From an optimization exercise on the open Yosys and OpenROAD flow, aimed at small area, a short achievable clock period and few clock cycles; shortcuts taken in it are not production practice.
Where RTL was checked, it was by simulation tests only, not by an equivalence proof against the original.
Not every run is shown, and edits may drop behaviour that the tests do not exercise.
The RTL of runs 2 to 4 and 9 was laid out without a check of its function.

`design/flow/config.mk`:
```
export PLATFORM = sky130hd
export DESIGN_NAME = pipeline
export DESIGN_NICKNAME = pipeline
export VERILOG_FILES = /design/flow/design.v
export SDC_FILE = /design/flow/constraint.sdc
export NUM_CORES = 8
export LEC_CHECK = 0
export CAP_MARGIN = 20
export CELL_PAD_IN_SITES_DETAIL_PLACEMENT = 2
export CELL_PAD_IN_SITES_GLOBAL_PLACEMENT = 2
export CORE_MARGIN = 2
export CORE_UTILIZATION = 35
export SETUP_SLACK_MARGIN = 5
export SLEW_MARGIN = 20
```
`design/flow/constraint.sdc`:
```
create_clock -name core_clock -period 10.0 [get_ports {clk}]
set_input_delay 2.0000 -clock core_clock [delete_from_list [all_inputs] [get_ports {clk}]]
set_output_delay 2.0000 -clock core_clock [all_outputs]
set_load 0.01 [all_outputs]
```
`design/flow/design.v`:
```
module pipeline (
	input  wire        clk,
	input  wire        rst_n,
	output wire [31:0] imem_addr,
	input  wire [31:0] imem_rdata,
	output reg  [31:0] dmem_addr,
	output reg  [31:0] dmem_wdata,
	output reg         dmem_we,
	output reg         dmem_byte,
	input  wire [31:0] dmem_rdata
);
	reg  [31:0] pc;
	reg         e_wen, e_load, e_store, e_br, e_jalr, e_link, e_pred;
	reg         e_alu, e_sub, e_sra, e_byte;
	reg  [2:0]  e_f3;
	reg  [4:0]  e_rd;
	reg  [31:0] e_a, e_b, e_aux;
	reg         w_wen, w_load, w_lb;
	reg  [4:0]  w_rd;
	reg  [31:0] rf [1:31];
	assign imem_addr = pc;
	wire [31:0] inst = imem_rdata;
	wire [4:0]  rs1 = inst[19:15];
	wire [4:0]  rs2 = inst[24:20];
	wire [4:0]  rd  = inst[11:7];
	wire [2:0]  f3  = inst[14:12];
	wire d_jal   = inst[3];
	wire d_jalr  = inst[6] & inst[2] & ~inst[3];
	wire d_br    = inst[6] & ~inst[2];
	wire d_lui   = ~inst[6] & inst[2];
	wire d_load  = ~inst[5] & ~inst[4];
	wire d_store = ~inst[6] & inst[5] & ~inst[4];
	wire d_opimm = ~inst[5] & inst[4];
	wire d_op    = inst[5] & inst[4] & ~inst[2];
	wire d_use1  = ~d_lui & ~d_jal;
	wire d_use2  = d_op | d_br | d_store;
	wire d_wr    = d_op | d_opimm | d_load | d_lui | d_jal | d_jalr;
	wire d_wen   = d_wr & (rd != 5'd0);
	wire d_alu   = d_op | d_opimm;
	wire d_sub   = d_br | (d_alu & ~f3[2] & f3[1]) | (d_op & inst[30] & (f3 == 3'b000));
	wire [31:0] e_bx  = e_b ^ {32{e_sub}};
	wire [31:0] e_sum = e_a + e_bx + {31'd0, e_sub};
	wire        e_sd  = e_a[31] ^ e_b[31];
	wire        e_lt  = e_sd ? e_a[31] : e_sum[31];
	wire        e_ltu = e_sd ? e_b[31] : e_sum[31];
	wire        e_eq  = (e_a == e_b);
	wire [2:0]  e_rsel = e_alu ? e_f3 : 3'b000;
	wire        e_left = ~e_f3[2];
	wire [4:0]  e_sh   = e_b[4:0];
	reg  [31:0] e_srev;
	integer k;
	always @(*) for (k = 0; k < 32; k = k + 1) e_srev[k] = e_a[31 - k];
	wire [31:0] e_sin  = e_left ? e_srev : e_a;
	wire        e_fill = e_sra & e_a[31] & ~e_left;
	wire [31:0] e_sr   = $signed({e_fill, e_sin}) >>> e_sh;
	reg  [31:0] e_srr;
	always @(*) for (k = 0; k < 32; k = k + 1) e_srr[k] = e_sr[31 - k];
	wire [31:0] e_shift = e_left ? e_srr : e_sr;
	reg  [31:0] e_alu_out;
	always @(*) begin
		case (e_rsel)
			3'b000: e_alu_out = e_sum;
			3'b001: e_alu_out = e_shift;
			3'b010: e_alu_out = {31'd0, e_lt};
			3'b011: e_alu_out = {31'd0, e_ltu};
			3'b100: e_alu_out = e_a ^ e_b;
			3'b101: e_alu_out = e_shift;
			3'b110: e_alu_out = e_a | e_b;
			default: e_alu_out = e_a & e_b;
		endcase
	end
	wire [31:0] e_res = e_link ? e_aux : e_alu_out;
	wire e_cond  = e_f3[2] ? (e_f3[1] ? e_ltu : e_lt) : e_eq;
	wire e_taken = e_cond ^ e_f3[0];
	wire redirect = e_jalr | (e_br & (e_taken ^ e_pred));
	wire [31:0] e_target = e_jalr ? {e_sum[31:1], 1'b0} : e_aux;
	wire [31:0] w_data = w_load ? (w_lb ? {24'd0, dmem_rdata[31:24]} : dmem_rdata) : dmem_addr;
	wire fe1 = e_wen & (e_rd == rs1);
	wire fw1 = w_wen & (w_rd == rs1);
	wire fe2 = e_wen & (e_rd == rs2);
	wire fw2 = w_wen & (w_rd == rs2);
	reg  [31:0] rf1, rf2;
	integer r;
	always @(*) begin
		rf1 = 32'd0;
		rf2 = 32'd0;
		for (r = 1; r < 32; r = r + 1) begin
			rf1 = rf1 | (rf[r] & {32{rs1 == r}});
			rf2 = rf2 | (rf[r] & {32{rs2 == r}});
		end
	end
	wire [31:0] rs1v = fe1 ? e_res : fw1 ? w_data : rf1;
	wire [31:0] rs2v = fe2 ? e_res : fw2 ? w_data : rf2;
	wire stall = e_load & e_wen & ((d_use1 & (e_rd == rs1)) | (d_use2 & (e_rd == rs2)));
	wire go    = ~redirect & ~stall;
	wire [31:0] imm_b_op = d_lui ? {inst[31:12], 12'd0}
	                             : {{20{inst[31]}}, inst[31:25], d_store ? inst[11:7] : inst[24:20]};
	wire [31:0] imm_jb = d_jal ? {{12{inst[31]}}, inst[19:12], inst[20], inst[30:21], 1'b0}
	                           : {{20{inst[31]}}, inst[7], inst[30:25], inst[11:8], 1'b0};
	wire [31:0] pc_tgt = pc + imm_jb;
	wire [31:0] pc_4   = pc + 32'd4;
	wire        d_pred = d_jal | (d_br & inst[31]);
	always @(posedge clk or negedge rst_n) begin
		if (!rst_n) begin
			pc <= 32'd0;
			e_wen <= 1'b0; e_load <= 1'b0; e_store <= 1'b0; e_br <= 1'b0; e_jalr <= 1'b0;
			dmem_we <= 1'b0; w_wen <= 1'b0;
		end else begin
			if (redirect)    pc <= e_target;
			else if (!stall) pc <= d_pred ? pc_tgt : pc_4;
			e_wen   <= go & d_wen;
			e_load  <= go & d_load;
			e_store <= go & d_store;
			e_br    <= go & d_br;
			e_jalr  <= go & d_jalr;
			dmem_we <= e_store;
			w_wen   <= e_wen;
		end
	end
	always @(posedge clk) begin
		e_link <= d_jal | d_jalr;
		e_pred <= d_pred;
		e_alu  <= d_alu;
		e_sub  <= d_sub;
		e_sra  <= inst[30];
		e_byte <= ~f3[1];
		e_f3   <= f3;
		e_rd   <= rd;
		e_a    <= d_lui ? 32'd0 : rs1v;
		e_b    <= (d_op | d_br) ? rs2v : imm_b_op;
		e_aux  <= d_store ? rs2v : (d_br & ~inst[31]) ? pc_tgt : pc_4;
		dmem_addr  <= e_res;
		dmem_wdata <= e_aux;
		dmem_byte  <= e_byte;
		w_rd   <= e_rd;
		w_load <= e_load;
		w_lb   <= e_byte;
		if (w_wen) rf[w_rd] <= w_data;
	end
endmodule
```
`design/flow/run.sh`:
```
#!/bin/bash
# synth_recipe.tcl (not shown) runs the flow's synth.tcl, then flattens the netlist and writes it again
# the make line also repeats each setting of config.mk as NAME=value (left out here)
make -C /OpenROAD-flow-scripts/flow DESIGN_CONFIG=/design/flow/config.mk WORK_HOME=/design/flow/orfs CLKGATE_MAP_FILE= SYNTH_SCRIPT=/design/flow/synth_recipe.tcl finish
```
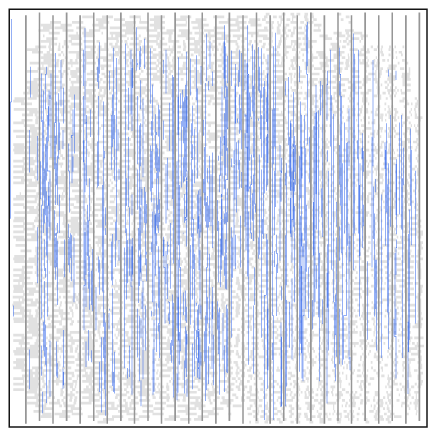
*The metal 4 layer, run 1*
Drawn at 1 px/um. Supply wires on this layer in gray.
main direction = vertical
longest straight run = 237 um
wire length on this layer = 32.0 mm
share of all routed wire = 8.6%
nets with wire on the layer = 283

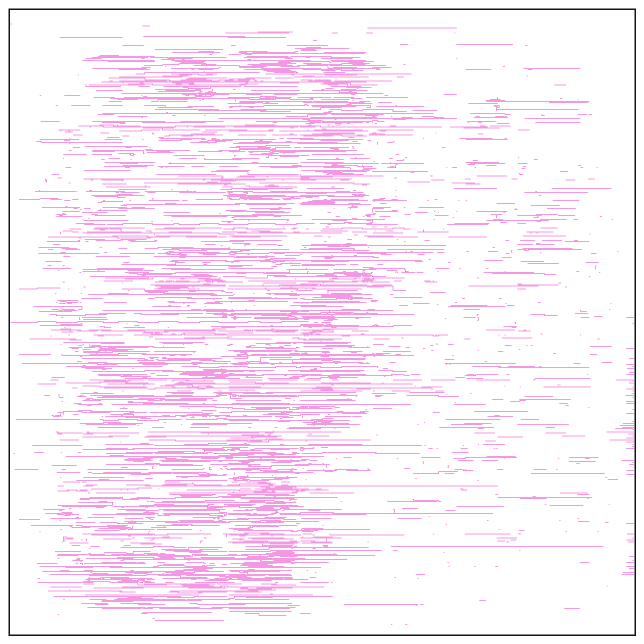
*The metal 3 layer, run 1*
Drawn at 1.5 px/um.
wire length on this layer = 42.0 mm
main direction = horizontal
nets with wire on the layer = 841
longest straight run = 235 um

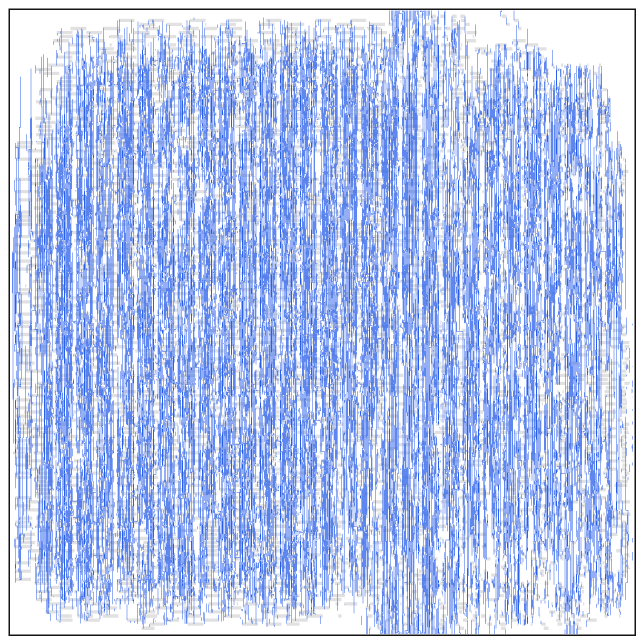
*The metal 2 layer, run 1*
Drawn at 1.5 px/um.
nets with wire on the layer = 5010
share of all routed wire = 45%
main direction = vertical
longest straight run = 139 um

==> impl_metrics.csv, run 1 <==
group,metric,value,unit
logic_synthesis,ys_ff_latch,1212,
cells_and_area,drive_gt1_frac,0.151,
worst_setup_path,r2r_start,"e_sub",
cells_and_area,sh_seq_area,0.485,
worst_setup_path,cp_common_cell,"buf_4",
cells_and_area,finalNonFillerCells,7626,
clock_network,clk_pin_slew,0.06,ns
hold_path,min_path_cells,0,
timing,tns,0,ns
logic_synthesis,synth_top_cell_area_share,0.501,
worst_setup_path,rr_endpoint,"e_aux[9]",
cells_and_area,multi_input_area,24300,um2
logic_synthesis,synthTopCellsByCount,"edfxtp_1 (992), a22oi_1 (653), nand2_1 (376)",
hold_path,min_from,"e_byte",
logic_synthesis,synth_edf_count,992,
global_routing,met3_usage,0.109,
worst_setup_path,cp-endpoint,"e_a[6]",
global_routing,grt_first_pass_wirelength,494000,um
global_routing,grt_usage,0.419,
worst_setup_path,critical_path_class,"in -> reg",
logic_synthesis,synth_flop_cell,"edfxtp_1",
logic_synthesis,postSynth.asyncResetShare,0.0322,
drt,wl,372000,um
worst_setup_path,required,10.74,ns
timing,timing.final.ws_setup,4.90,ns
logic_synthesis,synth_nets,5255,
floorplanning,die_h,416,um
logic_synthesis,avgSynthCellArea,11.8,um2
worst_setup_path,reg2reg_depth,12,
cells_and_area,seq_cells,1212,
worst_setup_path,cp.depth,12,
floorplanning,io_pins,164,
global_routing,grt_pass1_vias,54200,
job,cap_viol_max_count,0,
timing,finalHoldViolCount,0,
drt,highest_layer,"met5",
drt,dr_wl_met2,166000,um
run_status,status,"complete, no violations",
cells_and_area,largestClassByArea,"flip-flops and latches",
global_routing,use_met2,0.653,
drt,vias,54900,
logic_synthesis,synth_compound_area_frac,0.211,
cells_and_area,area_growth,19.2,%
placement,placedCellCount,7322,
drt,drcViolationCount,0,
worst_setup_path,cp_num_buf_inv,4,
worst_setup_path,path_cells,"clkdlybuf4s50_1 -> buf_4 -> nand3_1 -> nor2_4 -> buf_4 -> buf_4 -> a22o_1 -> a221oi_1 -> nand4_1 -> o22ai_1 -> mux2_2 -> nor2_1",
cells_and_area,final_cell_area,70900,um2
cells_and_area,diodes,12,
global_routing,antenna_found_initial,16,
logic_synthesis,synth_area_leader_cell,"edfxtp_1",
drt,drt_iter0_markers,9196,
timing,rsz0062_at_grt,"false",
Testbench counts for the RTL of run 1, summed over its fixed seeds: cycles 89,122.
### Clock nets, run 1

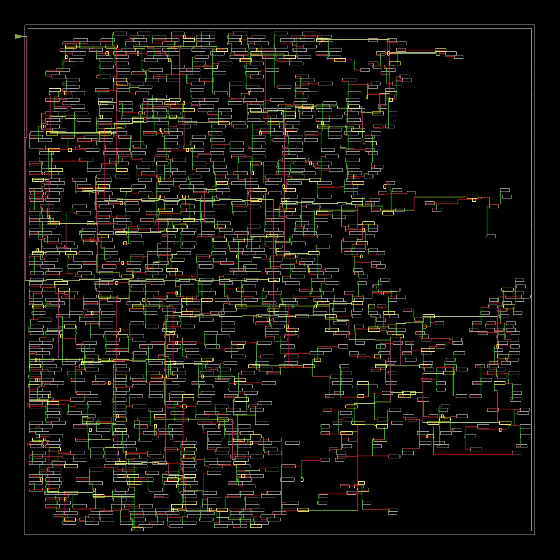

==> run 1 -> run 2 <==
--- a/design/flow/design.v
+++ b/design/flow/design.v
@@ -80,14 +80,6 @@
 	wire fe2 = e_wen & (e_rd == rs2);
 	wire fw2 = w_wen & (w_rd == rs2);
-	reg  [31:0] rf1, rf2;
-	integer r;
-	always @(*) begin
-		rf1 = 32'd0;
-		rf2 = 32'd0;
-		for (r = 1; r < 32; r = r + 1) begin
-			rf1 = rf1 | (rf[r] & {32{rs1 == r}});
-			rf2 = rf2 | (rf[r] & {32{rs2 == r}});
-		end
-	end
+	wire [31:0] rf1 = (rs1 == 5'd0) ? 32'd0 : rf[rs1];
+	wire [31:0] rf2 = (rs2 == 5'd0) ? 32'd0 : rf[rs2];
 	wire [31:0] rs1v = fe1 ? e_res : fw1 ? w_data : rf1;
 	wire [31:0] rs2v = fe2 ? e_res : fw2 ? w_data : rf2;
--- a/design/flow/config.mk
+++ b/design/flow/config.mk
@@ -11,4 +11,3 @@
 export CORE_MARGIN = 2
 export CORE_UTILIZATION = 35
-export SETUP_SLACK_MARGIN = 5
 export SLEW_MARGIN = 20
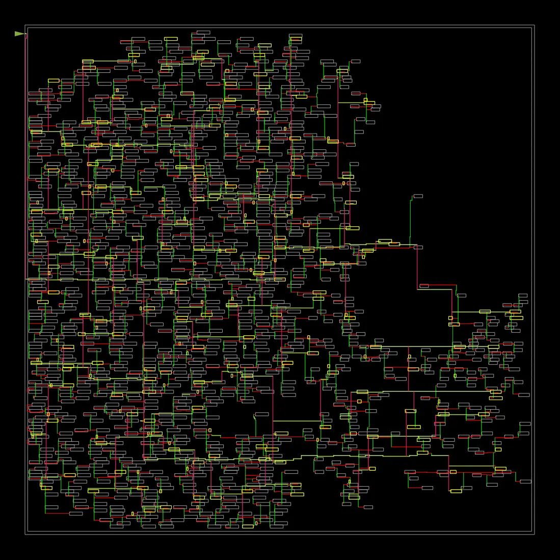
*Clock nets, run 2*
Worst-Skew Late Latency: 0.83 ns
CLK BUF: 179
Clock Skew: 0.0639 ns
Num CTS Buffers: 141

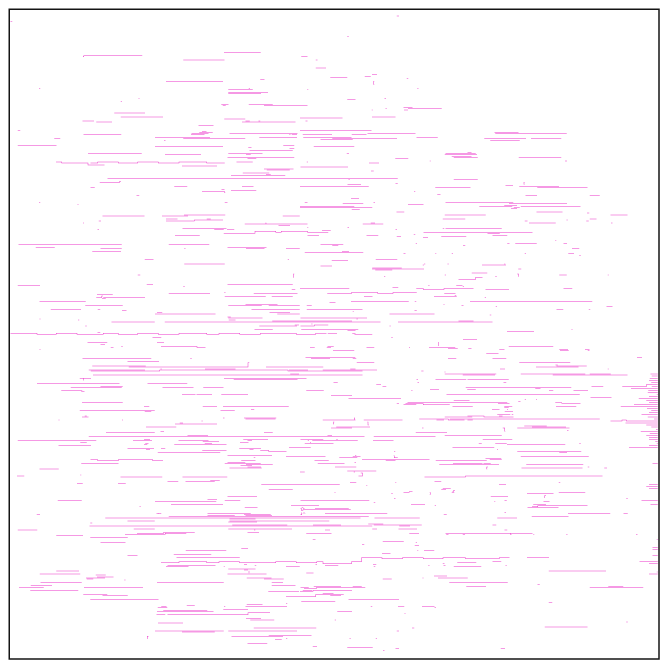
*The metal 3 layer, run 2*
Drawn at 1.5 px/um.
longest straight run = 193 um
share of all routed wire = 5.1%
wire length on this layer = 13500 um
nets with wire on the layer = 428

==> run 2 against run 1 <==
  * Area after synthesis increased by 7.8%
  * Setup slack got worse by 1.1 ns
  * First-iteration DRC count decreased by 58%
  * Critical path depth increased by 1
  * Highest routed layer unchanged
==> impl_metrics.csv, run 2 <==
group,metric,value,unit
run_status,status,"complete, no violations",
cells_and_area,regMostFlops,"rf",
cells_and_area,drive_gt1_frac,0.241,
logic_synthesis,synth_area_leaders,"edfxtp_1 (46%), mux4_2 (22%), dfxtp_1 (5.6%), mux2i_1 (2.8%), ha_1 (2.4%)",
placement,place_congestion,0.879,
logic_synthesis,synthTopCellsByCount,"edfxtp_1 (992), mux4_2 (633), nor2_1 (337)",
worst_setup_path,end_kind,"register",
worst_setup_path,worstPathArrival,6.87,ns
worst_setup_path,reg2reg_slack,3.85,ns
job,cap_viol_max_count,0,
cells_and_area,sh_seq_area,0.467,
drt,drtAntennaViolNets,0,
cells_and_area,largest_reg_flops,992,
floorplanning,io_pins,164,
drt,dr_wl_met2,133000,um
worst_setup_path,critical_path_class,"reg -> reg",
global_routing,met3_usage,0.0400,
logic_synthesis,avgSynthCellArea,14.5,um2
logic_synthesis,synth_area_leader_cell,"edfxtp_1",
timing,tns,0,ns
timing,period_needed,6.15,ns
worst_setup_path,reg2reg_depth,13,
timing,rsz0062_at_grt,"false",
drt,routed_via_density,6.16,
global_routing,busiest_layer,"met2",
timing,max_freq,163,MHz
floorplanning,taps,2385,
worst_setup_path,rr_endpoint,"pc[9]",
clock_network,clk_pin_slew,0.06,ns
cells_and_area,multi_input_area,28400,um2
timing,whs,0.341,ns
cells_and_area,diodes,7,
logic_synthesis,synthesis.area,64100,um2
logic_synthesis,synth_nets,4616,
logic_synthesis,ys_ff_latch,1212,
floorplanning,fp.dieW,432,um
cells_and_area,final_cell_area,73700,um2
drt,drt_iter0_markers,3868,
worst_setup_path,required,10.72,ns
drt,wl_met3,13500,um
logic_synthesis,synth_flop_cell,"edfxtp_1",
timing,timing.final.ws_setup,3.85,ns
placement,placedCellCount,6782,
global_routing,antenna_found_initial,15,
global_routing,grt_pass1_vias,46100,
worst_setup_path,cp.depth,13,
global_routing,grt_first_pass_wirelength,370000,um
cells_and_area,nFillCells,17800,
drt,dr.pass1.iters,5,
logic_synthesis,syn-instance-count,4423,
clock_network,postCtsSetupRepairBufs,0,
worst_setup_path,cp_num_buf_inv,3,
worst_setup_path,cp_common_cell,"buf_4",
drt,highest_layer,"met5",
floorplanning,core-area,182000,um2
logic_synthesis,postSynth.asyncResetShare,0.0322,
clock_network,htree_levels,4,
timing,finalHoldViolCount,0,
clock_network,cts_hold_buf,0,
logic_synthesis,synth_edf_count,992,
global_routing,grt_usage,0.284,
hold_path,min_path_cells,0,
cells_and_area,finalNonFillerCells,7042,
hold_path,min_from,"e_byte",
worst_setup_path,path_cells,"buf_4 -> inv_1 -> ha_1 -> nor4_1 -> nand4_1 -> nor3_1 -> nor2_1 -> nor4_2 -> mux2i_4 -> buf_4 -> or3_2 -> a211oi_1 -> a211o_1",
cells_and_area,seq_cells,1212,
logic_synthesis,synth_top_cell_area_share,0.464,
floorplanning,die_h,432,um
hold_path,hold_end,"w_lb",
worst_setup_path,cp-endpoint,"pc[9]",
worst_setup_path,r2r_start,"e_b[3]",
drt,drcViolationCount,0,
cells_and_area,largestClassByArea,"flip-flops and latches",
cells_and_area,area_growth,14.9,%
placement,pre_cts_ws,3.26,ns
logic_synthesis,synth_compound_area_frac,0.0788,
timing,period_share,0.615,
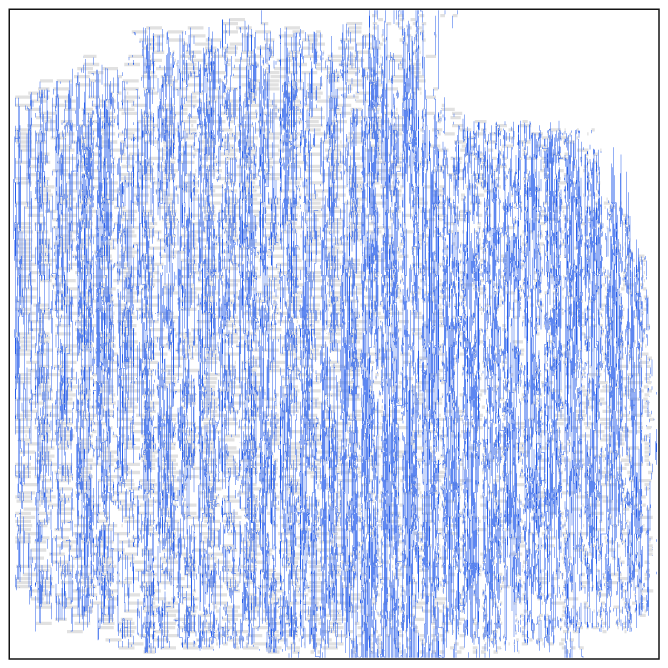
*The metal 2 layer, run 2*
Drawn at 1.5 px/um.
via count: 43400
global-route track usage on met2: 0.486
WL final: 265000 um

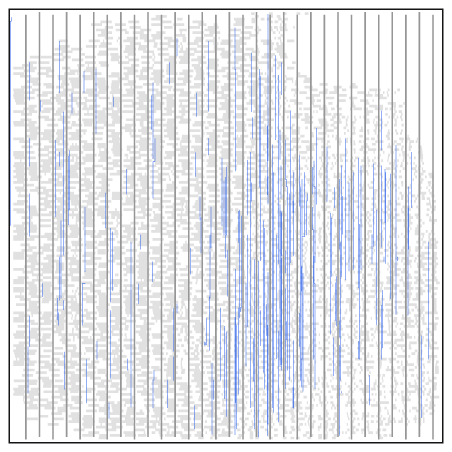
*The metal 4 layer, run 2*
Drawn at 1 px/um. Supply wires on this layer in gray.

### The metal 1 layer, run 2

Drawn at 1 px/um. Supply wires on this layer in gray.
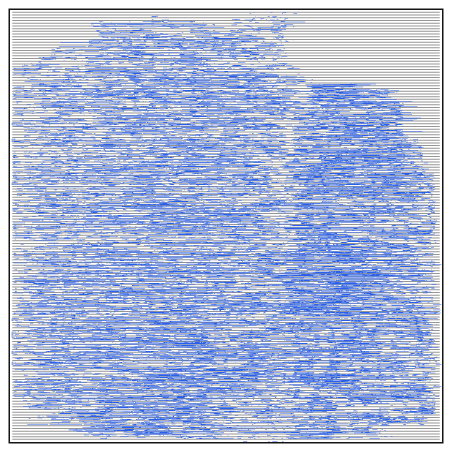

==> run 2 -> run 3 <==
--- a/design/flow/config.mk
+++ b/design/flow/config.mk
@@ -11,3 +11,4 @@
 export CORE_MARGIN = 2
 export CORE_UTILIZATION = 35
+export SETUP_SLACK_MARGIN = 5
 export SLEW_MARGIN = 20
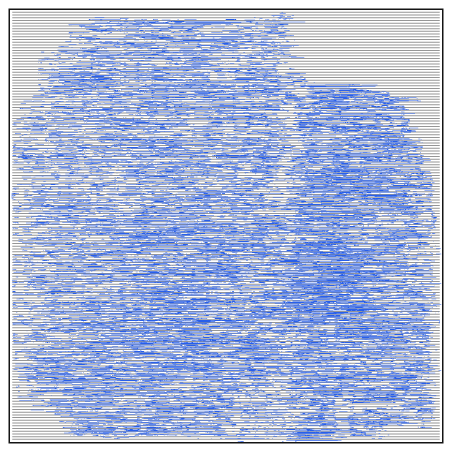
*The metal 1 layer, run 3*
Drawn at 1 px/um. Supply wires on this layer in gray.
nets with wire on the layer = 4520
wire length on this layer = 106 mm
share of all routed wire = 40%
main direction = horizontal
longest straight run = 83.7 um

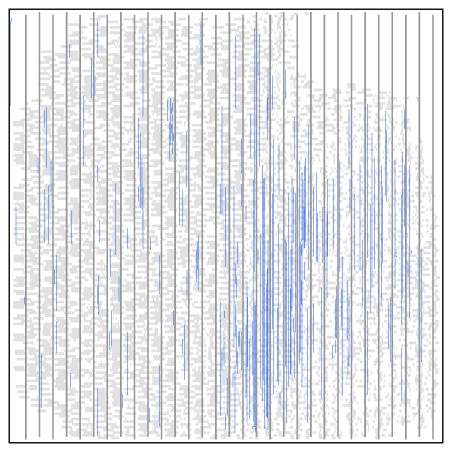
*The metal 4 layer, run 3*
Drawn at 1 px/um. Supply wires on this layer in gray.
main direction = vertical
wire length on this layer = 12500 um
share of all routed wire = 4.7%
nets with wire on the layer = 122

==> run 3 against run 2 <==
  * Still clean on timing, DRC and antenna
  * Synthesized cell count unchanged
  * Sequential share of layout area decreased by 0.31 points
  * Critical endpoint is now e_b[3]
==> impl_metrics.csv, run 3 <==
group,metric,value,unit
run_status,status,"complete, no violations",
global_routing,grt_first_pass_wirelength,369000,um
placement,placedCellCount,6791,
hold_path,min_path_cells,0,
logic_synthesis,synth_edf_count,992,
logic_synthesis,synthesis.area,64100,um2
timing,skew,0.0741,ns
worst_setup_path,cp_num_buf_inv,1,
worst_setup_path,rr_endpoint,"e_b[3]",
drt,drtAntennaViolNets,0,
logic_synthesis,synth_top_cell_area_share,0.464,
drt,dr.pass1.iters,5,
cells_and_area,nFillCells,17800,
worst_setup_path,path_cells,"buf_8 -> mux4_2 -> mux2_2 -> mux4_2 -> o211ai_1 -> a21oi_1 -> o22ai_1 -> o21ai_0 -> mux2i_2 -> o21ai_0",
drt,routed_via_density,6.14,
global_routing,grt_usage,0.282,
cells_and_area,final_cell_mix,"edfxtp_1 (992), mux4_2 (633), nor2_1 (303), a21oi_1 (250), nand2_1 (229)",
worst_setup_path,cp-endpoint,"e_b[3]",
clock_network,clk_pin_slew,0.06,ns
worst_setup_path,end_kind,"register",
worst_setup_path,reg2reg_depth,10,
floorplanning,taps,2385,
timing,rsz0062_at_grt,"true",
hold_path,min_from,"e_byte",
drt,dr_wl_met2,134000,um
worst_setup_path,critical_path_class,"reg -> reg",
logic_synthesis,postSynth.asyncResetShare,0.0322,
timing,timing.final.ws_setup,5.01,ns
cells_and_area,drive_gt1_frac,0.252,
logic_synthesis,synth_compound_area_frac,0.0788,
floorplanning,die_h,432,um
clock_network,htree_levels,4,
job,cap_viol_max_count,0,
logic_synthesis,avgSynthCellArea,14.5,um2
clock_network,post_cts_resized,50,
logic_synthesis,synth_area_leaders,"edfxtp_1 (46%), mux4_2 (22%), dfxtp_1 (5.6%), mux2i_1 (2.8%), ha_1 (2.4%)",
floorplanning,io_pins,164,
clock_network,cts_hold_buf,0,
cells_and_area,sh_seq_area,0.464,
timing,period_share,0.499,
drt,highest_layer,"met5",
cells_and_area,multi_input_area,28600,um2
placement,pre_cts_ws,3.61,ns
cells_and_area,regMostFlops,"rf",
timing,tns,0,ns
cells_and_area,finalNonFillerCells,7058,
timing,whs,0.339,ns
worst_setup_path,required,10.54,ns
timing,finalHoldViolCount,0,
drt,wl,264000,um
cells_and_area,final_cell_area,74200,um2
logic_synthesis,ys_ff_latch,1212,
cells_and_area,area_growth,15.7,%
global_routing,grt_pass1_vias,46400,
worst_setup_path,worstPathArrival,5.53,ns
drt,vias,43400,
logic_synthesis,syn-instance-count,4423,
timing,period_needed,4.99,ns
global_routing,busiest_layer,"met2",
logic_synthesis,synthTopCellsByCount,"edfxtp_1 (992), mux4_2 (633), nor2_1 (337)",
hold_path,holdCritPathClass,"reg -> reg",
cells_and_area,largest_reg_flops,992,
placement,place_congestion,0.891,
global_routing,use_met2,0.487,
clock_network,worst_skew_pair.late_latency,0.81,ns
cells_and_area,largestClassByArea,"flip-flops and latches",
worst_setup_path,cp.depth,10,
logic_synthesis,synth_flop_cell,"edfxtp_1",
global_routing,antenna_found_initial,13,
worst_setup_path,reg2reg_slack,5.01,ns
cells_and_area,diodes,1,
clock_network,numCtsBuffers,141,
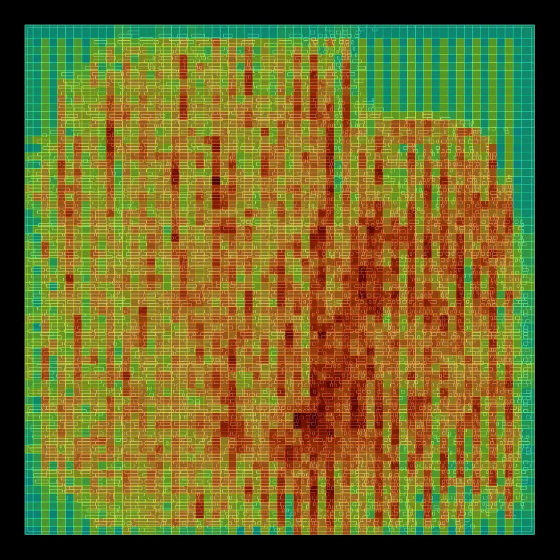
*Track usage over the die, run 3*
post-layout util: 0.407
routing usage on met3: 0.0350
GR Util met1: 0.357

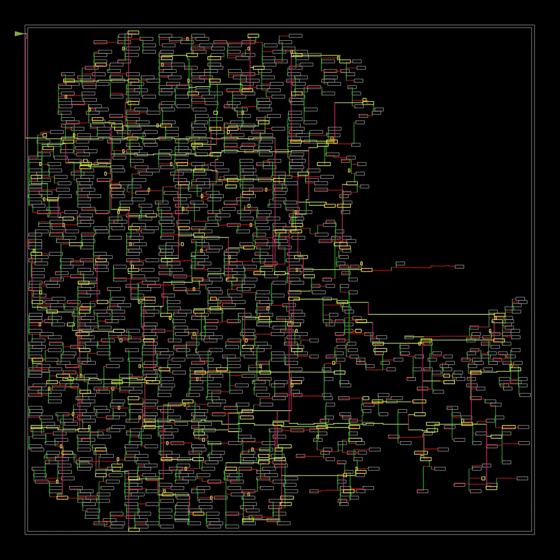
*Clock nets, run 3*
seq_cells: 1212
CTS sink cnt: 1212
CLK BUF: 181

### The metal 2 layer, run 3

Drawn at 1.5 px/um.
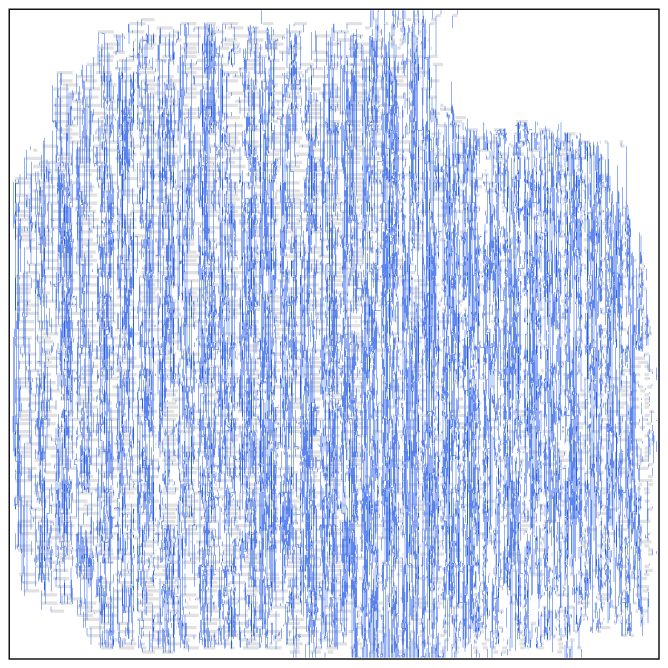

==> run 3 -> run 4 <==
==> design/flow/config.mk (replaced) <==
export PLATFORM = sky130hd
export DESIGN_NAME = pipeline
export DESIGN_NICKNAME = pipeline
export VERILOG_FILES = /design/flow/design.v
export SDC_FILE = /design/flow/constraint.sdc
export NUM_CORES = 8
export LEC_CHECK = 0
export CAP_MARGIN = 20
export CELL_PAD_IN_SITES_DETAIL_PLACEMENT = 1
export CELL_PAD_IN_SITES_GLOBAL_PLACEMENT = 1
export CORE_MARGIN = 2
export CORE_UTILIZATION = 55
export SETUP_SLACK_MARGIN = 5
export SLEW_MARGIN = 20
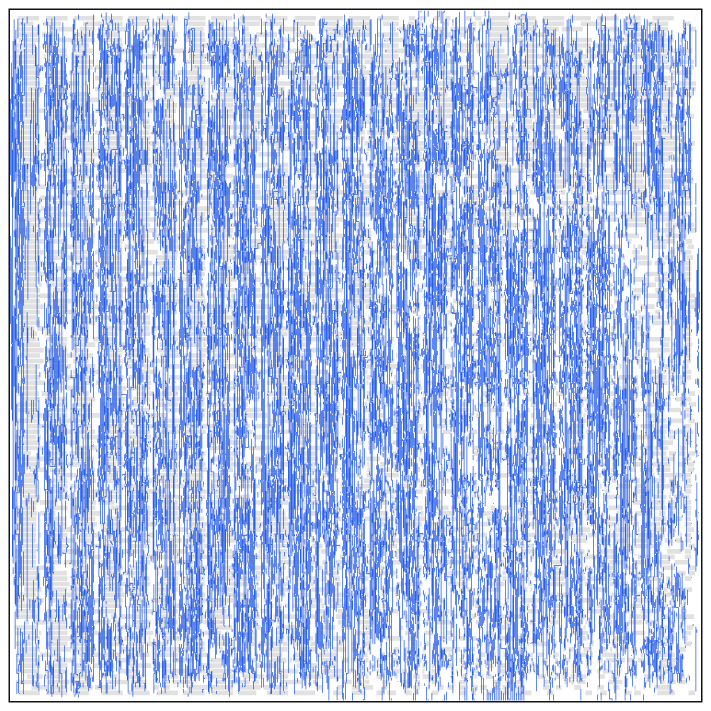
*The metal 2 layer, run 4*
Drawn at 2 px/um.
main direction = vertical
wire length on this layer = 112 mm

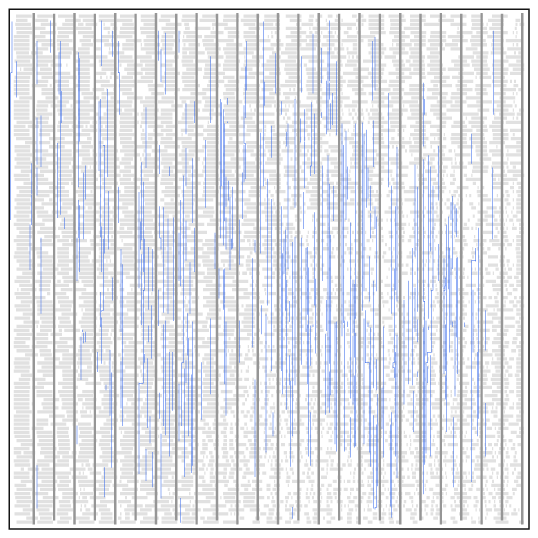
*The metal 4 layer, run 4*
Drawn at 1.5 px/um. Supply wires on this layer in gray.
via count: 45000
WL final: 238000 um

==> run 4 against run 3 <==
  * Setup slack got worse by 0.095 ns
  * Via count rose by 3.7%
  * Design area fell by 2.3%
  * Critical path type is now in -> reg
  * Largest cell class unchanged
==> impl_metrics.csv, run 4 <==
group,metric,value,unit
worst_setup_path,cp-endpoint,"e_b[12]",
logic_synthesis,synth_area_leader_cell,"edfxtp_1",
global_routing,grt_usage,0.399,
timing,maxSlewViolCount,0,
cells_and_area,clock_buffers,170,
hold_path,holdCritPathClass,"reg -> reg",
logic_synthesis,syn-instance-count,4423,
cells_and_area,drive_gt1_frac,0.244,
drt,routed_via_density,7.29,
logic_synthesis,synth_mux_area_frac,0.255,
worst_setup_path,path_cells,"buf_12 -> buf_4 -> mux4_2 -> mux4_2 -> mux2i_1 -> o21ai_0 -> o21ai_0 -> o21ai_0",
placement,placedCellCount,5912,
drt,drtAntennaViolNets,0,
logic_synthesis,postSynth.asyncResetShare,0.0322,
clock_network,clk_pin_slew,0.06,ns
logic_synthesis,synth_edf_count,992,
logic_synthesis,synth_top_cell_area_share,0.464,
timing,period_share,0.508,
timing,rsz0062_at_grt,"false",
drt,dr_wl_met2,112000,um
drt,wl_met3,25000,um
cells_and_area,nFillCells,10600,
timing,timing.final.ws_setup,4.92,ns
floorplanning,taps,1524,
clock_network,cts_hold_buf,0,
clock_network,clock_sinks,1212,
run_status,status,"complete, no violations",
floorplanning,io_pins,164,
hold_path,min_path_cells,0,
clock_network,post_cts_resized,21,
logic_synthesis,synth_area_leaders,"edfxtp_1 (46%), mux4_2 (22%), dfxtp_1 (5.6%), mux2i_1 (2.8%), ha_1 (2.4%)",
placement,pre_cts_ws,3.59,ns
worst_setup_path,end_kind,"register",
timing,finalHoldViolCount,0,
placement,place_congestion,1.07,
logic_synthesis,synthTopCellsByCount,"edfxtp_1 (992), mux4_2 (633), nor2_1 (337)",
global_routing,use_met1,0.521,
cells_and_area,sh_seq_area,0.475,
drt,dr.pass1.iters,5,
cells_and_area,area_growth,13.0,%
floorplanning,fp.dieW,345,um
logic_synthesis,synth_compound_area_frac,0.0788,
worst_setup_path,path_delay_family,"multiplexers",
cells_and_area,regMostFlops,"rf",
cells_and_area,multi_input_area,28600,um2
logic_synthesis,ys_ff_latch,1212,
cells_and_area,finalNonFillerCells,6165,
job,cap_viol_max_count,0,
global_routing,use_met2,0.624,
timing,skew,0.0440,ns
worst_setup_path,cp_num_buf_inv,2,
logic_synthesis,avgSynthCellArea,14.5,um2
worst_setup_path,rr_endpoint,"e_b[30]",
worst_setup_path,worstPathArrival,5.66,ns
worst_setup_path,required,10.58,ns
floorplanning,die_h,345,um
worst_setup_path,cp.depth,8,
cells_and_area,diodes,7,
global_routing,met3_usage,0.0948,
cells_and_area,final_cell_mix,"edfxtp_1 (992), mux4_2 (633), nor2_1 (303), a21oi_1 (250), nand2_1 (230)",
drt,highest_layer,"met5",
global_routing,antenna_found_initial,17,
hold_path,hold_end,"w_lb",
worst_setup_path,critical_path_class,"in -> reg",
hold_path,min_from,"e_byte",
clock_network,htree_levels,4,
logic_synthesis,ys_warn_count,1,
clock_network,numCtsBuffers,131,
global_routing,grt_pass1_vias,45800,
global_routing,grt_first_pass_wirelength,338000,um
clock_network,worst_skew_pair.late_latency,0.77,ns
cells_and_area,largest_reg_flops,992,
logic_synthesis,synth_cell_types,82,
logic_synthesis,synthesis.area,64100,um2
global_routing,busiest_layer,"met2",
worst_setup_path,reg2reg_depth,13,
cells_and_area,final_cell_area,72500,um2
cells_and_area,largestClassByArea,"flip-flops and latches",
timing,whs,0.329,ns
worst_setup_path,reg2reg_slack,5.10,ns
timing,period_needed,5.08,ns
cells_and_area,post-route-util,0.625,
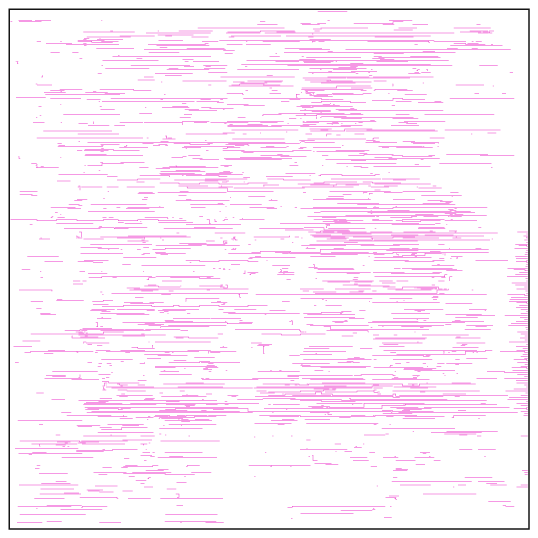
*The metal 3 layer, run 4*
Drawn at 1.5 px/um.
main direction = horizontal
longest straight run = 154 um
wire length on this layer = 25.0 mm
share of all routed wire = 11%

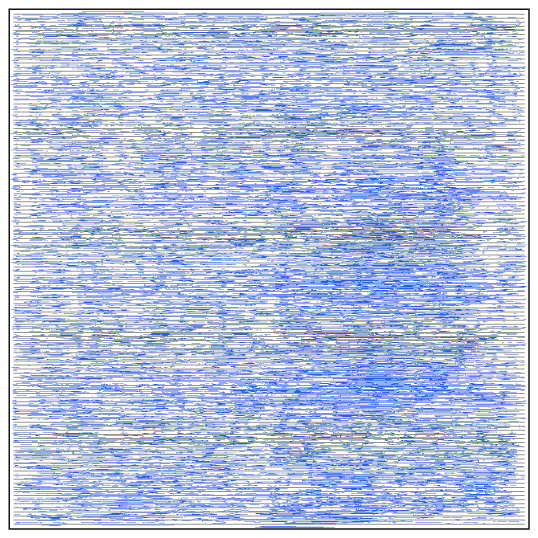
*The metal 1 layer, run 4*
Drawn at 1.5 px/um. Supply wires on this layer in gray.
main direction = horizontal
share of all routed wire = 36%
longest straight run = 89.9 um

### Clock nets, run 4

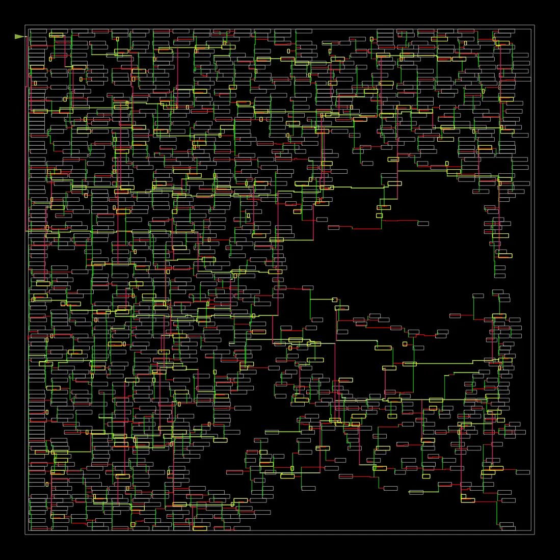

==> run 4 -> run 5 <==
--- a/design/flow/design.v
+++ b/design/flow/design.v
@@ -11,5 +11,5 @@
 );
 	reg  [31:0] pc;
-	reg         e_wen, e_load, e_store, e_br, e_jalr, e_link, e_pred;
+	reg         e_wen, e_load, e_store, e_br, e_jalr, e_link, e_pred, e_jal4;
 	reg         e_alu, e_sub, e_sra, e_byte;
 	reg  [2:0]  e_f3;
@@ -80,6 +80,14 @@
 	wire fe2 = e_wen & (e_rd == rs2);
 	wire fw2 = w_wen & (w_rd == rs2);
-	wire [31:0] rf1 = (rs1 == 5'd0) ? 32'd0 : rf[rs1];
-	wire [31:0] rf2 = (rs2 == 5'd0) ? 32'd0 : rf[rs2];
+	reg  [31:0] rf1, rf2;
+	integer r;
+	always @(*) begin
+		rf1 = 32'd0;
+		rf2 = 32'd0;
+		for (r = 1; r < 32; r = r + 1) begin
+			rf1 = rf1 | (rf[r] & {32{rs1 == r}});
+			rf2 = rf2 | (rf[r] & {32{rs2 == r}});
+		end
+	end
 	wire [31:0] rs1v = fe1 ? e_res : fw1 ? w_data : rf1;
 	wire [31:0] rs2v = fe2 ? e_res : fw2 ? w_data : rf2;
@@ -88,22 +96,26 @@
 	wire [31:0] imm_b_op = d_lui ? {inst[31:12], 12'd0}
 	                             : {{20{inst[31]}}, inst[31:25], d_store ? inst[11:7] : inst[24:20]};
-	wire [31:0] imm_jb = d_jal ? {{12{inst[31]}}, inst[19:12], inst[20], inst[30:21], 1'b0}
-	                           : {{20{inst[31]}}, inst[7], inst[30:25], inst[11:8], 1'b0};
-	wire [31:0] pc_tgt = pc + imm_jb;
+	wire [31:0] imm_pc = d_jal  ? {{12{inst[31]}}, inst[19:12], inst[20], inst[30:21], 1'b0}
+	                   : d_jalr ? {{20{inst[31]}}, inst[31:20]}
+	                   :          {{20{inst[31]}}, inst[7], inst[30:25], inst[11:8], 1'b0};
+	wire [31:0] pc_tgt = pc + imm_pc;
 	wire [31:0] pc_4   = pc + 32'd4;
-	wire        d_pred = d_jal | (d_br & inst[31]);
+	wire        d_jalr_k = d_jalr & e_jal4 & (e_rd == rs1);
+	wire        d_pred = d_jal | (d_br & inst[31]) | d_jalr_k;
+	wire        d_jal4 = d_jal & (inst[31:12] == 20'h00400);
 	always @(posedge clk or negedge rst_n) begin
 		if (!rst_n) begin
-			pc <= 32'd0;
+			pc <= 32'd0; e_jal4 <= 1'b0;
 			e_wen <= 1'b0; e_load <= 1'b0; e_store <= 1'b0; e_br <= 1'b0; e_jalr <= 1'b0;
 			dmem_we <= 1'b0; w_wen <= 1'b0;
 		end else begin
 			if (redirect)    pc <= e_target;
-			else if (!stall) pc <= d_pred ? pc_tgt : pc_4;
+			else if (!stall) pc <= d_pred ? {pc_tgt[31:1], pc_tgt[0] & ~d_jalr} : pc_4;
 			e_wen   <= go & d_wen;
 			e_load  <= go & d_load;
 			e_store <= go & d_store;
 			e_br    <= go & d_br;
-			e_jalr  <= go & d_jalr;
+			e_jalr  <= go & d_jalr & ~d_jalr_k;
+			e_jal4  <= go & d_jal4 & d_wen;
 			dmem_we <= e_store;
 			w_wen   <= e_wen;
==> design/flow/flow/run.sh (new file) <==
#!/bin/bash
set -euo pipefail
export SETUP_SLACK_MARGIN=5.5
export BUFFER_PORTS_ARGS="-buffer_cell sky130_fd_sc_hd__buf_2"
bash standard.sh > standard_flow.log 2>&1
==> design/flow/standard.sh (new file) <==
#!/bin/bash
# synth_recipe.tcl (not shown) runs the flow's synth.tcl, then flattens the netlist and writes it again
# the make line also repeats each setting of config.mk as NAME=value (left out here)
make -C /OpenROAD-flow-scripts/flow DESIGN_CONFIG=/design/flow/config.mk WORK_HOME=/design/flow/orfs CLKGATE_MAP_FILE= SYNTH_SCRIPT=/design/flow/synth_recipe.tcl "${@:-finish}"
==> design/flow/config.mk (replaced) <==
export PLATFORM = sky130hd
export DESIGN_NAME = pipeline
export DESIGN_NICKNAME = pipeline
export VERILOG_FILES = /design/flow/design.v
export SDC_FILE = /design/flow/constraint.sdc
export NUM_CORES = 8
export LEC_CHECK = 0
export CAP_MARGIN = 20
export CELL_PAD_IN_SITES_DETAIL_PLACEMENT = 2
export CELL_PAD_IN_SITES_GLOBAL_PLACEMENT = 2
export CORE_MARGIN = 2
export CORE_UTILIZATION = 35
export CTS_CLUSTER_DIAMETER = 100
export CTS_CLUSTER_SIZE = 24
export SLEW_MARGIN = 20
removed: design/flow/run.sh
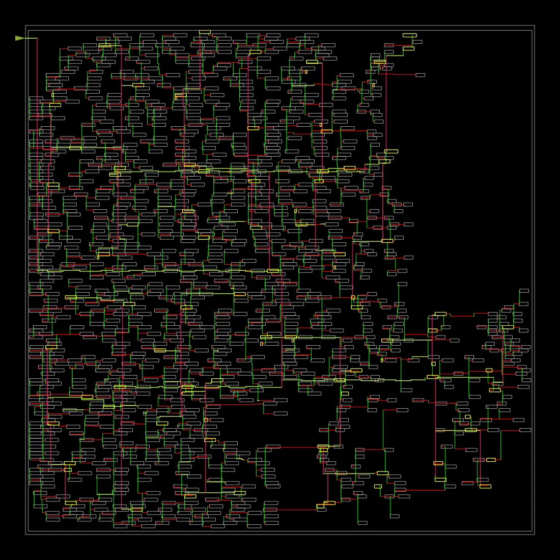
*Clock nets, run 5*
Num CTS Buffers: 66
Clock Skew: 0.0612 ns

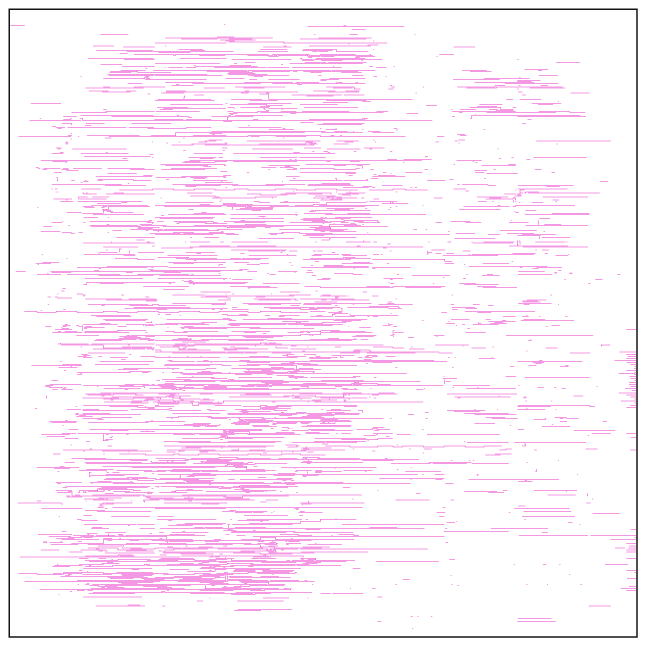
*The metal 3 layer, run 5*
Drawn at 1.5 px/um.
wire length on this layer = 38.6 mm
share of all routed wire = 11%
longest straight run = 233 um
nets with wire on the layer = 822

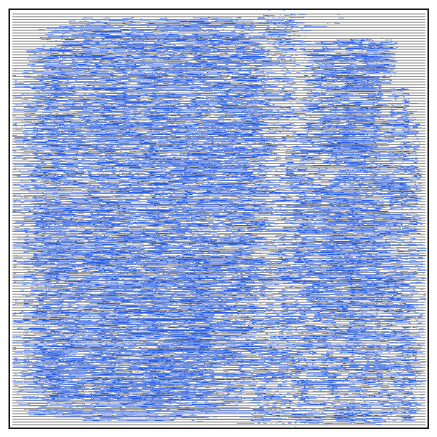
*The metal 1 layer, run 5*
Drawn at 1 px/um. Supply wires on this layer in gray.
main direction = horizontal
nets with wire on the layer = 5167

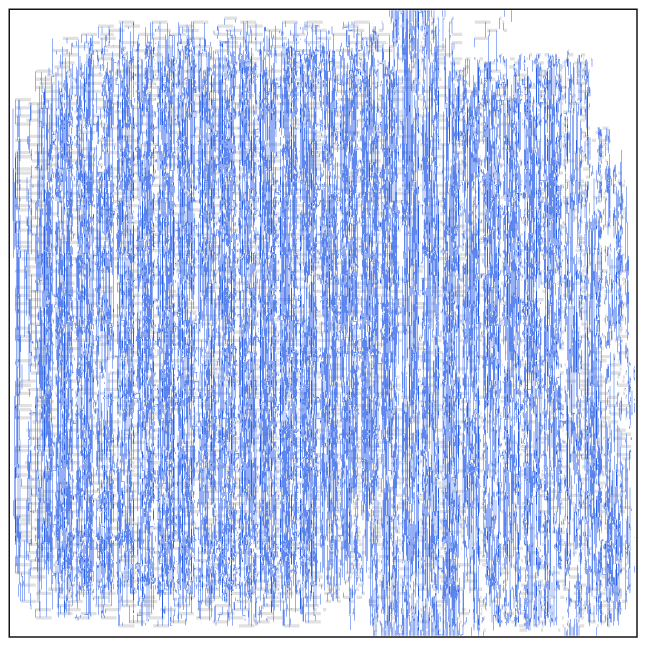
*The metal 2 layer, run 5*
Drawn at 1.5 px/um.
via count: 54600
global-route track usage on met2: 0.650
WL final: 368000 um

==> run 5 against run 4 <==
  * Register-to-register slack gained 0.42 ns
  * Clock-buffer cell count decreased by 91
  * Highest routed layer unchanged
  * Largest cell class unchanged
  * Global-route usage grew 1.1 points
  * Design area decreased by 4.9%
  * Clock skew rose by 0.017 ns
  * Hold slack better by 0.025 ns
  * Still clean
  * Fmax up 8.0%
  * Critical path depth increased by 2
  * Die area increased by 46%
==> impl_metrics.csv, run 5 <==
group,metric,value,unit
timing,timing.final.ws_setup,5.30,ns
worst_setup_path,cp_num_buf_inv,2,
logic_synthesis,synth_top_cell_area_share,0.498,
logic_synthesis,synth_area_leader_cell,"edfxtp_1",
worst_setup_path,path_delay_family,"simple AND/OR/NAND/NOR gates",
logic_synthesis,synth_mux_area_frac,0.0315,
cells_and_area,multi_input_area,25300,um2
timing,period_share,0.470,
global_routing,grt_pass1_vias,53800,
hold_path,hold_end,"w_lb",
hold_path,holdCritPathClass,"reg -> reg",
cells_and_area,largest_reg_flops,992,
worst_setup_path,critical_path_class,"in -> reg",
drt,drtAntennaViolNets,0,
floorplanning,io_pins,164,
cells_and_area,finalNonFillerCells,7552,
floorplanning,die_h,417,um
logic_synthesis,ys_warn_count,1,
logic_synthesis,ys_ff_latch,1213,
global_routing,met3_usage,0.0951,
clock_network,cts_hold_buf,0,
placement,place_congestion,0.938,
hold_path,min_from,"e_byte",
logic_synthesis,syn-instance-count,5102,
cells_and_area,regMostFlops,"rf",
floorplanning,fp.dieW,417,um
worst_setup_path,reg2reg_depth,13,
logic_synthesis,synth_cell_types,99,
placement,pre_cts_ws,3.84,ns
logic_synthesis,synthXorXnorAreaFrac,0.0206,
timing,maxSlewViolCount,0,
logic_synthesis,synth_compound_area_frac,0.215,
drt,highest_layer,"met5",
logic_synthesis,synthTopCellsByCount,"edfxtp_1 (992), a22oi_1 (626), nand2_1 (357)",
logic_synthesis,synth_fa_ha_area_frac,0.0270,
logic_synthesis,synth_area_leaders,"edfxtp_1 (50%), a22oi_1 (7.9%), dfxtp_1 (6.1%), ha_1 (2.6%), nand2_1 (2.2%)",
timing,rsz0062_at_grt,"true",
cells_and_area,drive_gt1_frac,0.184,
run_status,status,"complete, no violations",
logic_synthesis,avgSynthCellArea,11.7,um2
timing,finalHoldViolCount,0,
logic_synthesis,synth_most_common_cell,"edfxtp_1",
floorplanning,fp-row-count,151,
clock_network,clk_pin_slew,0.10,ns
job,cap_viol_max_count,0,
drt,wl_met1,132000,um
worst_setup_path,cp_slowest_cell,"nor2_4",
worst_setup_path,reg2reg_slack,5.52,ns
worst_setup_path,end_kind,"register",
cells_and_area,nFillCells,17300,
cells_and_area,diodes,8,
logic_synthesis,synthesis.area,59800,um2
cells_and_area,clock_buffers,79,
global_routing,use_met1,0.498,
hold_path,min_path_cells,0,
global_routing,busiest_layer,"met2",
worst_setup_path,worstPathArrival,5.33,ns
global_routing,grt_first_pass_wirelength,486000,um
placement,placedCellCount,7335,
cells_and_area,post-route-util,0.406,
cells_and_area,final_cell_mix,"edfxtp_1 (992), a22oi_1 (625), nand2_1 (350), buf_4 (296), nor2_1 (235)",
global_routing,antenna_found_initial,20,
logic_synthesis,synth_edf_count,992,
timing,whs,0.353,ns
drt,dr_wl_met2,167000,um
clock_network,worst_skew_pair.late_latency,0.73,ns
worst_setup_path,cp.depth,10,
floorplanning,taps,2218,
drt,dr.pass1.iters,10,
worst_setup_path,cp-endpoint,"e_a[20]",
clock_network,clock_sinks,1213,
cells_and_area,regArea,34400,um2
drt,wl_met3,38600,um
cells_and_area,area_growth,15.3,%
cells_and_area,inverters,147,
cells_and_area,sh_seq_area,0.499,
clock_network,htree_levels,3,
clock_network,cts_buffer_depth,3,
logic_synthesis,postSynth.asyncResetShare,0.0330,
global_routing,grt_usage,0.409,
drt,routed_via_density,7.22,
clock_network,post_cts_resized,151,
cells_and_area,final_cell_area,69000,um2
worst_setup_path,rr_endpoint,"e_b[11]",
worst_setup_path,required,10.63,ns
cells_and_area,largestClassByArea,"flip-flops and latches",
timing,period_needed,4.70,ns
worst_setup_path,path_cells,"clkbuf_4 -> or3_1 -> nor2_4 -> buf_4 -> a221oi_1 -> nand4_1 -> nor3_1 -> nand2_1 -> o211ai_1 -> a21oi_1",
Testbench counts for the RTL of run 5, summed over its fixed seeds: cycles 86,713.
### The metal 4 layer, run 5

Drawn at 1 px/um. Supply wires on this layer in gray.
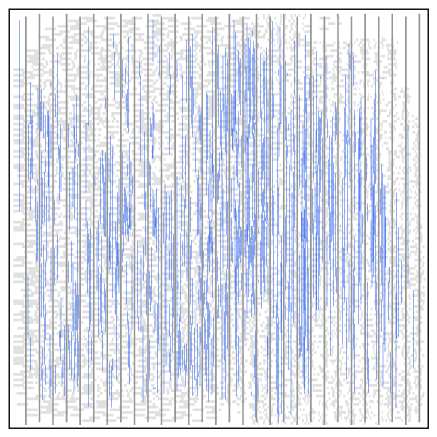

==> run 5 -> run 6 <==
--- a/design/flow/design.v
+++ b/design/flow/design.v
@@ -96,10 +96,14 @@
 	wire [31:0] imm_b_op = d_lui ? {inst[31:12], 12'd0}
 	                             : {{20{inst[31]}}, inst[31:25], d_store ? inst[11:7] : inst[24:20]};
-	wire [31:0] imm_pc = d_jal  ? {{12{inst[31]}}, inst[19:12], inst[20], inst[30:21], 1'b0}
-	                   : d_jalr ? {{20{inst[31]}}, inst[31:20]}
-	                   :          {{20{inst[31]}}, inst[7], inst[30:25], inst[11:8], 1'b0};
+	wire [31:0] imm_pc = {{12{inst[31]}},
+	                      inst[3] ? inst[19:12] : {8{inst[31]}},
+	                      inst[3] ? inst[20] : inst[2] ? inst[31] : inst[7],
+	                      inst[30:25],
+	                      inst[2] ? inst[24:21] : inst[11:8],
+	                      inst[2] & ~inst[3] & inst[20]};
 	wire [31:0] pc_tgt = pc + imm_pc;
 	wire [31:0] pc_4   = pc + 32'd4;
 	wire        d_jalr_k = d_jalr & e_jal4 & (e_rd == rs1);
+	wire        d_br4  = (inst[31:25] == 7'd0) & (inst[11:7] == 5'b00100);
 	wire        d_pred = d_jal | (d_br & inst[31]) | d_jalr_k;
 	wire        d_jal4 = d_jal & (inst[31:12] == 20'h00400);
@@ -115,5 +119,5 @@
 			e_load  <= go & d_load;
 			e_store <= go & d_store;
-			e_br    <= go & d_br;
+			e_br    <= go & d_br & ~d_br4;
 			e_jalr  <= go & d_jalr & ~d_jalr_k;
 			e_jal4  <= go & d_jal4 & d_wen;
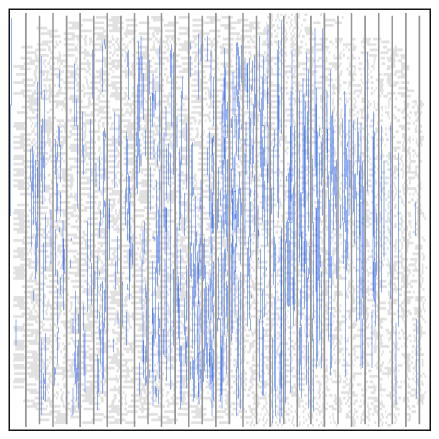
*The metal 4 layer, run 6*
Drawn at 1 px/um. Supply wires on this layer in gray.
share of all routed wire = 7.6%
nets with wire on the layer = 267
main direction = vertical
wire length on this layer = 28.2 mm
longest straight run = 237 um

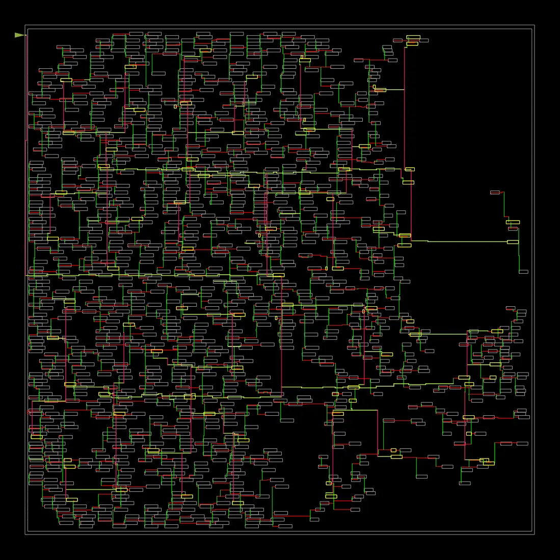
*Clock nets, run 6*
CTS sink cnt: 1213
Worst-Skew Late Latency: 0.76 ns
seq_cells: 1213

==> run 6 against run 5 <==
  * Area after synthesis increased by 0.95%
  * Final cell count rose by 2.4%
  * First-iteration DRC count increased by 7.6%
  * Critical endpoint is now e_b[2]
  * Global-route usage rose by 0.36 points
  * Largest cell class unchanged
  * Hold slack worse by 0.0061 ns
  * Highest routed layer unchanged
==> impl_metrics.csv, run 6 <==
group,metric,value,unit
floorplanning,taps,2310,
drt,wl_met1,135000,um
cells_and_area,regMostFlops,"rf",
logic_synthesis,synthXorXnorAreaFrac,0.0193,
logic_synthesis,synth_area_leaders,"edfxtp_1 (49%), a22oi_1 (10%), dfxtp_1 (6.0%), nand2_1 (3.1%), ha_1 (2.6%)",
logic_synthesis,synthesis.area,60400,um2
placement,place_congestion,0.968,
worst_setup_path,reg2reg_slack,5.49,ns
drt,wl,371000,um
worst_setup_path,cp_slowest_cell,"nor2_4",
logic_synthesis,synthTopCellsByCount,"edfxtp_1 (992), a22oi_1 (831), nand2_1 (495)",
logic_synthesis,ys_ff_latch,1213,
cells_and_area,final_cell_area,69000,um2
global_routing,grt_pass1_vias,54700,
timing,worstMarginPinSlew,1.23,ns
logic_synthesis,synth_nets,5418,
run_status,status,"complete, no violations",
logic_synthesis,ys_warn_count,1,
cells_and_area,area_growth,14.2,%
logic_synthesis,synth_most_common_cell,"edfxtp_1",
worst_setup_path,path_delay_family,"compound AO/OA/AOI/OAI gates",
logic_synthesis,synth_edf_count,992,
worst_setup_path,path_cells,"buf_4 -> nand3b_1 -> buf_4 -> nor2_4 -> buf_6 -> a22oi_1 -> nand3_1 -> nor3_1 -> nand3_1 -> o211ai_1 -> o21a_1 -> o21ai_0",
cells_and_area,diodes,12,
cells_and_area,regArea,34400,um2
logic_synthesis,synth_area_leader_cell,"edfxtp_1",
clock_network,numCtsBuffers,66,
clock_network,post_cts_resized,147,
cells_and_area,drive_gt1_frac,0.172,
placement,pre_cts_ws,3.84,ns
hold_path,min_path_cells,0,
timing,whs,0.347,ns
clock_network,cts_hold_buf,0,
drt,dr.pass1.iters,10,
logic_synthesis,synth_top_family_by_area,"compound AO/OA/AOI/OAI gates",
cells_and_area,largestClassByArea,"flip-flops and latches",
floorplanning,fp-row-count,152,
logic_synthesis,synth_compound_area_frac,0.209,
logic_synthesis,avgSynthCellArea,11.6,um2
worst_setup_path,rr_endpoint,"e_b[12]",
global_routing,antenna_found_initial,26,
timing,period_needed,4.58,ns
drt,routed_via_density,7.15,
floorplanning,die_h,419,um
logic_synthesis,synth_mux_area_frac,0.0351,
cells_and_area,post-route-util,0.402,
cells_and_area,sh_seq_area,0.499,
cells_and_area,inverters,138,
timing,timing.final.ws_setup,5.42,ns
worst_setup_path,worstPathArrival,5.24,ns
drt,highest_layer,"met5",
logic_synthesis,synth_cell_types,99,
placement,placedCellCount,7555,
cells_and_area,finalNonFillerCells,7733,
global_routing,grt_first_pass_wirelength,493000,um
worst_setup_path,critical_path_class,"in -> reg",
worst_setup_path,end_kind,"register",
worst_setup_path,cp-endpoint,"e_b[2]",
worst_setup_path,cp.depth,12,
logic_synthesis,synth_fa_ha_area_frac,0.0268,
worst_setup_path,required,10.66,ns
cells_and_area,nFillCells,17700,
hold_path,min_from,"e_byte",
drt,drtAntennaViolNets,0,
cells_and_area,clock_buffers,76,
timing,finalHoldViolCount,0,
worst_setup_path,reg2reg_depth,10,
drt,wl_met3,40500,um
clock_network,clk_pin_slew,0.10,ns
hold_path,hold_end,"w_lb",
timing,rsz0062_at_grt,"true",
clock_network,htree_levels,3,
logic_synthesis,postSynth.asyncResetShare,0.0330,
Testbench counts for the RTL of run 6, summed over its fixed seeds: cycles 86,161.
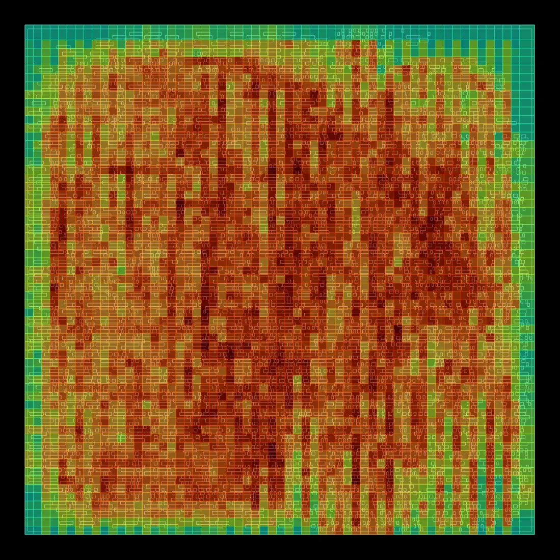
*Track usage over the die, run 6*
GR Util met1: 0.513
drt wl/cell: 48.0 um
busiest grt layer: met2
Total GRT Usage: 0.413

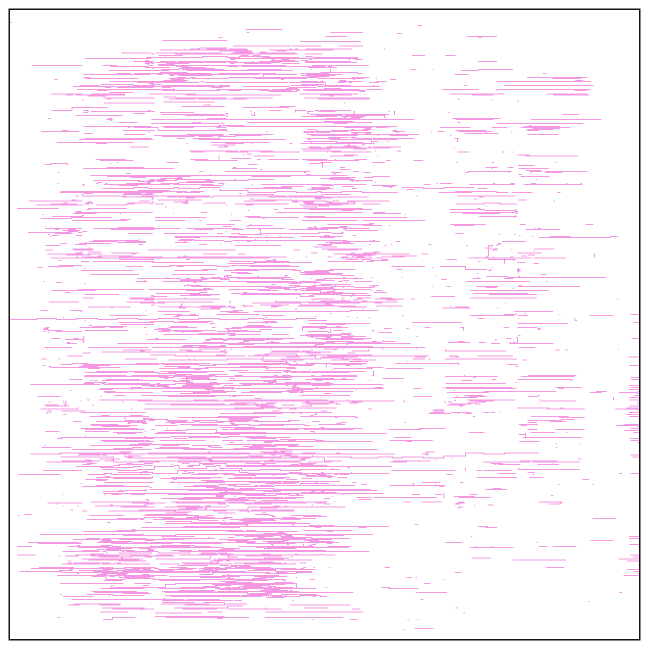
*The metal 3 layer, run 6*
Drawn at 1.5 px/um.
wire length on this layer = 40.5 mm
share of all routed wire = 11%
nets with wire on the layer = 785
longest straight run = 196 um
main direction = horizontal

### The metal 1 layer, run 6

Drawn at 1 px/um. Supply wires on this layer in gray.
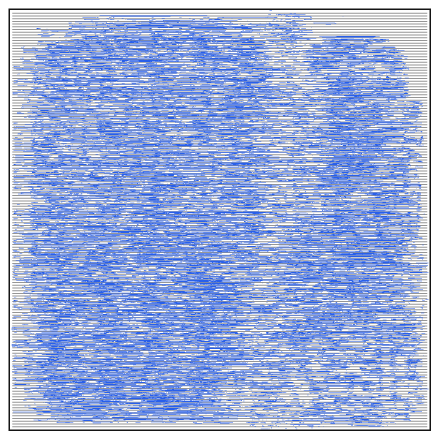

==> run 6 -> run 7 <==
--- a/design/flow/design.v
+++ b/design/flow/design.v
@@ -127,5 +127,5 @@
 	end
 	always @(posedge clk) begin
-		e_link <= d_jal | d_jalr;
+		e_link <= d_jal | d_jalr | d_lui;
 		e_pred <= d_pred;
 		e_alu  <= d_alu;
@@ -135,7 +135,7 @@
 		e_f3   <= f3;
 		e_rd   <= rd;
-		e_a    <= d_lui ? 32'd0 : rs1v;
+		e_a    <= rs1v;
 		e_b    <= (d_op | d_br) ? rs2v : imm_b_op;
-		e_aux  <= d_store ? rs2v : (d_br & ~inst[31]) ? pc_tgt : pc_4;
+		e_aux  <= d_store ? rs2v : d_lui ? {inst[31:12], 12'd0} : (d_br & ~inst[31]) ? pc_tgt : pc_4;
 		dmem_addr  <= e_res;
 		dmem_wdata <= e_aux;
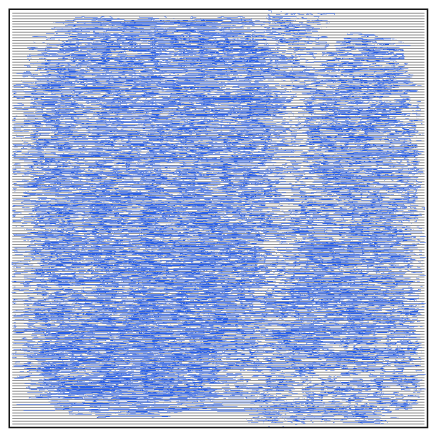
*The metal 1 layer, run 7*
Drawn at 1 px/um. Supply wires on this layer in gray.
nets with wire on the layer = 5078
share of all routed wire = 36%
longest straight run = 177 um
wire length on this layer = 132 mm

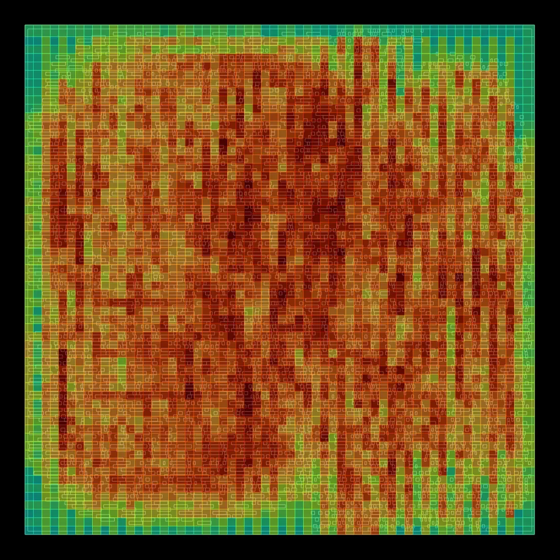
*Track usage over the die, run 7*
global-route track usage on met2: 0.656
post-layout util: 0.401
GR Util met1: 0.498
drt wl/cell: 48.9 um
routing usage on met3: 0.0974

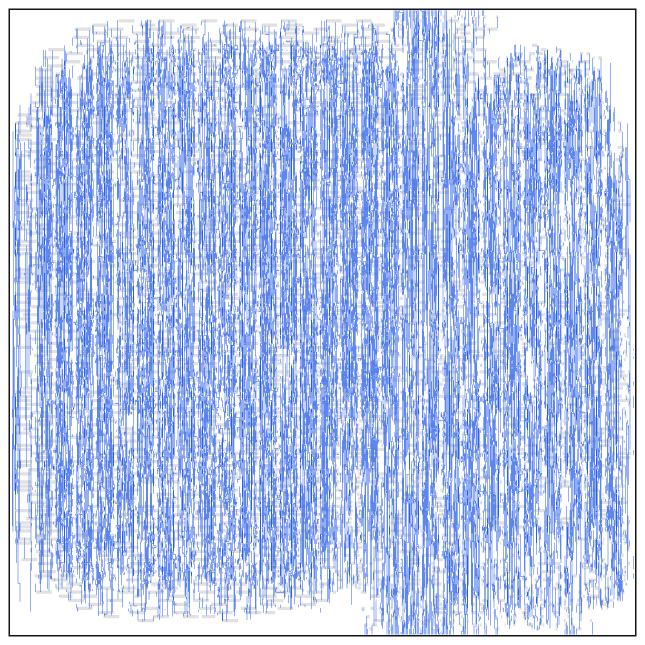
*The metal 2 layer, run 7*
Drawn at 1.5 px/um.
wire length on this layer = 166 mm
main direction = vertical
share of all routed wire = 45%

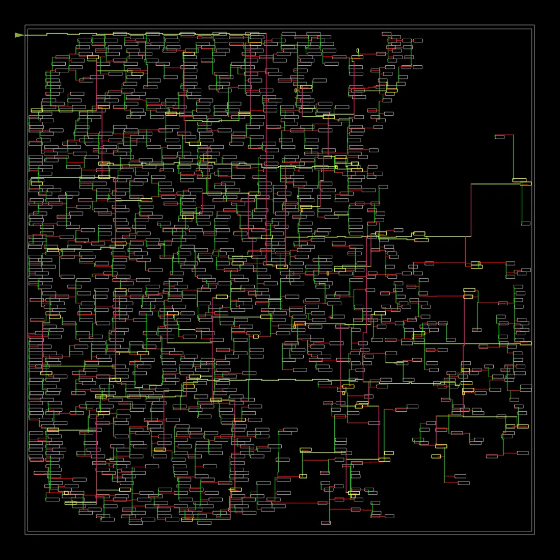
*Clock nets, run 7*
CLK BUF: 76

==> run 7 against run 6 <==
  * Sequential share of layout area up 0.76 points
  * Core utilization is 0.074 points lower
  * Final cell count decreased by 3.7%
  * Die area is 1.3% lower
  * Clock-buffer cell count did not move
  * Global-route usage fell by 0.36 points
  * Clock skew rose by 0.0015 ns
  * First-iteration DRC count fell by 3.9%
  * Critical path depth stayed put
  * Wire length is 1.8% lower
  * Critical path type unchanged
  * Highest routed layer unchanged
==> impl_metrics.csv, run 7 <==
group,metric,value,unit
timing,worstMarginPinSlew,1.21,ns
placement,placedCellCount,7289,
logic_synthesis,ys_warn_count,1,
placement,pre_cts_ws,3.66,ns
cells_and_area,drive_gt1_frac,0.172,
logic_synthesis,synth_top_family_by_area,"compound AO/OA/AOI/OAI gates",
worst_setup_path,reg2reg_depth,11,
cells_and_area,buffers_excl_clock,448,
logic_synthesis,synth_area_leader_cell,"edfxtp_1",
logic_synthesis,synth_cell_types,81,
cells_and_area,largestClassByArea,"flip-flops and latches",
worst_setup_path,worstPathArrival,5.25,ns
timing,whs,0.349,ns
cells_and_area,sh_seq_area,0.507,
logic_synthesis,synth_compound_area_frac,0.210,
worst_setup_path,path_delay_family,"simple AND/OR/NAND/NOR gates",
clock_network,clk_pin_slew,0.09,ns
global_routing,grt_first_pass_wirelength,484000,um
global_routing,antenna_found_initial,16,
hold_path,holdCritPathClass,"reg -> reg",
clock_network,cts_hold_buf,0,
worst_setup_path,cp_max_fo,15,
floorplanning,taps,2218,
clock_network,clock_sinks,1213,
logic_synthesis,ys_ff_latch,1213,
global_routing,busiest_layer,"met2",
worst_setup_path,critical_path_class,"in -> reg",
timing,rsz0062_at_grt,"true",
placement,dpl_cell_area,64600,um2
cells_and_area,final_common_cell,"edfxtp_1",
timing,finalHoldViolCount,0,
logic_synthesis,synthTopCellsByCount,"edfxtp_1 (992), a22oi_1 (690), nand2_1 (334)",
cells_and_area,seq_cells,1213,
drt,highest_layer,"met5",
worst_setup_path,cp-endpoint,"e_a[3]",
logic_synthesis,postSynth.asyncResetShare,0.0330,
drt,wl_met1,132000,um
logic_synthesis,synth_fa_ha_area_frac,0.0271,
worst_setup_path,reg2reg_slack,5.61,ns
worst_setup_path,r2r_start,"e_f3[2]",
worst_setup_path,rr_endpoint,"e_b[30]",
drt,wl,364000,um
cells_and_area,final_cell_area,67900,um2
global_routing,grt_usage,0.409,
global_routing,grt_pass1_vias,53600,
cells_and_area,finalNonFillerCells,7448,
worst_setup_path,cp_slowest_cell,"or3b_2",
placement,place_congestion,0.908,
worst_setup_path,cp_num_buf_inv,3,
logic_synthesis,synth_mux_area_frac,0.0402,
floorplanning,fp-row-count,151,
hold_path,min_path_cells,0,
logic_synthesis,syn-instance-count,5047,
cells_and_area,regArea,34400,um2
drt,dr_wl_met2,166000,um
worst_setup_path,cp.depth,12,
drt,drtAntennaViolNets,0,
drt,routed_via_density,7.24,
logic_synthesis,synthesis.area,59600,um2
run_status,status,"complete, no violations",
logic_synthesis,synth_most_common_cell,"edfxtp_1",
logic_synthesis,synth_area_leaders,"edfxtp_1 (50%), a22oi_1 (8.7%), dfxtp_1 (6.1%), ha_1 (2.6%), mux4_2 (2.1%)",
logic_synthesis,avgSynthCellArea,11.8,um2
hold_path,min_from,"e_byte",
cells_and_area,area_growth,14.0,%
floorplanning,die_h,417,um
worst_setup_path,required,10.67,ns
timing,period_needed,4.58,ns
logic_synthesis,synth_nets,5241,
cells_and_area,regMostFlops,"rf",
worst_setup_path,end_kind,"register",
drt,dr.pass1.iters,8,
clock_network,post_cts_resized,106,
cells_and_area,largest_reg_flops,992,
cells_and_area,inverters,156,
cells_and_area,nFillCells,17300,
timing,maxSlewViolCount,0,
drt,wl_met3,38500,um
logic_synthesis,synth_edf_count,992,
hold_path,hold_end,"w_lb",
logic_synthesis,synthXorXnorAreaFrac,0.0198,
cells_and_area,diodes,6,
timing,timing.final.ws_setup,5.42,ns
worst_setup_path,path_cells,"clkbuf_4 -> or3b_2 -> nor2_4 -> buf_6 -> buf_4 -> a22o_1 -> a221oi_1 -> nand3_1 -> nor2_1 -> nand4_1 -> o22ai_2 -> mux2i_1",
clock_network,htree_levels,3,
clock_network,worst_skew_pair.late_latency,0.79,ns
timing,max_freq,218,MHz
clock_network,numCtsBuffers,66,
Testbench counts for the RTL of run 7, summed over its fixed seeds: cycles 86,161.
### The metal 4 layer, run 7

Drawn at 1 px/um. Supply wires on this layer in gray.
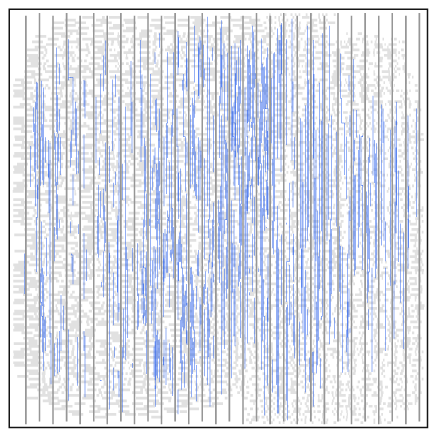

==> run 7 -> run 8 <==
==> design/flow/flow/run.sh (replaced) <==
#!/bin/bash
set -euo pipefail
export SETUP_SLACK_MARGIN=5.75
export BUFFER_PORTS_ARGS="-buffer_cell sky130_fd_sc_hd__buf_2"
bash standard.sh > standard_flow.log 2>&1
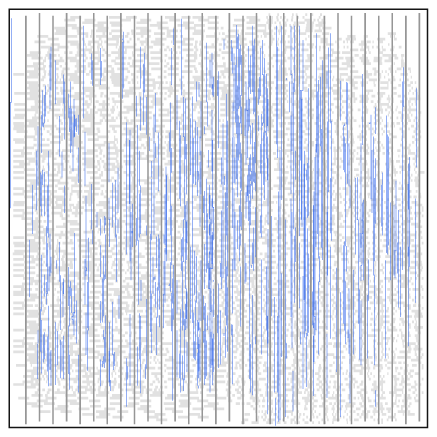
*The metal 4 layer, run 8*
Drawn at 1 px/um. Supply wires on this layer in gray.
nets with wire on the layer = 254
share of all routed wire = 7.6%

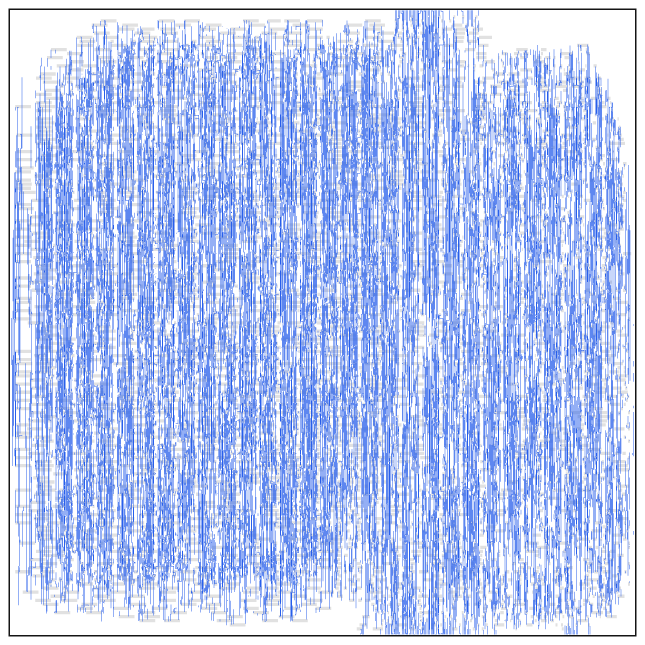
*The metal 2 layer, run 8*
Drawn at 1.5 px/um.
nets with wire on the layer = 5015
share of all routed wire = 46%
wire length on this layer = 166 mm
longest straight run = 152 um
main direction = vertical

==> run 8 against run 7 <==
  * Critical path type unchanged
  * Still clean
  * Global-route usage shrank 0.25 points
  * Design area grew 1.8%
  * Final cell count grew 0.89%
  * Register-to-register slack gained 0.24 ns
  * Setup slack gained 0.27 ns
  * Hold slack lost 0.0073 ns
  * Highest routed layer unchanged
==> impl_metrics.csv, run 8 <==
group,metric,value,unit
run_status,status,"complete, no violations",
drt,wl_met1,131000,um
global_routing,use_met2,0.653,
clock_network,numCtsBuffers,66,
timing,max_freq,232,MHz
logic_synthesis,synthTopCellsByCount,"edfxtp_1 (992), a22oi_1 (690), nand2_1 (334)",
cells_and_area,regMostFlops,"rf",
worst_setup_path,reg2reg_depth,13,
job,cap_viol_max_count,0,
cells_and_area,nFillCells,17200,
worst_setup_path,path_delay_family,"compound AO/OA/AOI/OAI gates",
logic_synthesis,synth_mux_area_frac,0.0402,
logic_synthesis,ys_warn_count,1,
placement,place_congestion,0.912,
cells_and_area,finalNonFillerCells,7514,
clock_network,worst_skew_pair.late_latency,0.77,ns
global_routing,use_met1,0.499,
global_routing,grt_usage,0.407,
global_routing,antenna_found_initial,20,
worst_setup_path,crit_path_start_kind,"input pin",
logic_synthesis,ys_ff_latch,1213,
logic_synthesis,synth_area_leader_cell,"edfxtp_1",
hold_path,min_from,"e_byte",
global_routing,busiest_layer,"met2",
timing,period_needed,4.31,ns
timing,maxSlewViolCount,0,
floorplanning,fp-row-count,151,
cells_and_area,inverters,156,
logic_synthesis,syn-instance-count,5047,
worst_setup_path,cp-endpoint,"e_b[5]",
worst_setup_path,r2r_start,"e_a[16]",
global_routing,grt_first_pass_wirelength,484000,um
worst_setup_path,cp_num_buf_inv,3,
drt,highest_layer,"met5",
worst_setup_path,critical_path_class,"in -> reg",
worst_setup_path,cp_slowest_stage_delay,0.41,ns
cells_and_area,final_cell_area,69100,um2
logic_synthesis,synthesis.area,59600,um2
worst_setup_path,end_kind,"register",
timing,timing.final.ws_setup,5.69,ns
worst_setup_path,cp_max_fo,14,
cells_and_area,regArea,34400,um2
logic_synthesis,avgSynthCellArea,11.8,um2
clock_network,clock_sinks,1213,
logic_synthesis,synth_top_family_by_area,"compound AO/OA/AOI/OAI gates",
drt,wl_per_cell,48.4,um
clock_network,cts_tree,"built",
cells_and_area,post-route-util,0.408,
cells_and_area,final_common_cell,"edfxtp_1",
timing,finalHoldViolCount,0,
cells_and_area,final-nonclk-buf-share,0.0596,
worst_setup_path,cp_slowest_cell,"o211ai_1",
hold_path,hold_end,"w_lb",
worst_setup_path,path_cells,"buf_8 -> or3b_4 -> nor2_4 -> buf_4 -> buf_4 -> a222oi_1 -> nand3_1 -> nor3_2 -> nand3_1 -> o211ai_1 -> o21ai_2 -> a21o_1",
floorplanning,initial_core_util,0.352,
logic_synthesis,synth_most_common_cell,"edfxtp_1",
hold_path,holdCritPathClass,"reg -> reg",
cells_and_area,largestClassByArea,"flip-flops and latches",
logic_synthesis,synth_fa_ha_area_frac,0.0271,
timing,whs,0.341,ns
logic_synthesis,synth_compound_area_frac,0.210,
placement,placedCellCount,7287,
floorplanning,dieArea,174000,um2
drt,drtAntennaViolNets,0,
worst_setup_path,rr_endpoint,"pc[14]",
cells_and_area,buffers_excl_clock,508,
floorplanning,die_h,417,um
cells_and_area,area_growth,16.0,%
cells_and_area,drive_gt1_frac,0.192,
worst_setup_path,reg2reg_slack,5.85,ns
logic_synthesis,synth_nets,5241,
cells_and_area,largest_reg_flops,992,
timing,worstMarginPinSlew,1.23,ns
global_routing,grt_pass1_vias,54000,
clock_network,htree_levels,3,
floorplanning,taps,2218,
cells_and_area,seq_cells,1213,
drt,routed_via_density,7.21,
logic_synthesis,synth_edf_count,992,
worst_setup_path,required,10.61,ns
cells_and_area,clock_buffers,75,
drt,wl_met3,37600,um
drt,dr.pass1.iters,8,
logic_synthesis,synth_area_leaders,"edfxtp_1 (50%), a22oi_1 (8.7%), dfxtp_1 (6.1%), ha_1 (2.6%), mux4_2 (2.1%)",
clock_network,cts_hold_buf,0,
logic_synthesis,synthXorXnorAreaFrac,0.0198,
worst_setup_path,cp.depth,12,
logic_synthesis,synth_cell_types,81,
global_routing,met3_usage,0.0892,
clock_network,post_cts_resized,207,
timing,rsz0062_at_grt,"true",
hold_path,min_path_cells,0,
cells_and_area,sh_seq_area,0.498,
clock_network,clk_pin_slew,0.10,ns
placement,dpl_cell_area,64500,um2
cells_and_area,diodes,9,
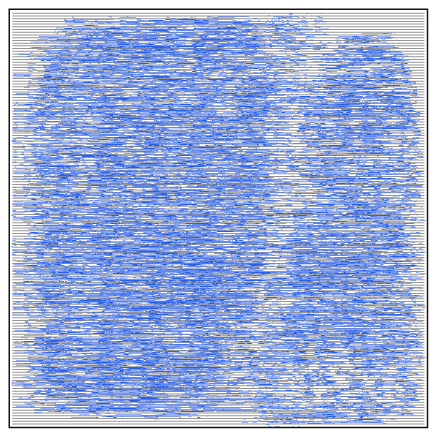
*The metal 1 layer, run 8*
Drawn at 1 px/um. Supply wires on this layer in gray.
via count: 54200
WL final: 363000 um

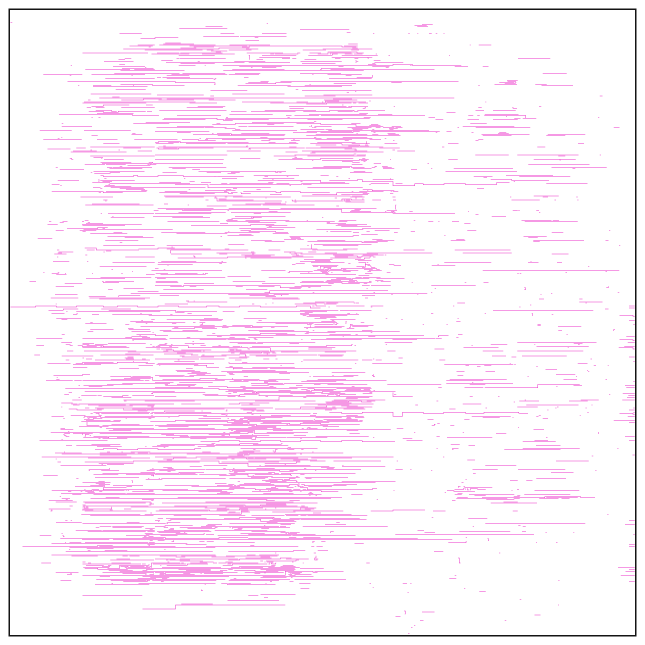
*The metal 3 layer, run 8*
Drawn at 1.5 px/um.
wire length on this layer = 37.6 mm
main direction = horizontal

### Clock nets, run 8

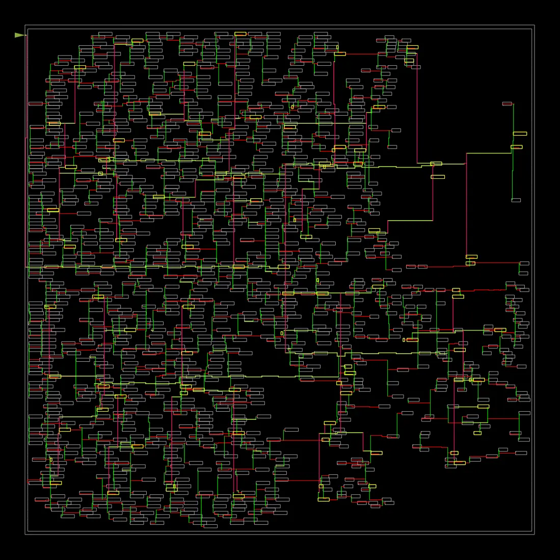

## Run 9: large edit since run 8, in outline
design/flow/design.v: 148 -> 961 lines; modules unchanged: 0
  PC: new, 15 lines
  IFID: new, 37 lines
  regnumDecoder: new, 9 lines
  regFile: new, 28 lines
  control: new, 108 lines
  ALUctl: new, 23 lines
  immGen: new, 29 lines
  hazardDetect: new, 13 lines
  IDEX: new, 72 lines
  foward: new, 33 lines
  mul2t1: new, 13 lines
  mul3t1: new, 15 lines
  ALU: new, 29 lines
  ALUSaGen: new, 7 lines
  comparator: new, 21 lines
  LSBextract: new, 7 lines
  branchHandler: new, 35 lines
  adder: new, 7 lines
  EXMEM: new, 47 lines
  dataModifier: new, 13 lines
  MEMWB: new, 30 lines
  pipeline: edited, 148 -> 370 lines
==> module dataModifier as of run 9 <==
module dataModifier
	#(parameter mem_dwidth = 32)
(data_in, lb_w, data_out);
	input [mem_dwidth-1:0] data_in;
	input lb_w;
	output reg [mem_dwidth-1:0] data_out;
	always@(data_in, lb_w) begin
		if(lb_w)
			data_out <= {24'b0, data_in[31:24]};
		else
			data_out <= data_in;
	end
endmodule
==> module LSBextract as of run 9 <==
module LSBextract
	#(parameter in_dwidth = 32)
(data_input, lsb);
	input [in_dwidth-1:0] data_input;
	output lsb;
	assign lsb = data_input[0];
endmodule
==> module MEMWB as of run 9 <==
module MEMWB
	#(parameter num_width = 5, operand_width = 32, ALUop_width = 4)
( 
clk, rst_n, wr_num_in, reg_write_in, reg_wr_src_in,
ALU_result_in, memory_data_in,
wr_num_out, reg_write_out, wr_data_out
);
	input clk, rst_n;
	input [num_width-1:0] wr_num_in;
	input [operand_width-1:0] ALU_result_in, memory_data_in;
	input reg_write_in;
	input [1:0] reg_wr_src_in;
	output reg [num_width-1:0] wr_num_out;
	output reg [operand_width-1:0] wr_data_out;
	output reg reg_write_out;
	always@(posedge clk) begin
		if(!rst_n) begin
			wr_num_out <= 0;
			wr_data_out <= 0;
	      reg_write_out <= 0;
		end else begin
			wr_num_out <= wr_num_in;
	      reg_write_out <= reg_write_in;
			if(reg_wr_src_in == 2'b10)
				wr_data_out <= memory_data_in;
			else
				wr_data_out <= ALU_result_in;
		end
	end
endmodule
==> module adder as of run 9 <==
module adder
	#(parameter operand_width = 32)
(PC_in, offset_in, C);
	input signed [operand_width-1:0] PC_in, offset_in;
	output reg signed [operand_width-1:0] C;
	always@(PC_in, offset_in) C <= PC_in + offset_in;
endmodule
==> module EXMEM as of run 9 <==
module EXMEM
	#(parameter PC_width = 32, num_width = 5, operand_width = 32, ALUop_width = 4)
( 
clk, rst_n, PC4_in, wr_num_in, rs2_in, sb_w_in, 
memory_rd_in, memory_wr_in, lb_w_in, reg_write_in, reg_wr_src_in,
ALU_result_in,
wr_num_out, rs2_out, sb_w_out, memory_rd_out, memory_wr_out, lb_w_out,
reg_write_out, reg_wr_src_out,
ALU_result_out
);
	input clk, rst_n;
	input [PC_width-1:0] PC4_in;
	input [num_width-1:0] wr_num_in;
	input [operand_width-1:0] rs2_in, ALU_result_in;
	input sb_w_in, memory_rd_in, memory_wr_in, lb_w_in, reg_write_in;
	input [1:0] reg_wr_src_in;
	output reg [num_width-1:0] wr_num_out;
	output reg [operand_width-1:0] rs2_out, ALU_result_out;
	output reg sb_w_out, memory_rd_out, memory_wr_out, lb_w_out, reg_write_out;
	output reg [1:0] reg_wr_src_out;
	always@(posedge clk) begin
		if(!rst_n) begin
			wr_num_out <= 0;
			rs2_out <= 0;
			ALU_result_out <= 0;
			sb_w_out <= 0; 
			memory_rd_out <= 0;
			memory_wr_out <= 0; 
			lb_w_out <= 0;
	      reg_write_out <= 0;
			reg_wr_src_out <= 0;
		end else begin
			wr_num_out <= wr_num_in;
			sb_w_out <= sb_w_in;
			memory_rd_out <= memory_rd_in;
			memory_wr_out <= memory_wr_in;
			lb_w_out <= lb_w_in;
	      reg_write_out <= reg_write_in;
			reg_wr_src_out <= reg_wr_src_in;
			rs2_out <= rs2_in;
			if(reg_wr_src_in == 2'b11)
				ALU_result_out <= PC4_in;
			else
				ALU_result_out <= ALU_result_in;
		end
	end
endmodule
==> module immGen as of run 9 <==
module immGen
	#(parameter inst_width = 32, imm_width = 32)
(inst_in, imm_out);
	input [inst_width-1:0] inst_in;
	output reg[imm_width-1:0] imm_out;
	reg [2:0] inst_type;
	always@(inst_in[6:0]) begin
		case(inst_in[6:0])
			7'b0110011: inst_type <= 3'b000;
			7'b0010011, 7'b1100111, 7'b0000011: inst_type <= 3'b001;
			7'b0010111, 7'b0110111: inst_type <= 3'b010;
			7'b1101111: inst_type <= 3'b011;
			7'b1100011: inst_type <= 3'b100;
			7'b0100011: inst_type <= 3'b101;
			default: inst_type <= 3'b000; 
		endcase
	end
	always@(inst_type, inst_in) begin
		case(inst_type)
			3'd0: imm_out <= 0;
			3'd1: imm_out <= {{20{inst_in[31]}}, inst_in[31:20]};
			3'd2: imm_out <= {inst_in[31:12], 12'b0};
			3'd3: imm_out <= {{11{inst_in[31]}}, inst_in[31], inst_in[19:12], inst_in[20], inst_in[30:21], 1'b0};
			3'd4: imm_out <= {{19{inst_in[31]}}, inst_in[31], inst_in[7], inst_in[30:25], inst_in[11:8] , 1'b0};
			3'd5: imm_out <= {{20{inst_in[31]}}, inst_in[31:25], inst_in[11:7]};
		default: imm_out <= 0;
		endcase
	end
endmodule
==> module foward as of run 9 <==
module foward
	#(parameter num_width = 5)
(EX_rs1, EX_rs2, MEM_rd, MEM_regwr, WB_rd, WB_regwr, EX_rs1src, EX_rs2src);
	input [num_width-1:0] EX_rs1, EX_rs2, MEM_rd, WB_rd;
	input MEM_regwr, WB_regwr;   
	output reg [1:0] EX_rs1src, EX_rs2src;   
	always@(EX_rs1, EX_rs2, MEM_rd, MEM_regwr, WB_rd, WB_regwr) begin
		if(MEM_rd == EX_rs1 && EX_rs1 != 0 && MEM_regwr == 1'b1) begin
			if(MEM_regwr == 1'b1)
				EX_rs1src <= 2'b10;
			else
				EX_rs1src <= 2'b00;
		end else if(WB_rd == EX_rs1 && EX_rs1 != 0) begin
			if(WB_regwr == 1'b1)
				EX_rs1src <= 2'b11;
			else
				EX_rs1src <= 2'b00;
		end else
			EX_rs1src <= 2'b00;
		if(MEM_rd == EX_rs2 && EX_rs2 != 0 && MEM_regwr == 1'b1) begin
			if(MEM_regwr == 1'b1)
				EX_rs2src <= 2'b10;
			else
				EX_rs2src <= 2'b00;
		end else if(WB_rd == EX_rs2 && EX_rs2 != 0) begin
			if(WB_regwr == 1'b1)
				EX_rs2src <= 2'b11;
			else
				EX_rs2src <= 2'b00;
		end else
			EX_rs2src <= 2'b00;
	end
endmodule
==> module ALU as of run 9 <==
module ALU
	#(parameter opcode_width = 4, Sa_width = 5, operand_width = 32)
(ALUop, Sa, A, B, C, V);
	input [opcode_width-1:0] ALUop;
	input [Sa_width-1:0] Sa;
	input signed [operand_width-1:0] A, B;
	output V;
	output reg signed [operand_width-1:0] C;
	assign V = ((ALUop[opcode_width-1:opcode_width-3] == 3'b100 || ALUop[opcode_width-1:opcode_width-3] == 3'b110) && 
	(A[operand_width-1] == B[operand_width-1]) && (A[operand_width-1] != C[operand_width-1]))?1'b1:1'b0;
	always@(ALUop, A, B, Sa) begin
		casex(ALUop)
			4'b0001: C <= A | B;
			4'b0101: C <= ~(A | B);
			4'b0011: C <= A & B;
			4'b0111: C <= A ^ B;
			4'b0010: C <= (A==B)?{{(operand_width-1){1'd0}}, 1'b1}:{{(operand_width-1){1'd0}}, 1'b0};
			4'b0000: C <= (A==B)?{{(operand_width-1){1'd0}}, 1'b0}:{{(operand_width-1){1'd0}}, 1'b1};
			4'b0100: C <= (A<=0)?{{(operand_width-1){1'd0}}, 1'b1}:{{(operand_width-1){1'd0}}, 1'b0};
			4'b0110: C <= (A<=0)?{{(operand_width-1){1'd0}}, 1'b0}:{{(operand_width-1){1'd0}}, 1'b1};
			4'b100x: C <= A + B;
			4'b110x: C <= A - B;
			4'b101x: C <= A << Sa;
			4'b1110: C <= A >> Sa;
			4'b1111: C <= A >>> Sa;
			default C <= {operand_width{1'b0}};
		endcase
	end
endmodule
==> module branchHandler as of run 9 <==
module branchHandler
	#(parameter inst_width = 32, inst_op_width = 17)
(inst_in, AB_relation, PC_src, flush);
	input [inst_width-1:0] inst_in;
	input AB_relation;
	output reg [1:0] PC_src;
	output reg flush;
	wire[inst_op_width-1:0] operation;
	assign operation = {inst_in[6:0], inst_in[14:12], inst_in[31:25]};
	always@(operation, AB_relation) begin
		casex(operation)
			17'b1100111_000_xxxxxxx: PC_src <= 2'b10;
			17'b0010111_xxx_xxxxxxx, 17'b1101111_xxx_xxxxxxx: PC_src <= 2'b11;
			17'b1100011_000_xxxxxxx, 17'b1100011_001_xxxxxxx, 17'b1100011_100_xxxxxxx, 17'b1100011_110_xxxxxxx: begin  
			if(AB_relation == 1'b1)
				PC_src <= 2'b11;
			else
				PC_src <= 2'b00;
			end
			17'b1100011_101_xxxxxxx, 17'b1100011_111_xxxxxxx: begin  
			if(AB_relation == 1'b1)
				PC_src <= 2'b00;
			else
				PC_src <= 2'b11;
			end
			default:  PC_src <= 2'b00;
		endcase
	end
	always@(PC_src) begin
		if(PC_src == 2'b00)
			flush <= 1'b0;
		else
			flush <= 1'b1;
	end
endmodule
==> module regnumDecoder as of run 9 <==
module regnumDecoder
	#(parameter inst_width = 32, num_width = 5)
(instruction, rs1, rs2, rd);
	input [inst_width-1:0] instruction;
	output [num_width-1:0] rs1, rs2, rd;
	assign rs1 = instruction[19:15];
	assign rs2 = instruction[24:20];
	assign rd = instruction[11:7];
endmodule
==> module ALUSaGen as of run 9 <==
module ALUSaGen
	#(parameter operand_width = 32, Sa_width = 5)
(ALU_src_in, Sa_out);
	input [operand_width-1:0] ALU_src_in;
	output [Sa_width-1:0] Sa_out;
	assign Sa_out = ALU_src_in[Sa_width-1:0];
endmodule
==> design/flow/run.sh (new file) <==
#!/bin/bash
# synth_recipe.tcl (not shown) runs the flow's synth.tcl, then flattens the netlist and writes it again
# the make line also repeats each setting of config.mk as NAME=value (left out here)
make -C /OpenROAD-flow-scripts/flow DESIGN_CONFIG=/design/flow/config.mk WORK_HOME=/design/flow/orfs CLKGATE_MAP_FILE= SYNTH_SCRIPT=/design/flow/synth_recipe.tcl finish
--- a/design/flow/config.mk
+++ b/design/flow/config.mk
@@ -11,5 +11,3 @@
 export CORE_MARGIN = 2
 export CORE_UTILIZATION = 35
-export CTS_CLUSTER_DIAMETER = 100
-export CTS_CLUSTER_SIZE = 24
 export SLEW_MARGIN = 20
removed: design/flow/flow/run.sh
removed: design/flow/standard.sh
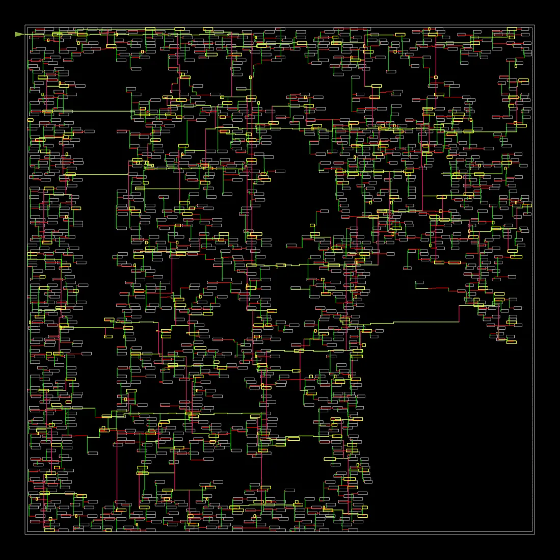
*Clock nets, run 9*
CLK BUF: 243
CTS sink cnt: 1461
Clock Skew: 0.121 ns

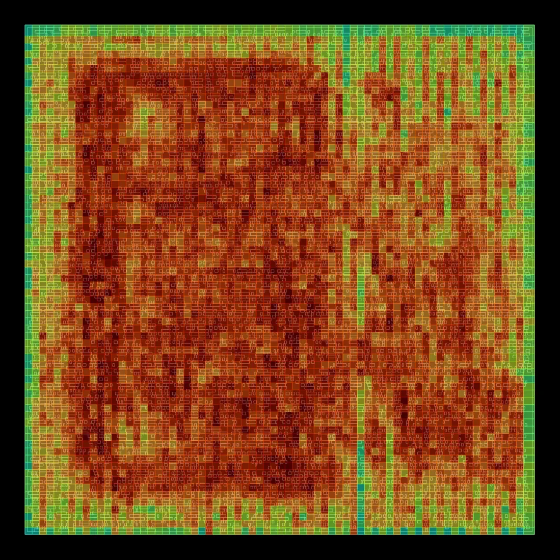
*Track usage over the die, run 9*
drt wl/cell: 47.6 um
post-layout util: 0.409
GR Util met1: 0.590
routing usage on met3: 0.216
global-route track usage on met2: 0.699

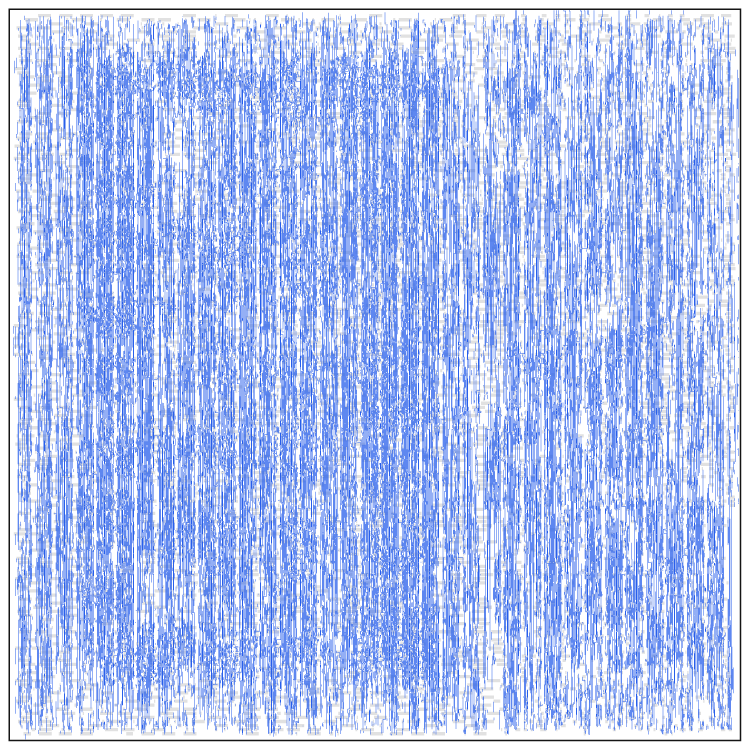
*The metal 2 layer, run 9*
Drawn at 1.5 px/um.
via count: 95800
WL final: 605000 um

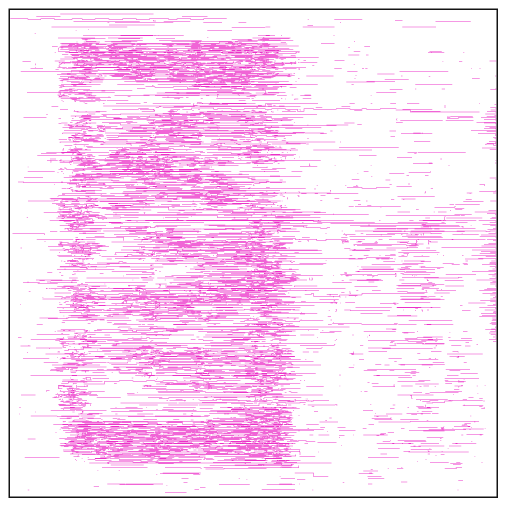
*The metal 3 layer, run 9*
Drawn at 1 px/um.

==> run 9 against run 8 <==
  * Critical path depth shrank 1
  * Clock skew grew 0.066 ns
  * Die area grew 36%
  * Final cell count grew 69%
  * Critical path type is now reg -> reg
==> impl_metrics.csv, run 9 <==
group,metric,value,unit
worst_setup_path,crit_path_start_kind,"register",
placement,place_congestion,1.04,
worst_setup_path,critical_path_class,"reg -> reg",
cells_and_area,largestClassByArea,"multi-input combinational cells",
worst_setup_path,path_delay_family,"simple AND/OR/NAND/NOR gates",
clock_network,cts_tree,"built",
logic_synthesis,avgSynthCellArea,8.53,um2
cells_and_area,nFillCells,25300,
clock_network,htree_levels,4,
cells_and_area,area_growth,16.3,%
global_routing,grt_pass1_vias,93300,
clock_network,numCtsBuffers,171,
logic_synthesis,synth_area_leader_cell,"dfrtn_1",
drt,dr.pass1.iters,14,
logic_synthesis,synthTopCellsByCount,"nand2_1 (1484), o21ai_0 (1261), dfrtn_1 (1024)",
clock_network,clk_pin_slew,0.06,ns
timing,timing.final.ws_setup,0.530,ns
logic_synthesis,synth_edf_count,0,
clock_network,cts_hold_buf,0,
logic_synthesis,synthesis.area,81500,um2
drt,routed_via_density,7.54,
worst_setup_path,required,5.75,ns
floorplanning,initial_core_util,0.351,
cells_and_area,seq_cells,1461,
worst_setup_path,path_cells,"or3b_2 -> nor2_4 -> buf_4 -> a22o_1 -> a221oi_1 -> nand4_1 -> nor3_1 -> nor3_1 -> a21oi_2 -> buf_4 -> o21ai_0",
cells_and_area,sh_seq_area,0.364,
worst_setup_path,end_kind,"register",
cells_and_area,final-nonclk-buf-share,0.0593,
global_routing,antenna_found_initial,68,
global_routing,grt_usage,0.497,
timing,whs,0.425,ns
job,cap_viol_max_count,0,
worst_setup_path,r2r_start,"b2v_inst30.wr_num_out[3]",
cells_and_area,inverters,115,
clock_network,post_cts_resized,0,
cells_and_area,drive_gt1_frac,0.109,
logic_synthesis,synth_top_family_by_area,"compound AO/OA/AOI/OAI gates",
logic_synthesis,synth_area_leaders,"dfrtn_1 (31%), dfxtp_1 (9.9%), o21ai_0 (7.7%), nand2_1 (6.8%), a22oi_1 (5.9%)",
drt,wl_met3,76600,um
worst_setup_path,cp_slowest_cell,"nor2_4",
floorplanning,die_h,487,um
cells_and_area,regArea,34500,um2
global_routing,grt_max_degree,89,
cells_and_area,final_cell_area,94800,um2
timing,worstMarginPinSlew,1.43,ns
cells_and_area,diodes,84,
floorplanning,dieArea,237000,um2
logic_synthesis,synth_most_common_cell,"nand2_1",
logic_synthesis,syn-instance-count,9553,
drt,drtAntennaViolNets,0,
cells_and_area,finalNonFillerCells,12700,
worst_setup_path,cp_slowest_stage_delay,1.05,ns
hold_path,min_path_cells,1,
logic_synthesis,synthXorXnorAreaFrac,0.0129,
placement,place_hpwl,395000,um
placement,dpl_cell_area,88400,um2
drt,wl_met1,222000,um
logic_synthesis,ys_ff_latch,1461,
worst_setup_path,cp_max_fo,31,
logic_synthesis,synth_cell_types,105,
clock_network,worst_skew_pair.late_latency,0.88,ns
run_status,status,"complete, no violations",
floorplanning,taps,3043,
hold_path,holdCritPathClass,"reg -> reg",
logic_synthesis,synth_fa_ha_area_frac,0.0219,
logic_synthesis,synth_nets,9760,
hold_path,min_from,"b2v_inst2.PC_out[28]",
worst_setup_path,reg2reg_depth,11,
timing,rsz0062_at_grt,"false",
worst_setup_path,reg2reg_slack,0.53,ns
cells_and_area,final_common_cell,"nand2_1",
worst_setup_path,cp.depth,11,
logic_synthesis,ys_warn_count,20,
global_routing,busiest_layer,"met2",
worst_setup_path,cp_num_buf_inv,2,
logic_synthesis,synth_mux_area_frac,0.0182,
logic_synthesis,synth_compound_area_frac,0.308,
cells_and_area,buffers_excl_clock,610,
global_routing,grt_first_pass_wirelength,817000,um

## Gallery

Track usage over the die.
picture 1
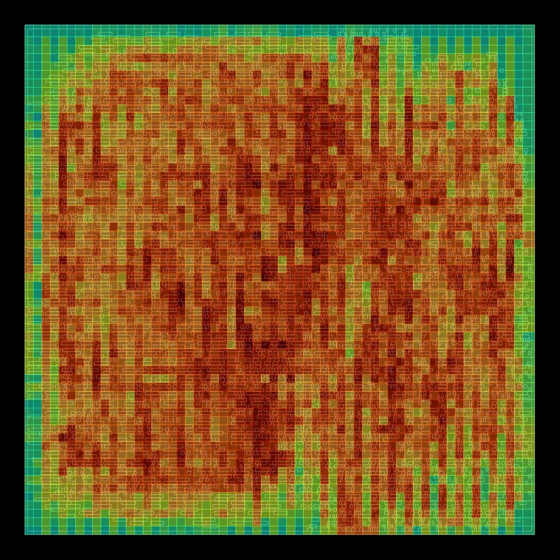
picture 2
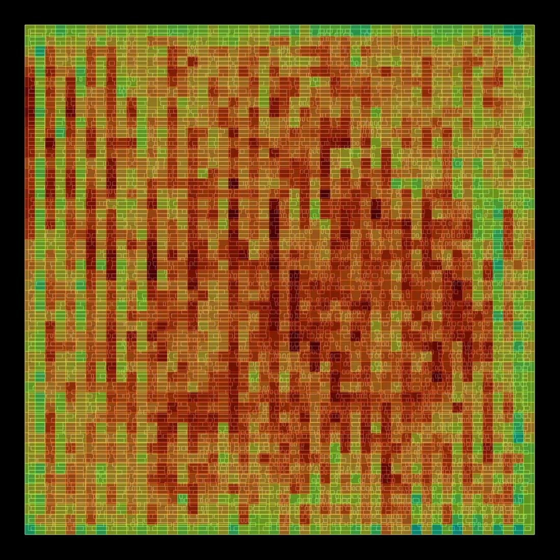
picture 3
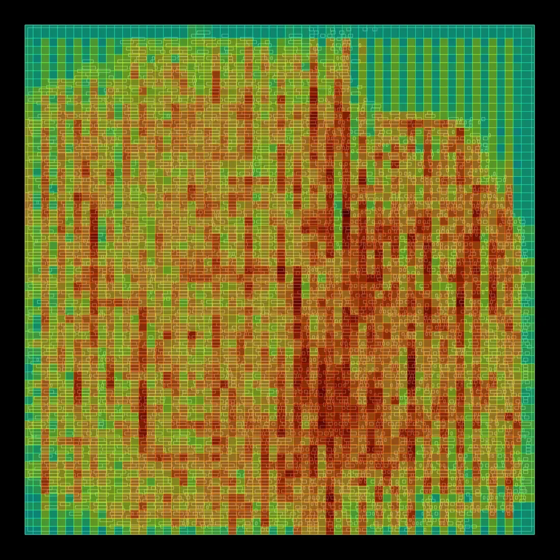
- picture 2 = run 4
- picture 3 = run 2
- picture 1 = run 8
The one with the most wire per cell is picture 1.
The one with the lowest track usage is picture 3.

==> what the ideal ports hide <==
The results above use ideal ports. As a check the final layouts listed here were re-extracted and re-timed, cells and wires unchanged.
Step 1 sets driving cells, clkbuf_16 on the clock port and buf_2 on the other inputs (assumed; they add their load-dependent delay and slew).
Step 2, shift: input delay + t, output delay - t, t = (earliest + latest rising clock arrival at the registers) / 2. This alone moves slack from input paths to output paths.
Three values: ideal ports, drivers, drivers and shift; two values: the first two.
| run | t, ns | slack for setup (ns) | hold slack, ns |
|---|---|---|---|
| run 1 | 0.904 | 4.901 / 4.964 / 4.060 | 0.332 / 0.332 / 0.332 |
| run 2 | 0.886 | 3.847 / 3.847 / 3.193 | 0.341 / 0.341 / 0.341 |
| run 3 | 0.861 | 5.013 / 5.013 / 4.318 | 0.339 / 0.339 / 0.339 |
| run 4 | 0.829 | 4.918 / 4.939 / 4.110 | 0.329 / 0.329 / 0.329 |
| run 5 | 0.789 | 5.296 / 5.360 / 4.570 | 0.353 / 0.353 / 0.353 |
| run 6 | 0.813 | 5.419 / 5.478 / 4.665 | 0.347 / 0.347 / 0.347 |
| run 7 | 0.841 | 5.421 / 5.481 / 4.640 | 0.349 / 0.349 / 0.349 |
| run 8 | 0.836 | 5.695 / 5.656 / 4.821 | 0.341 / 0.341 / 0.341 |
After both steps every run listed still meets setup and hold. The setup slack of run 8, which loses most, moves by -0.039 ns with the drivers and by -0.874 ns with both steps.
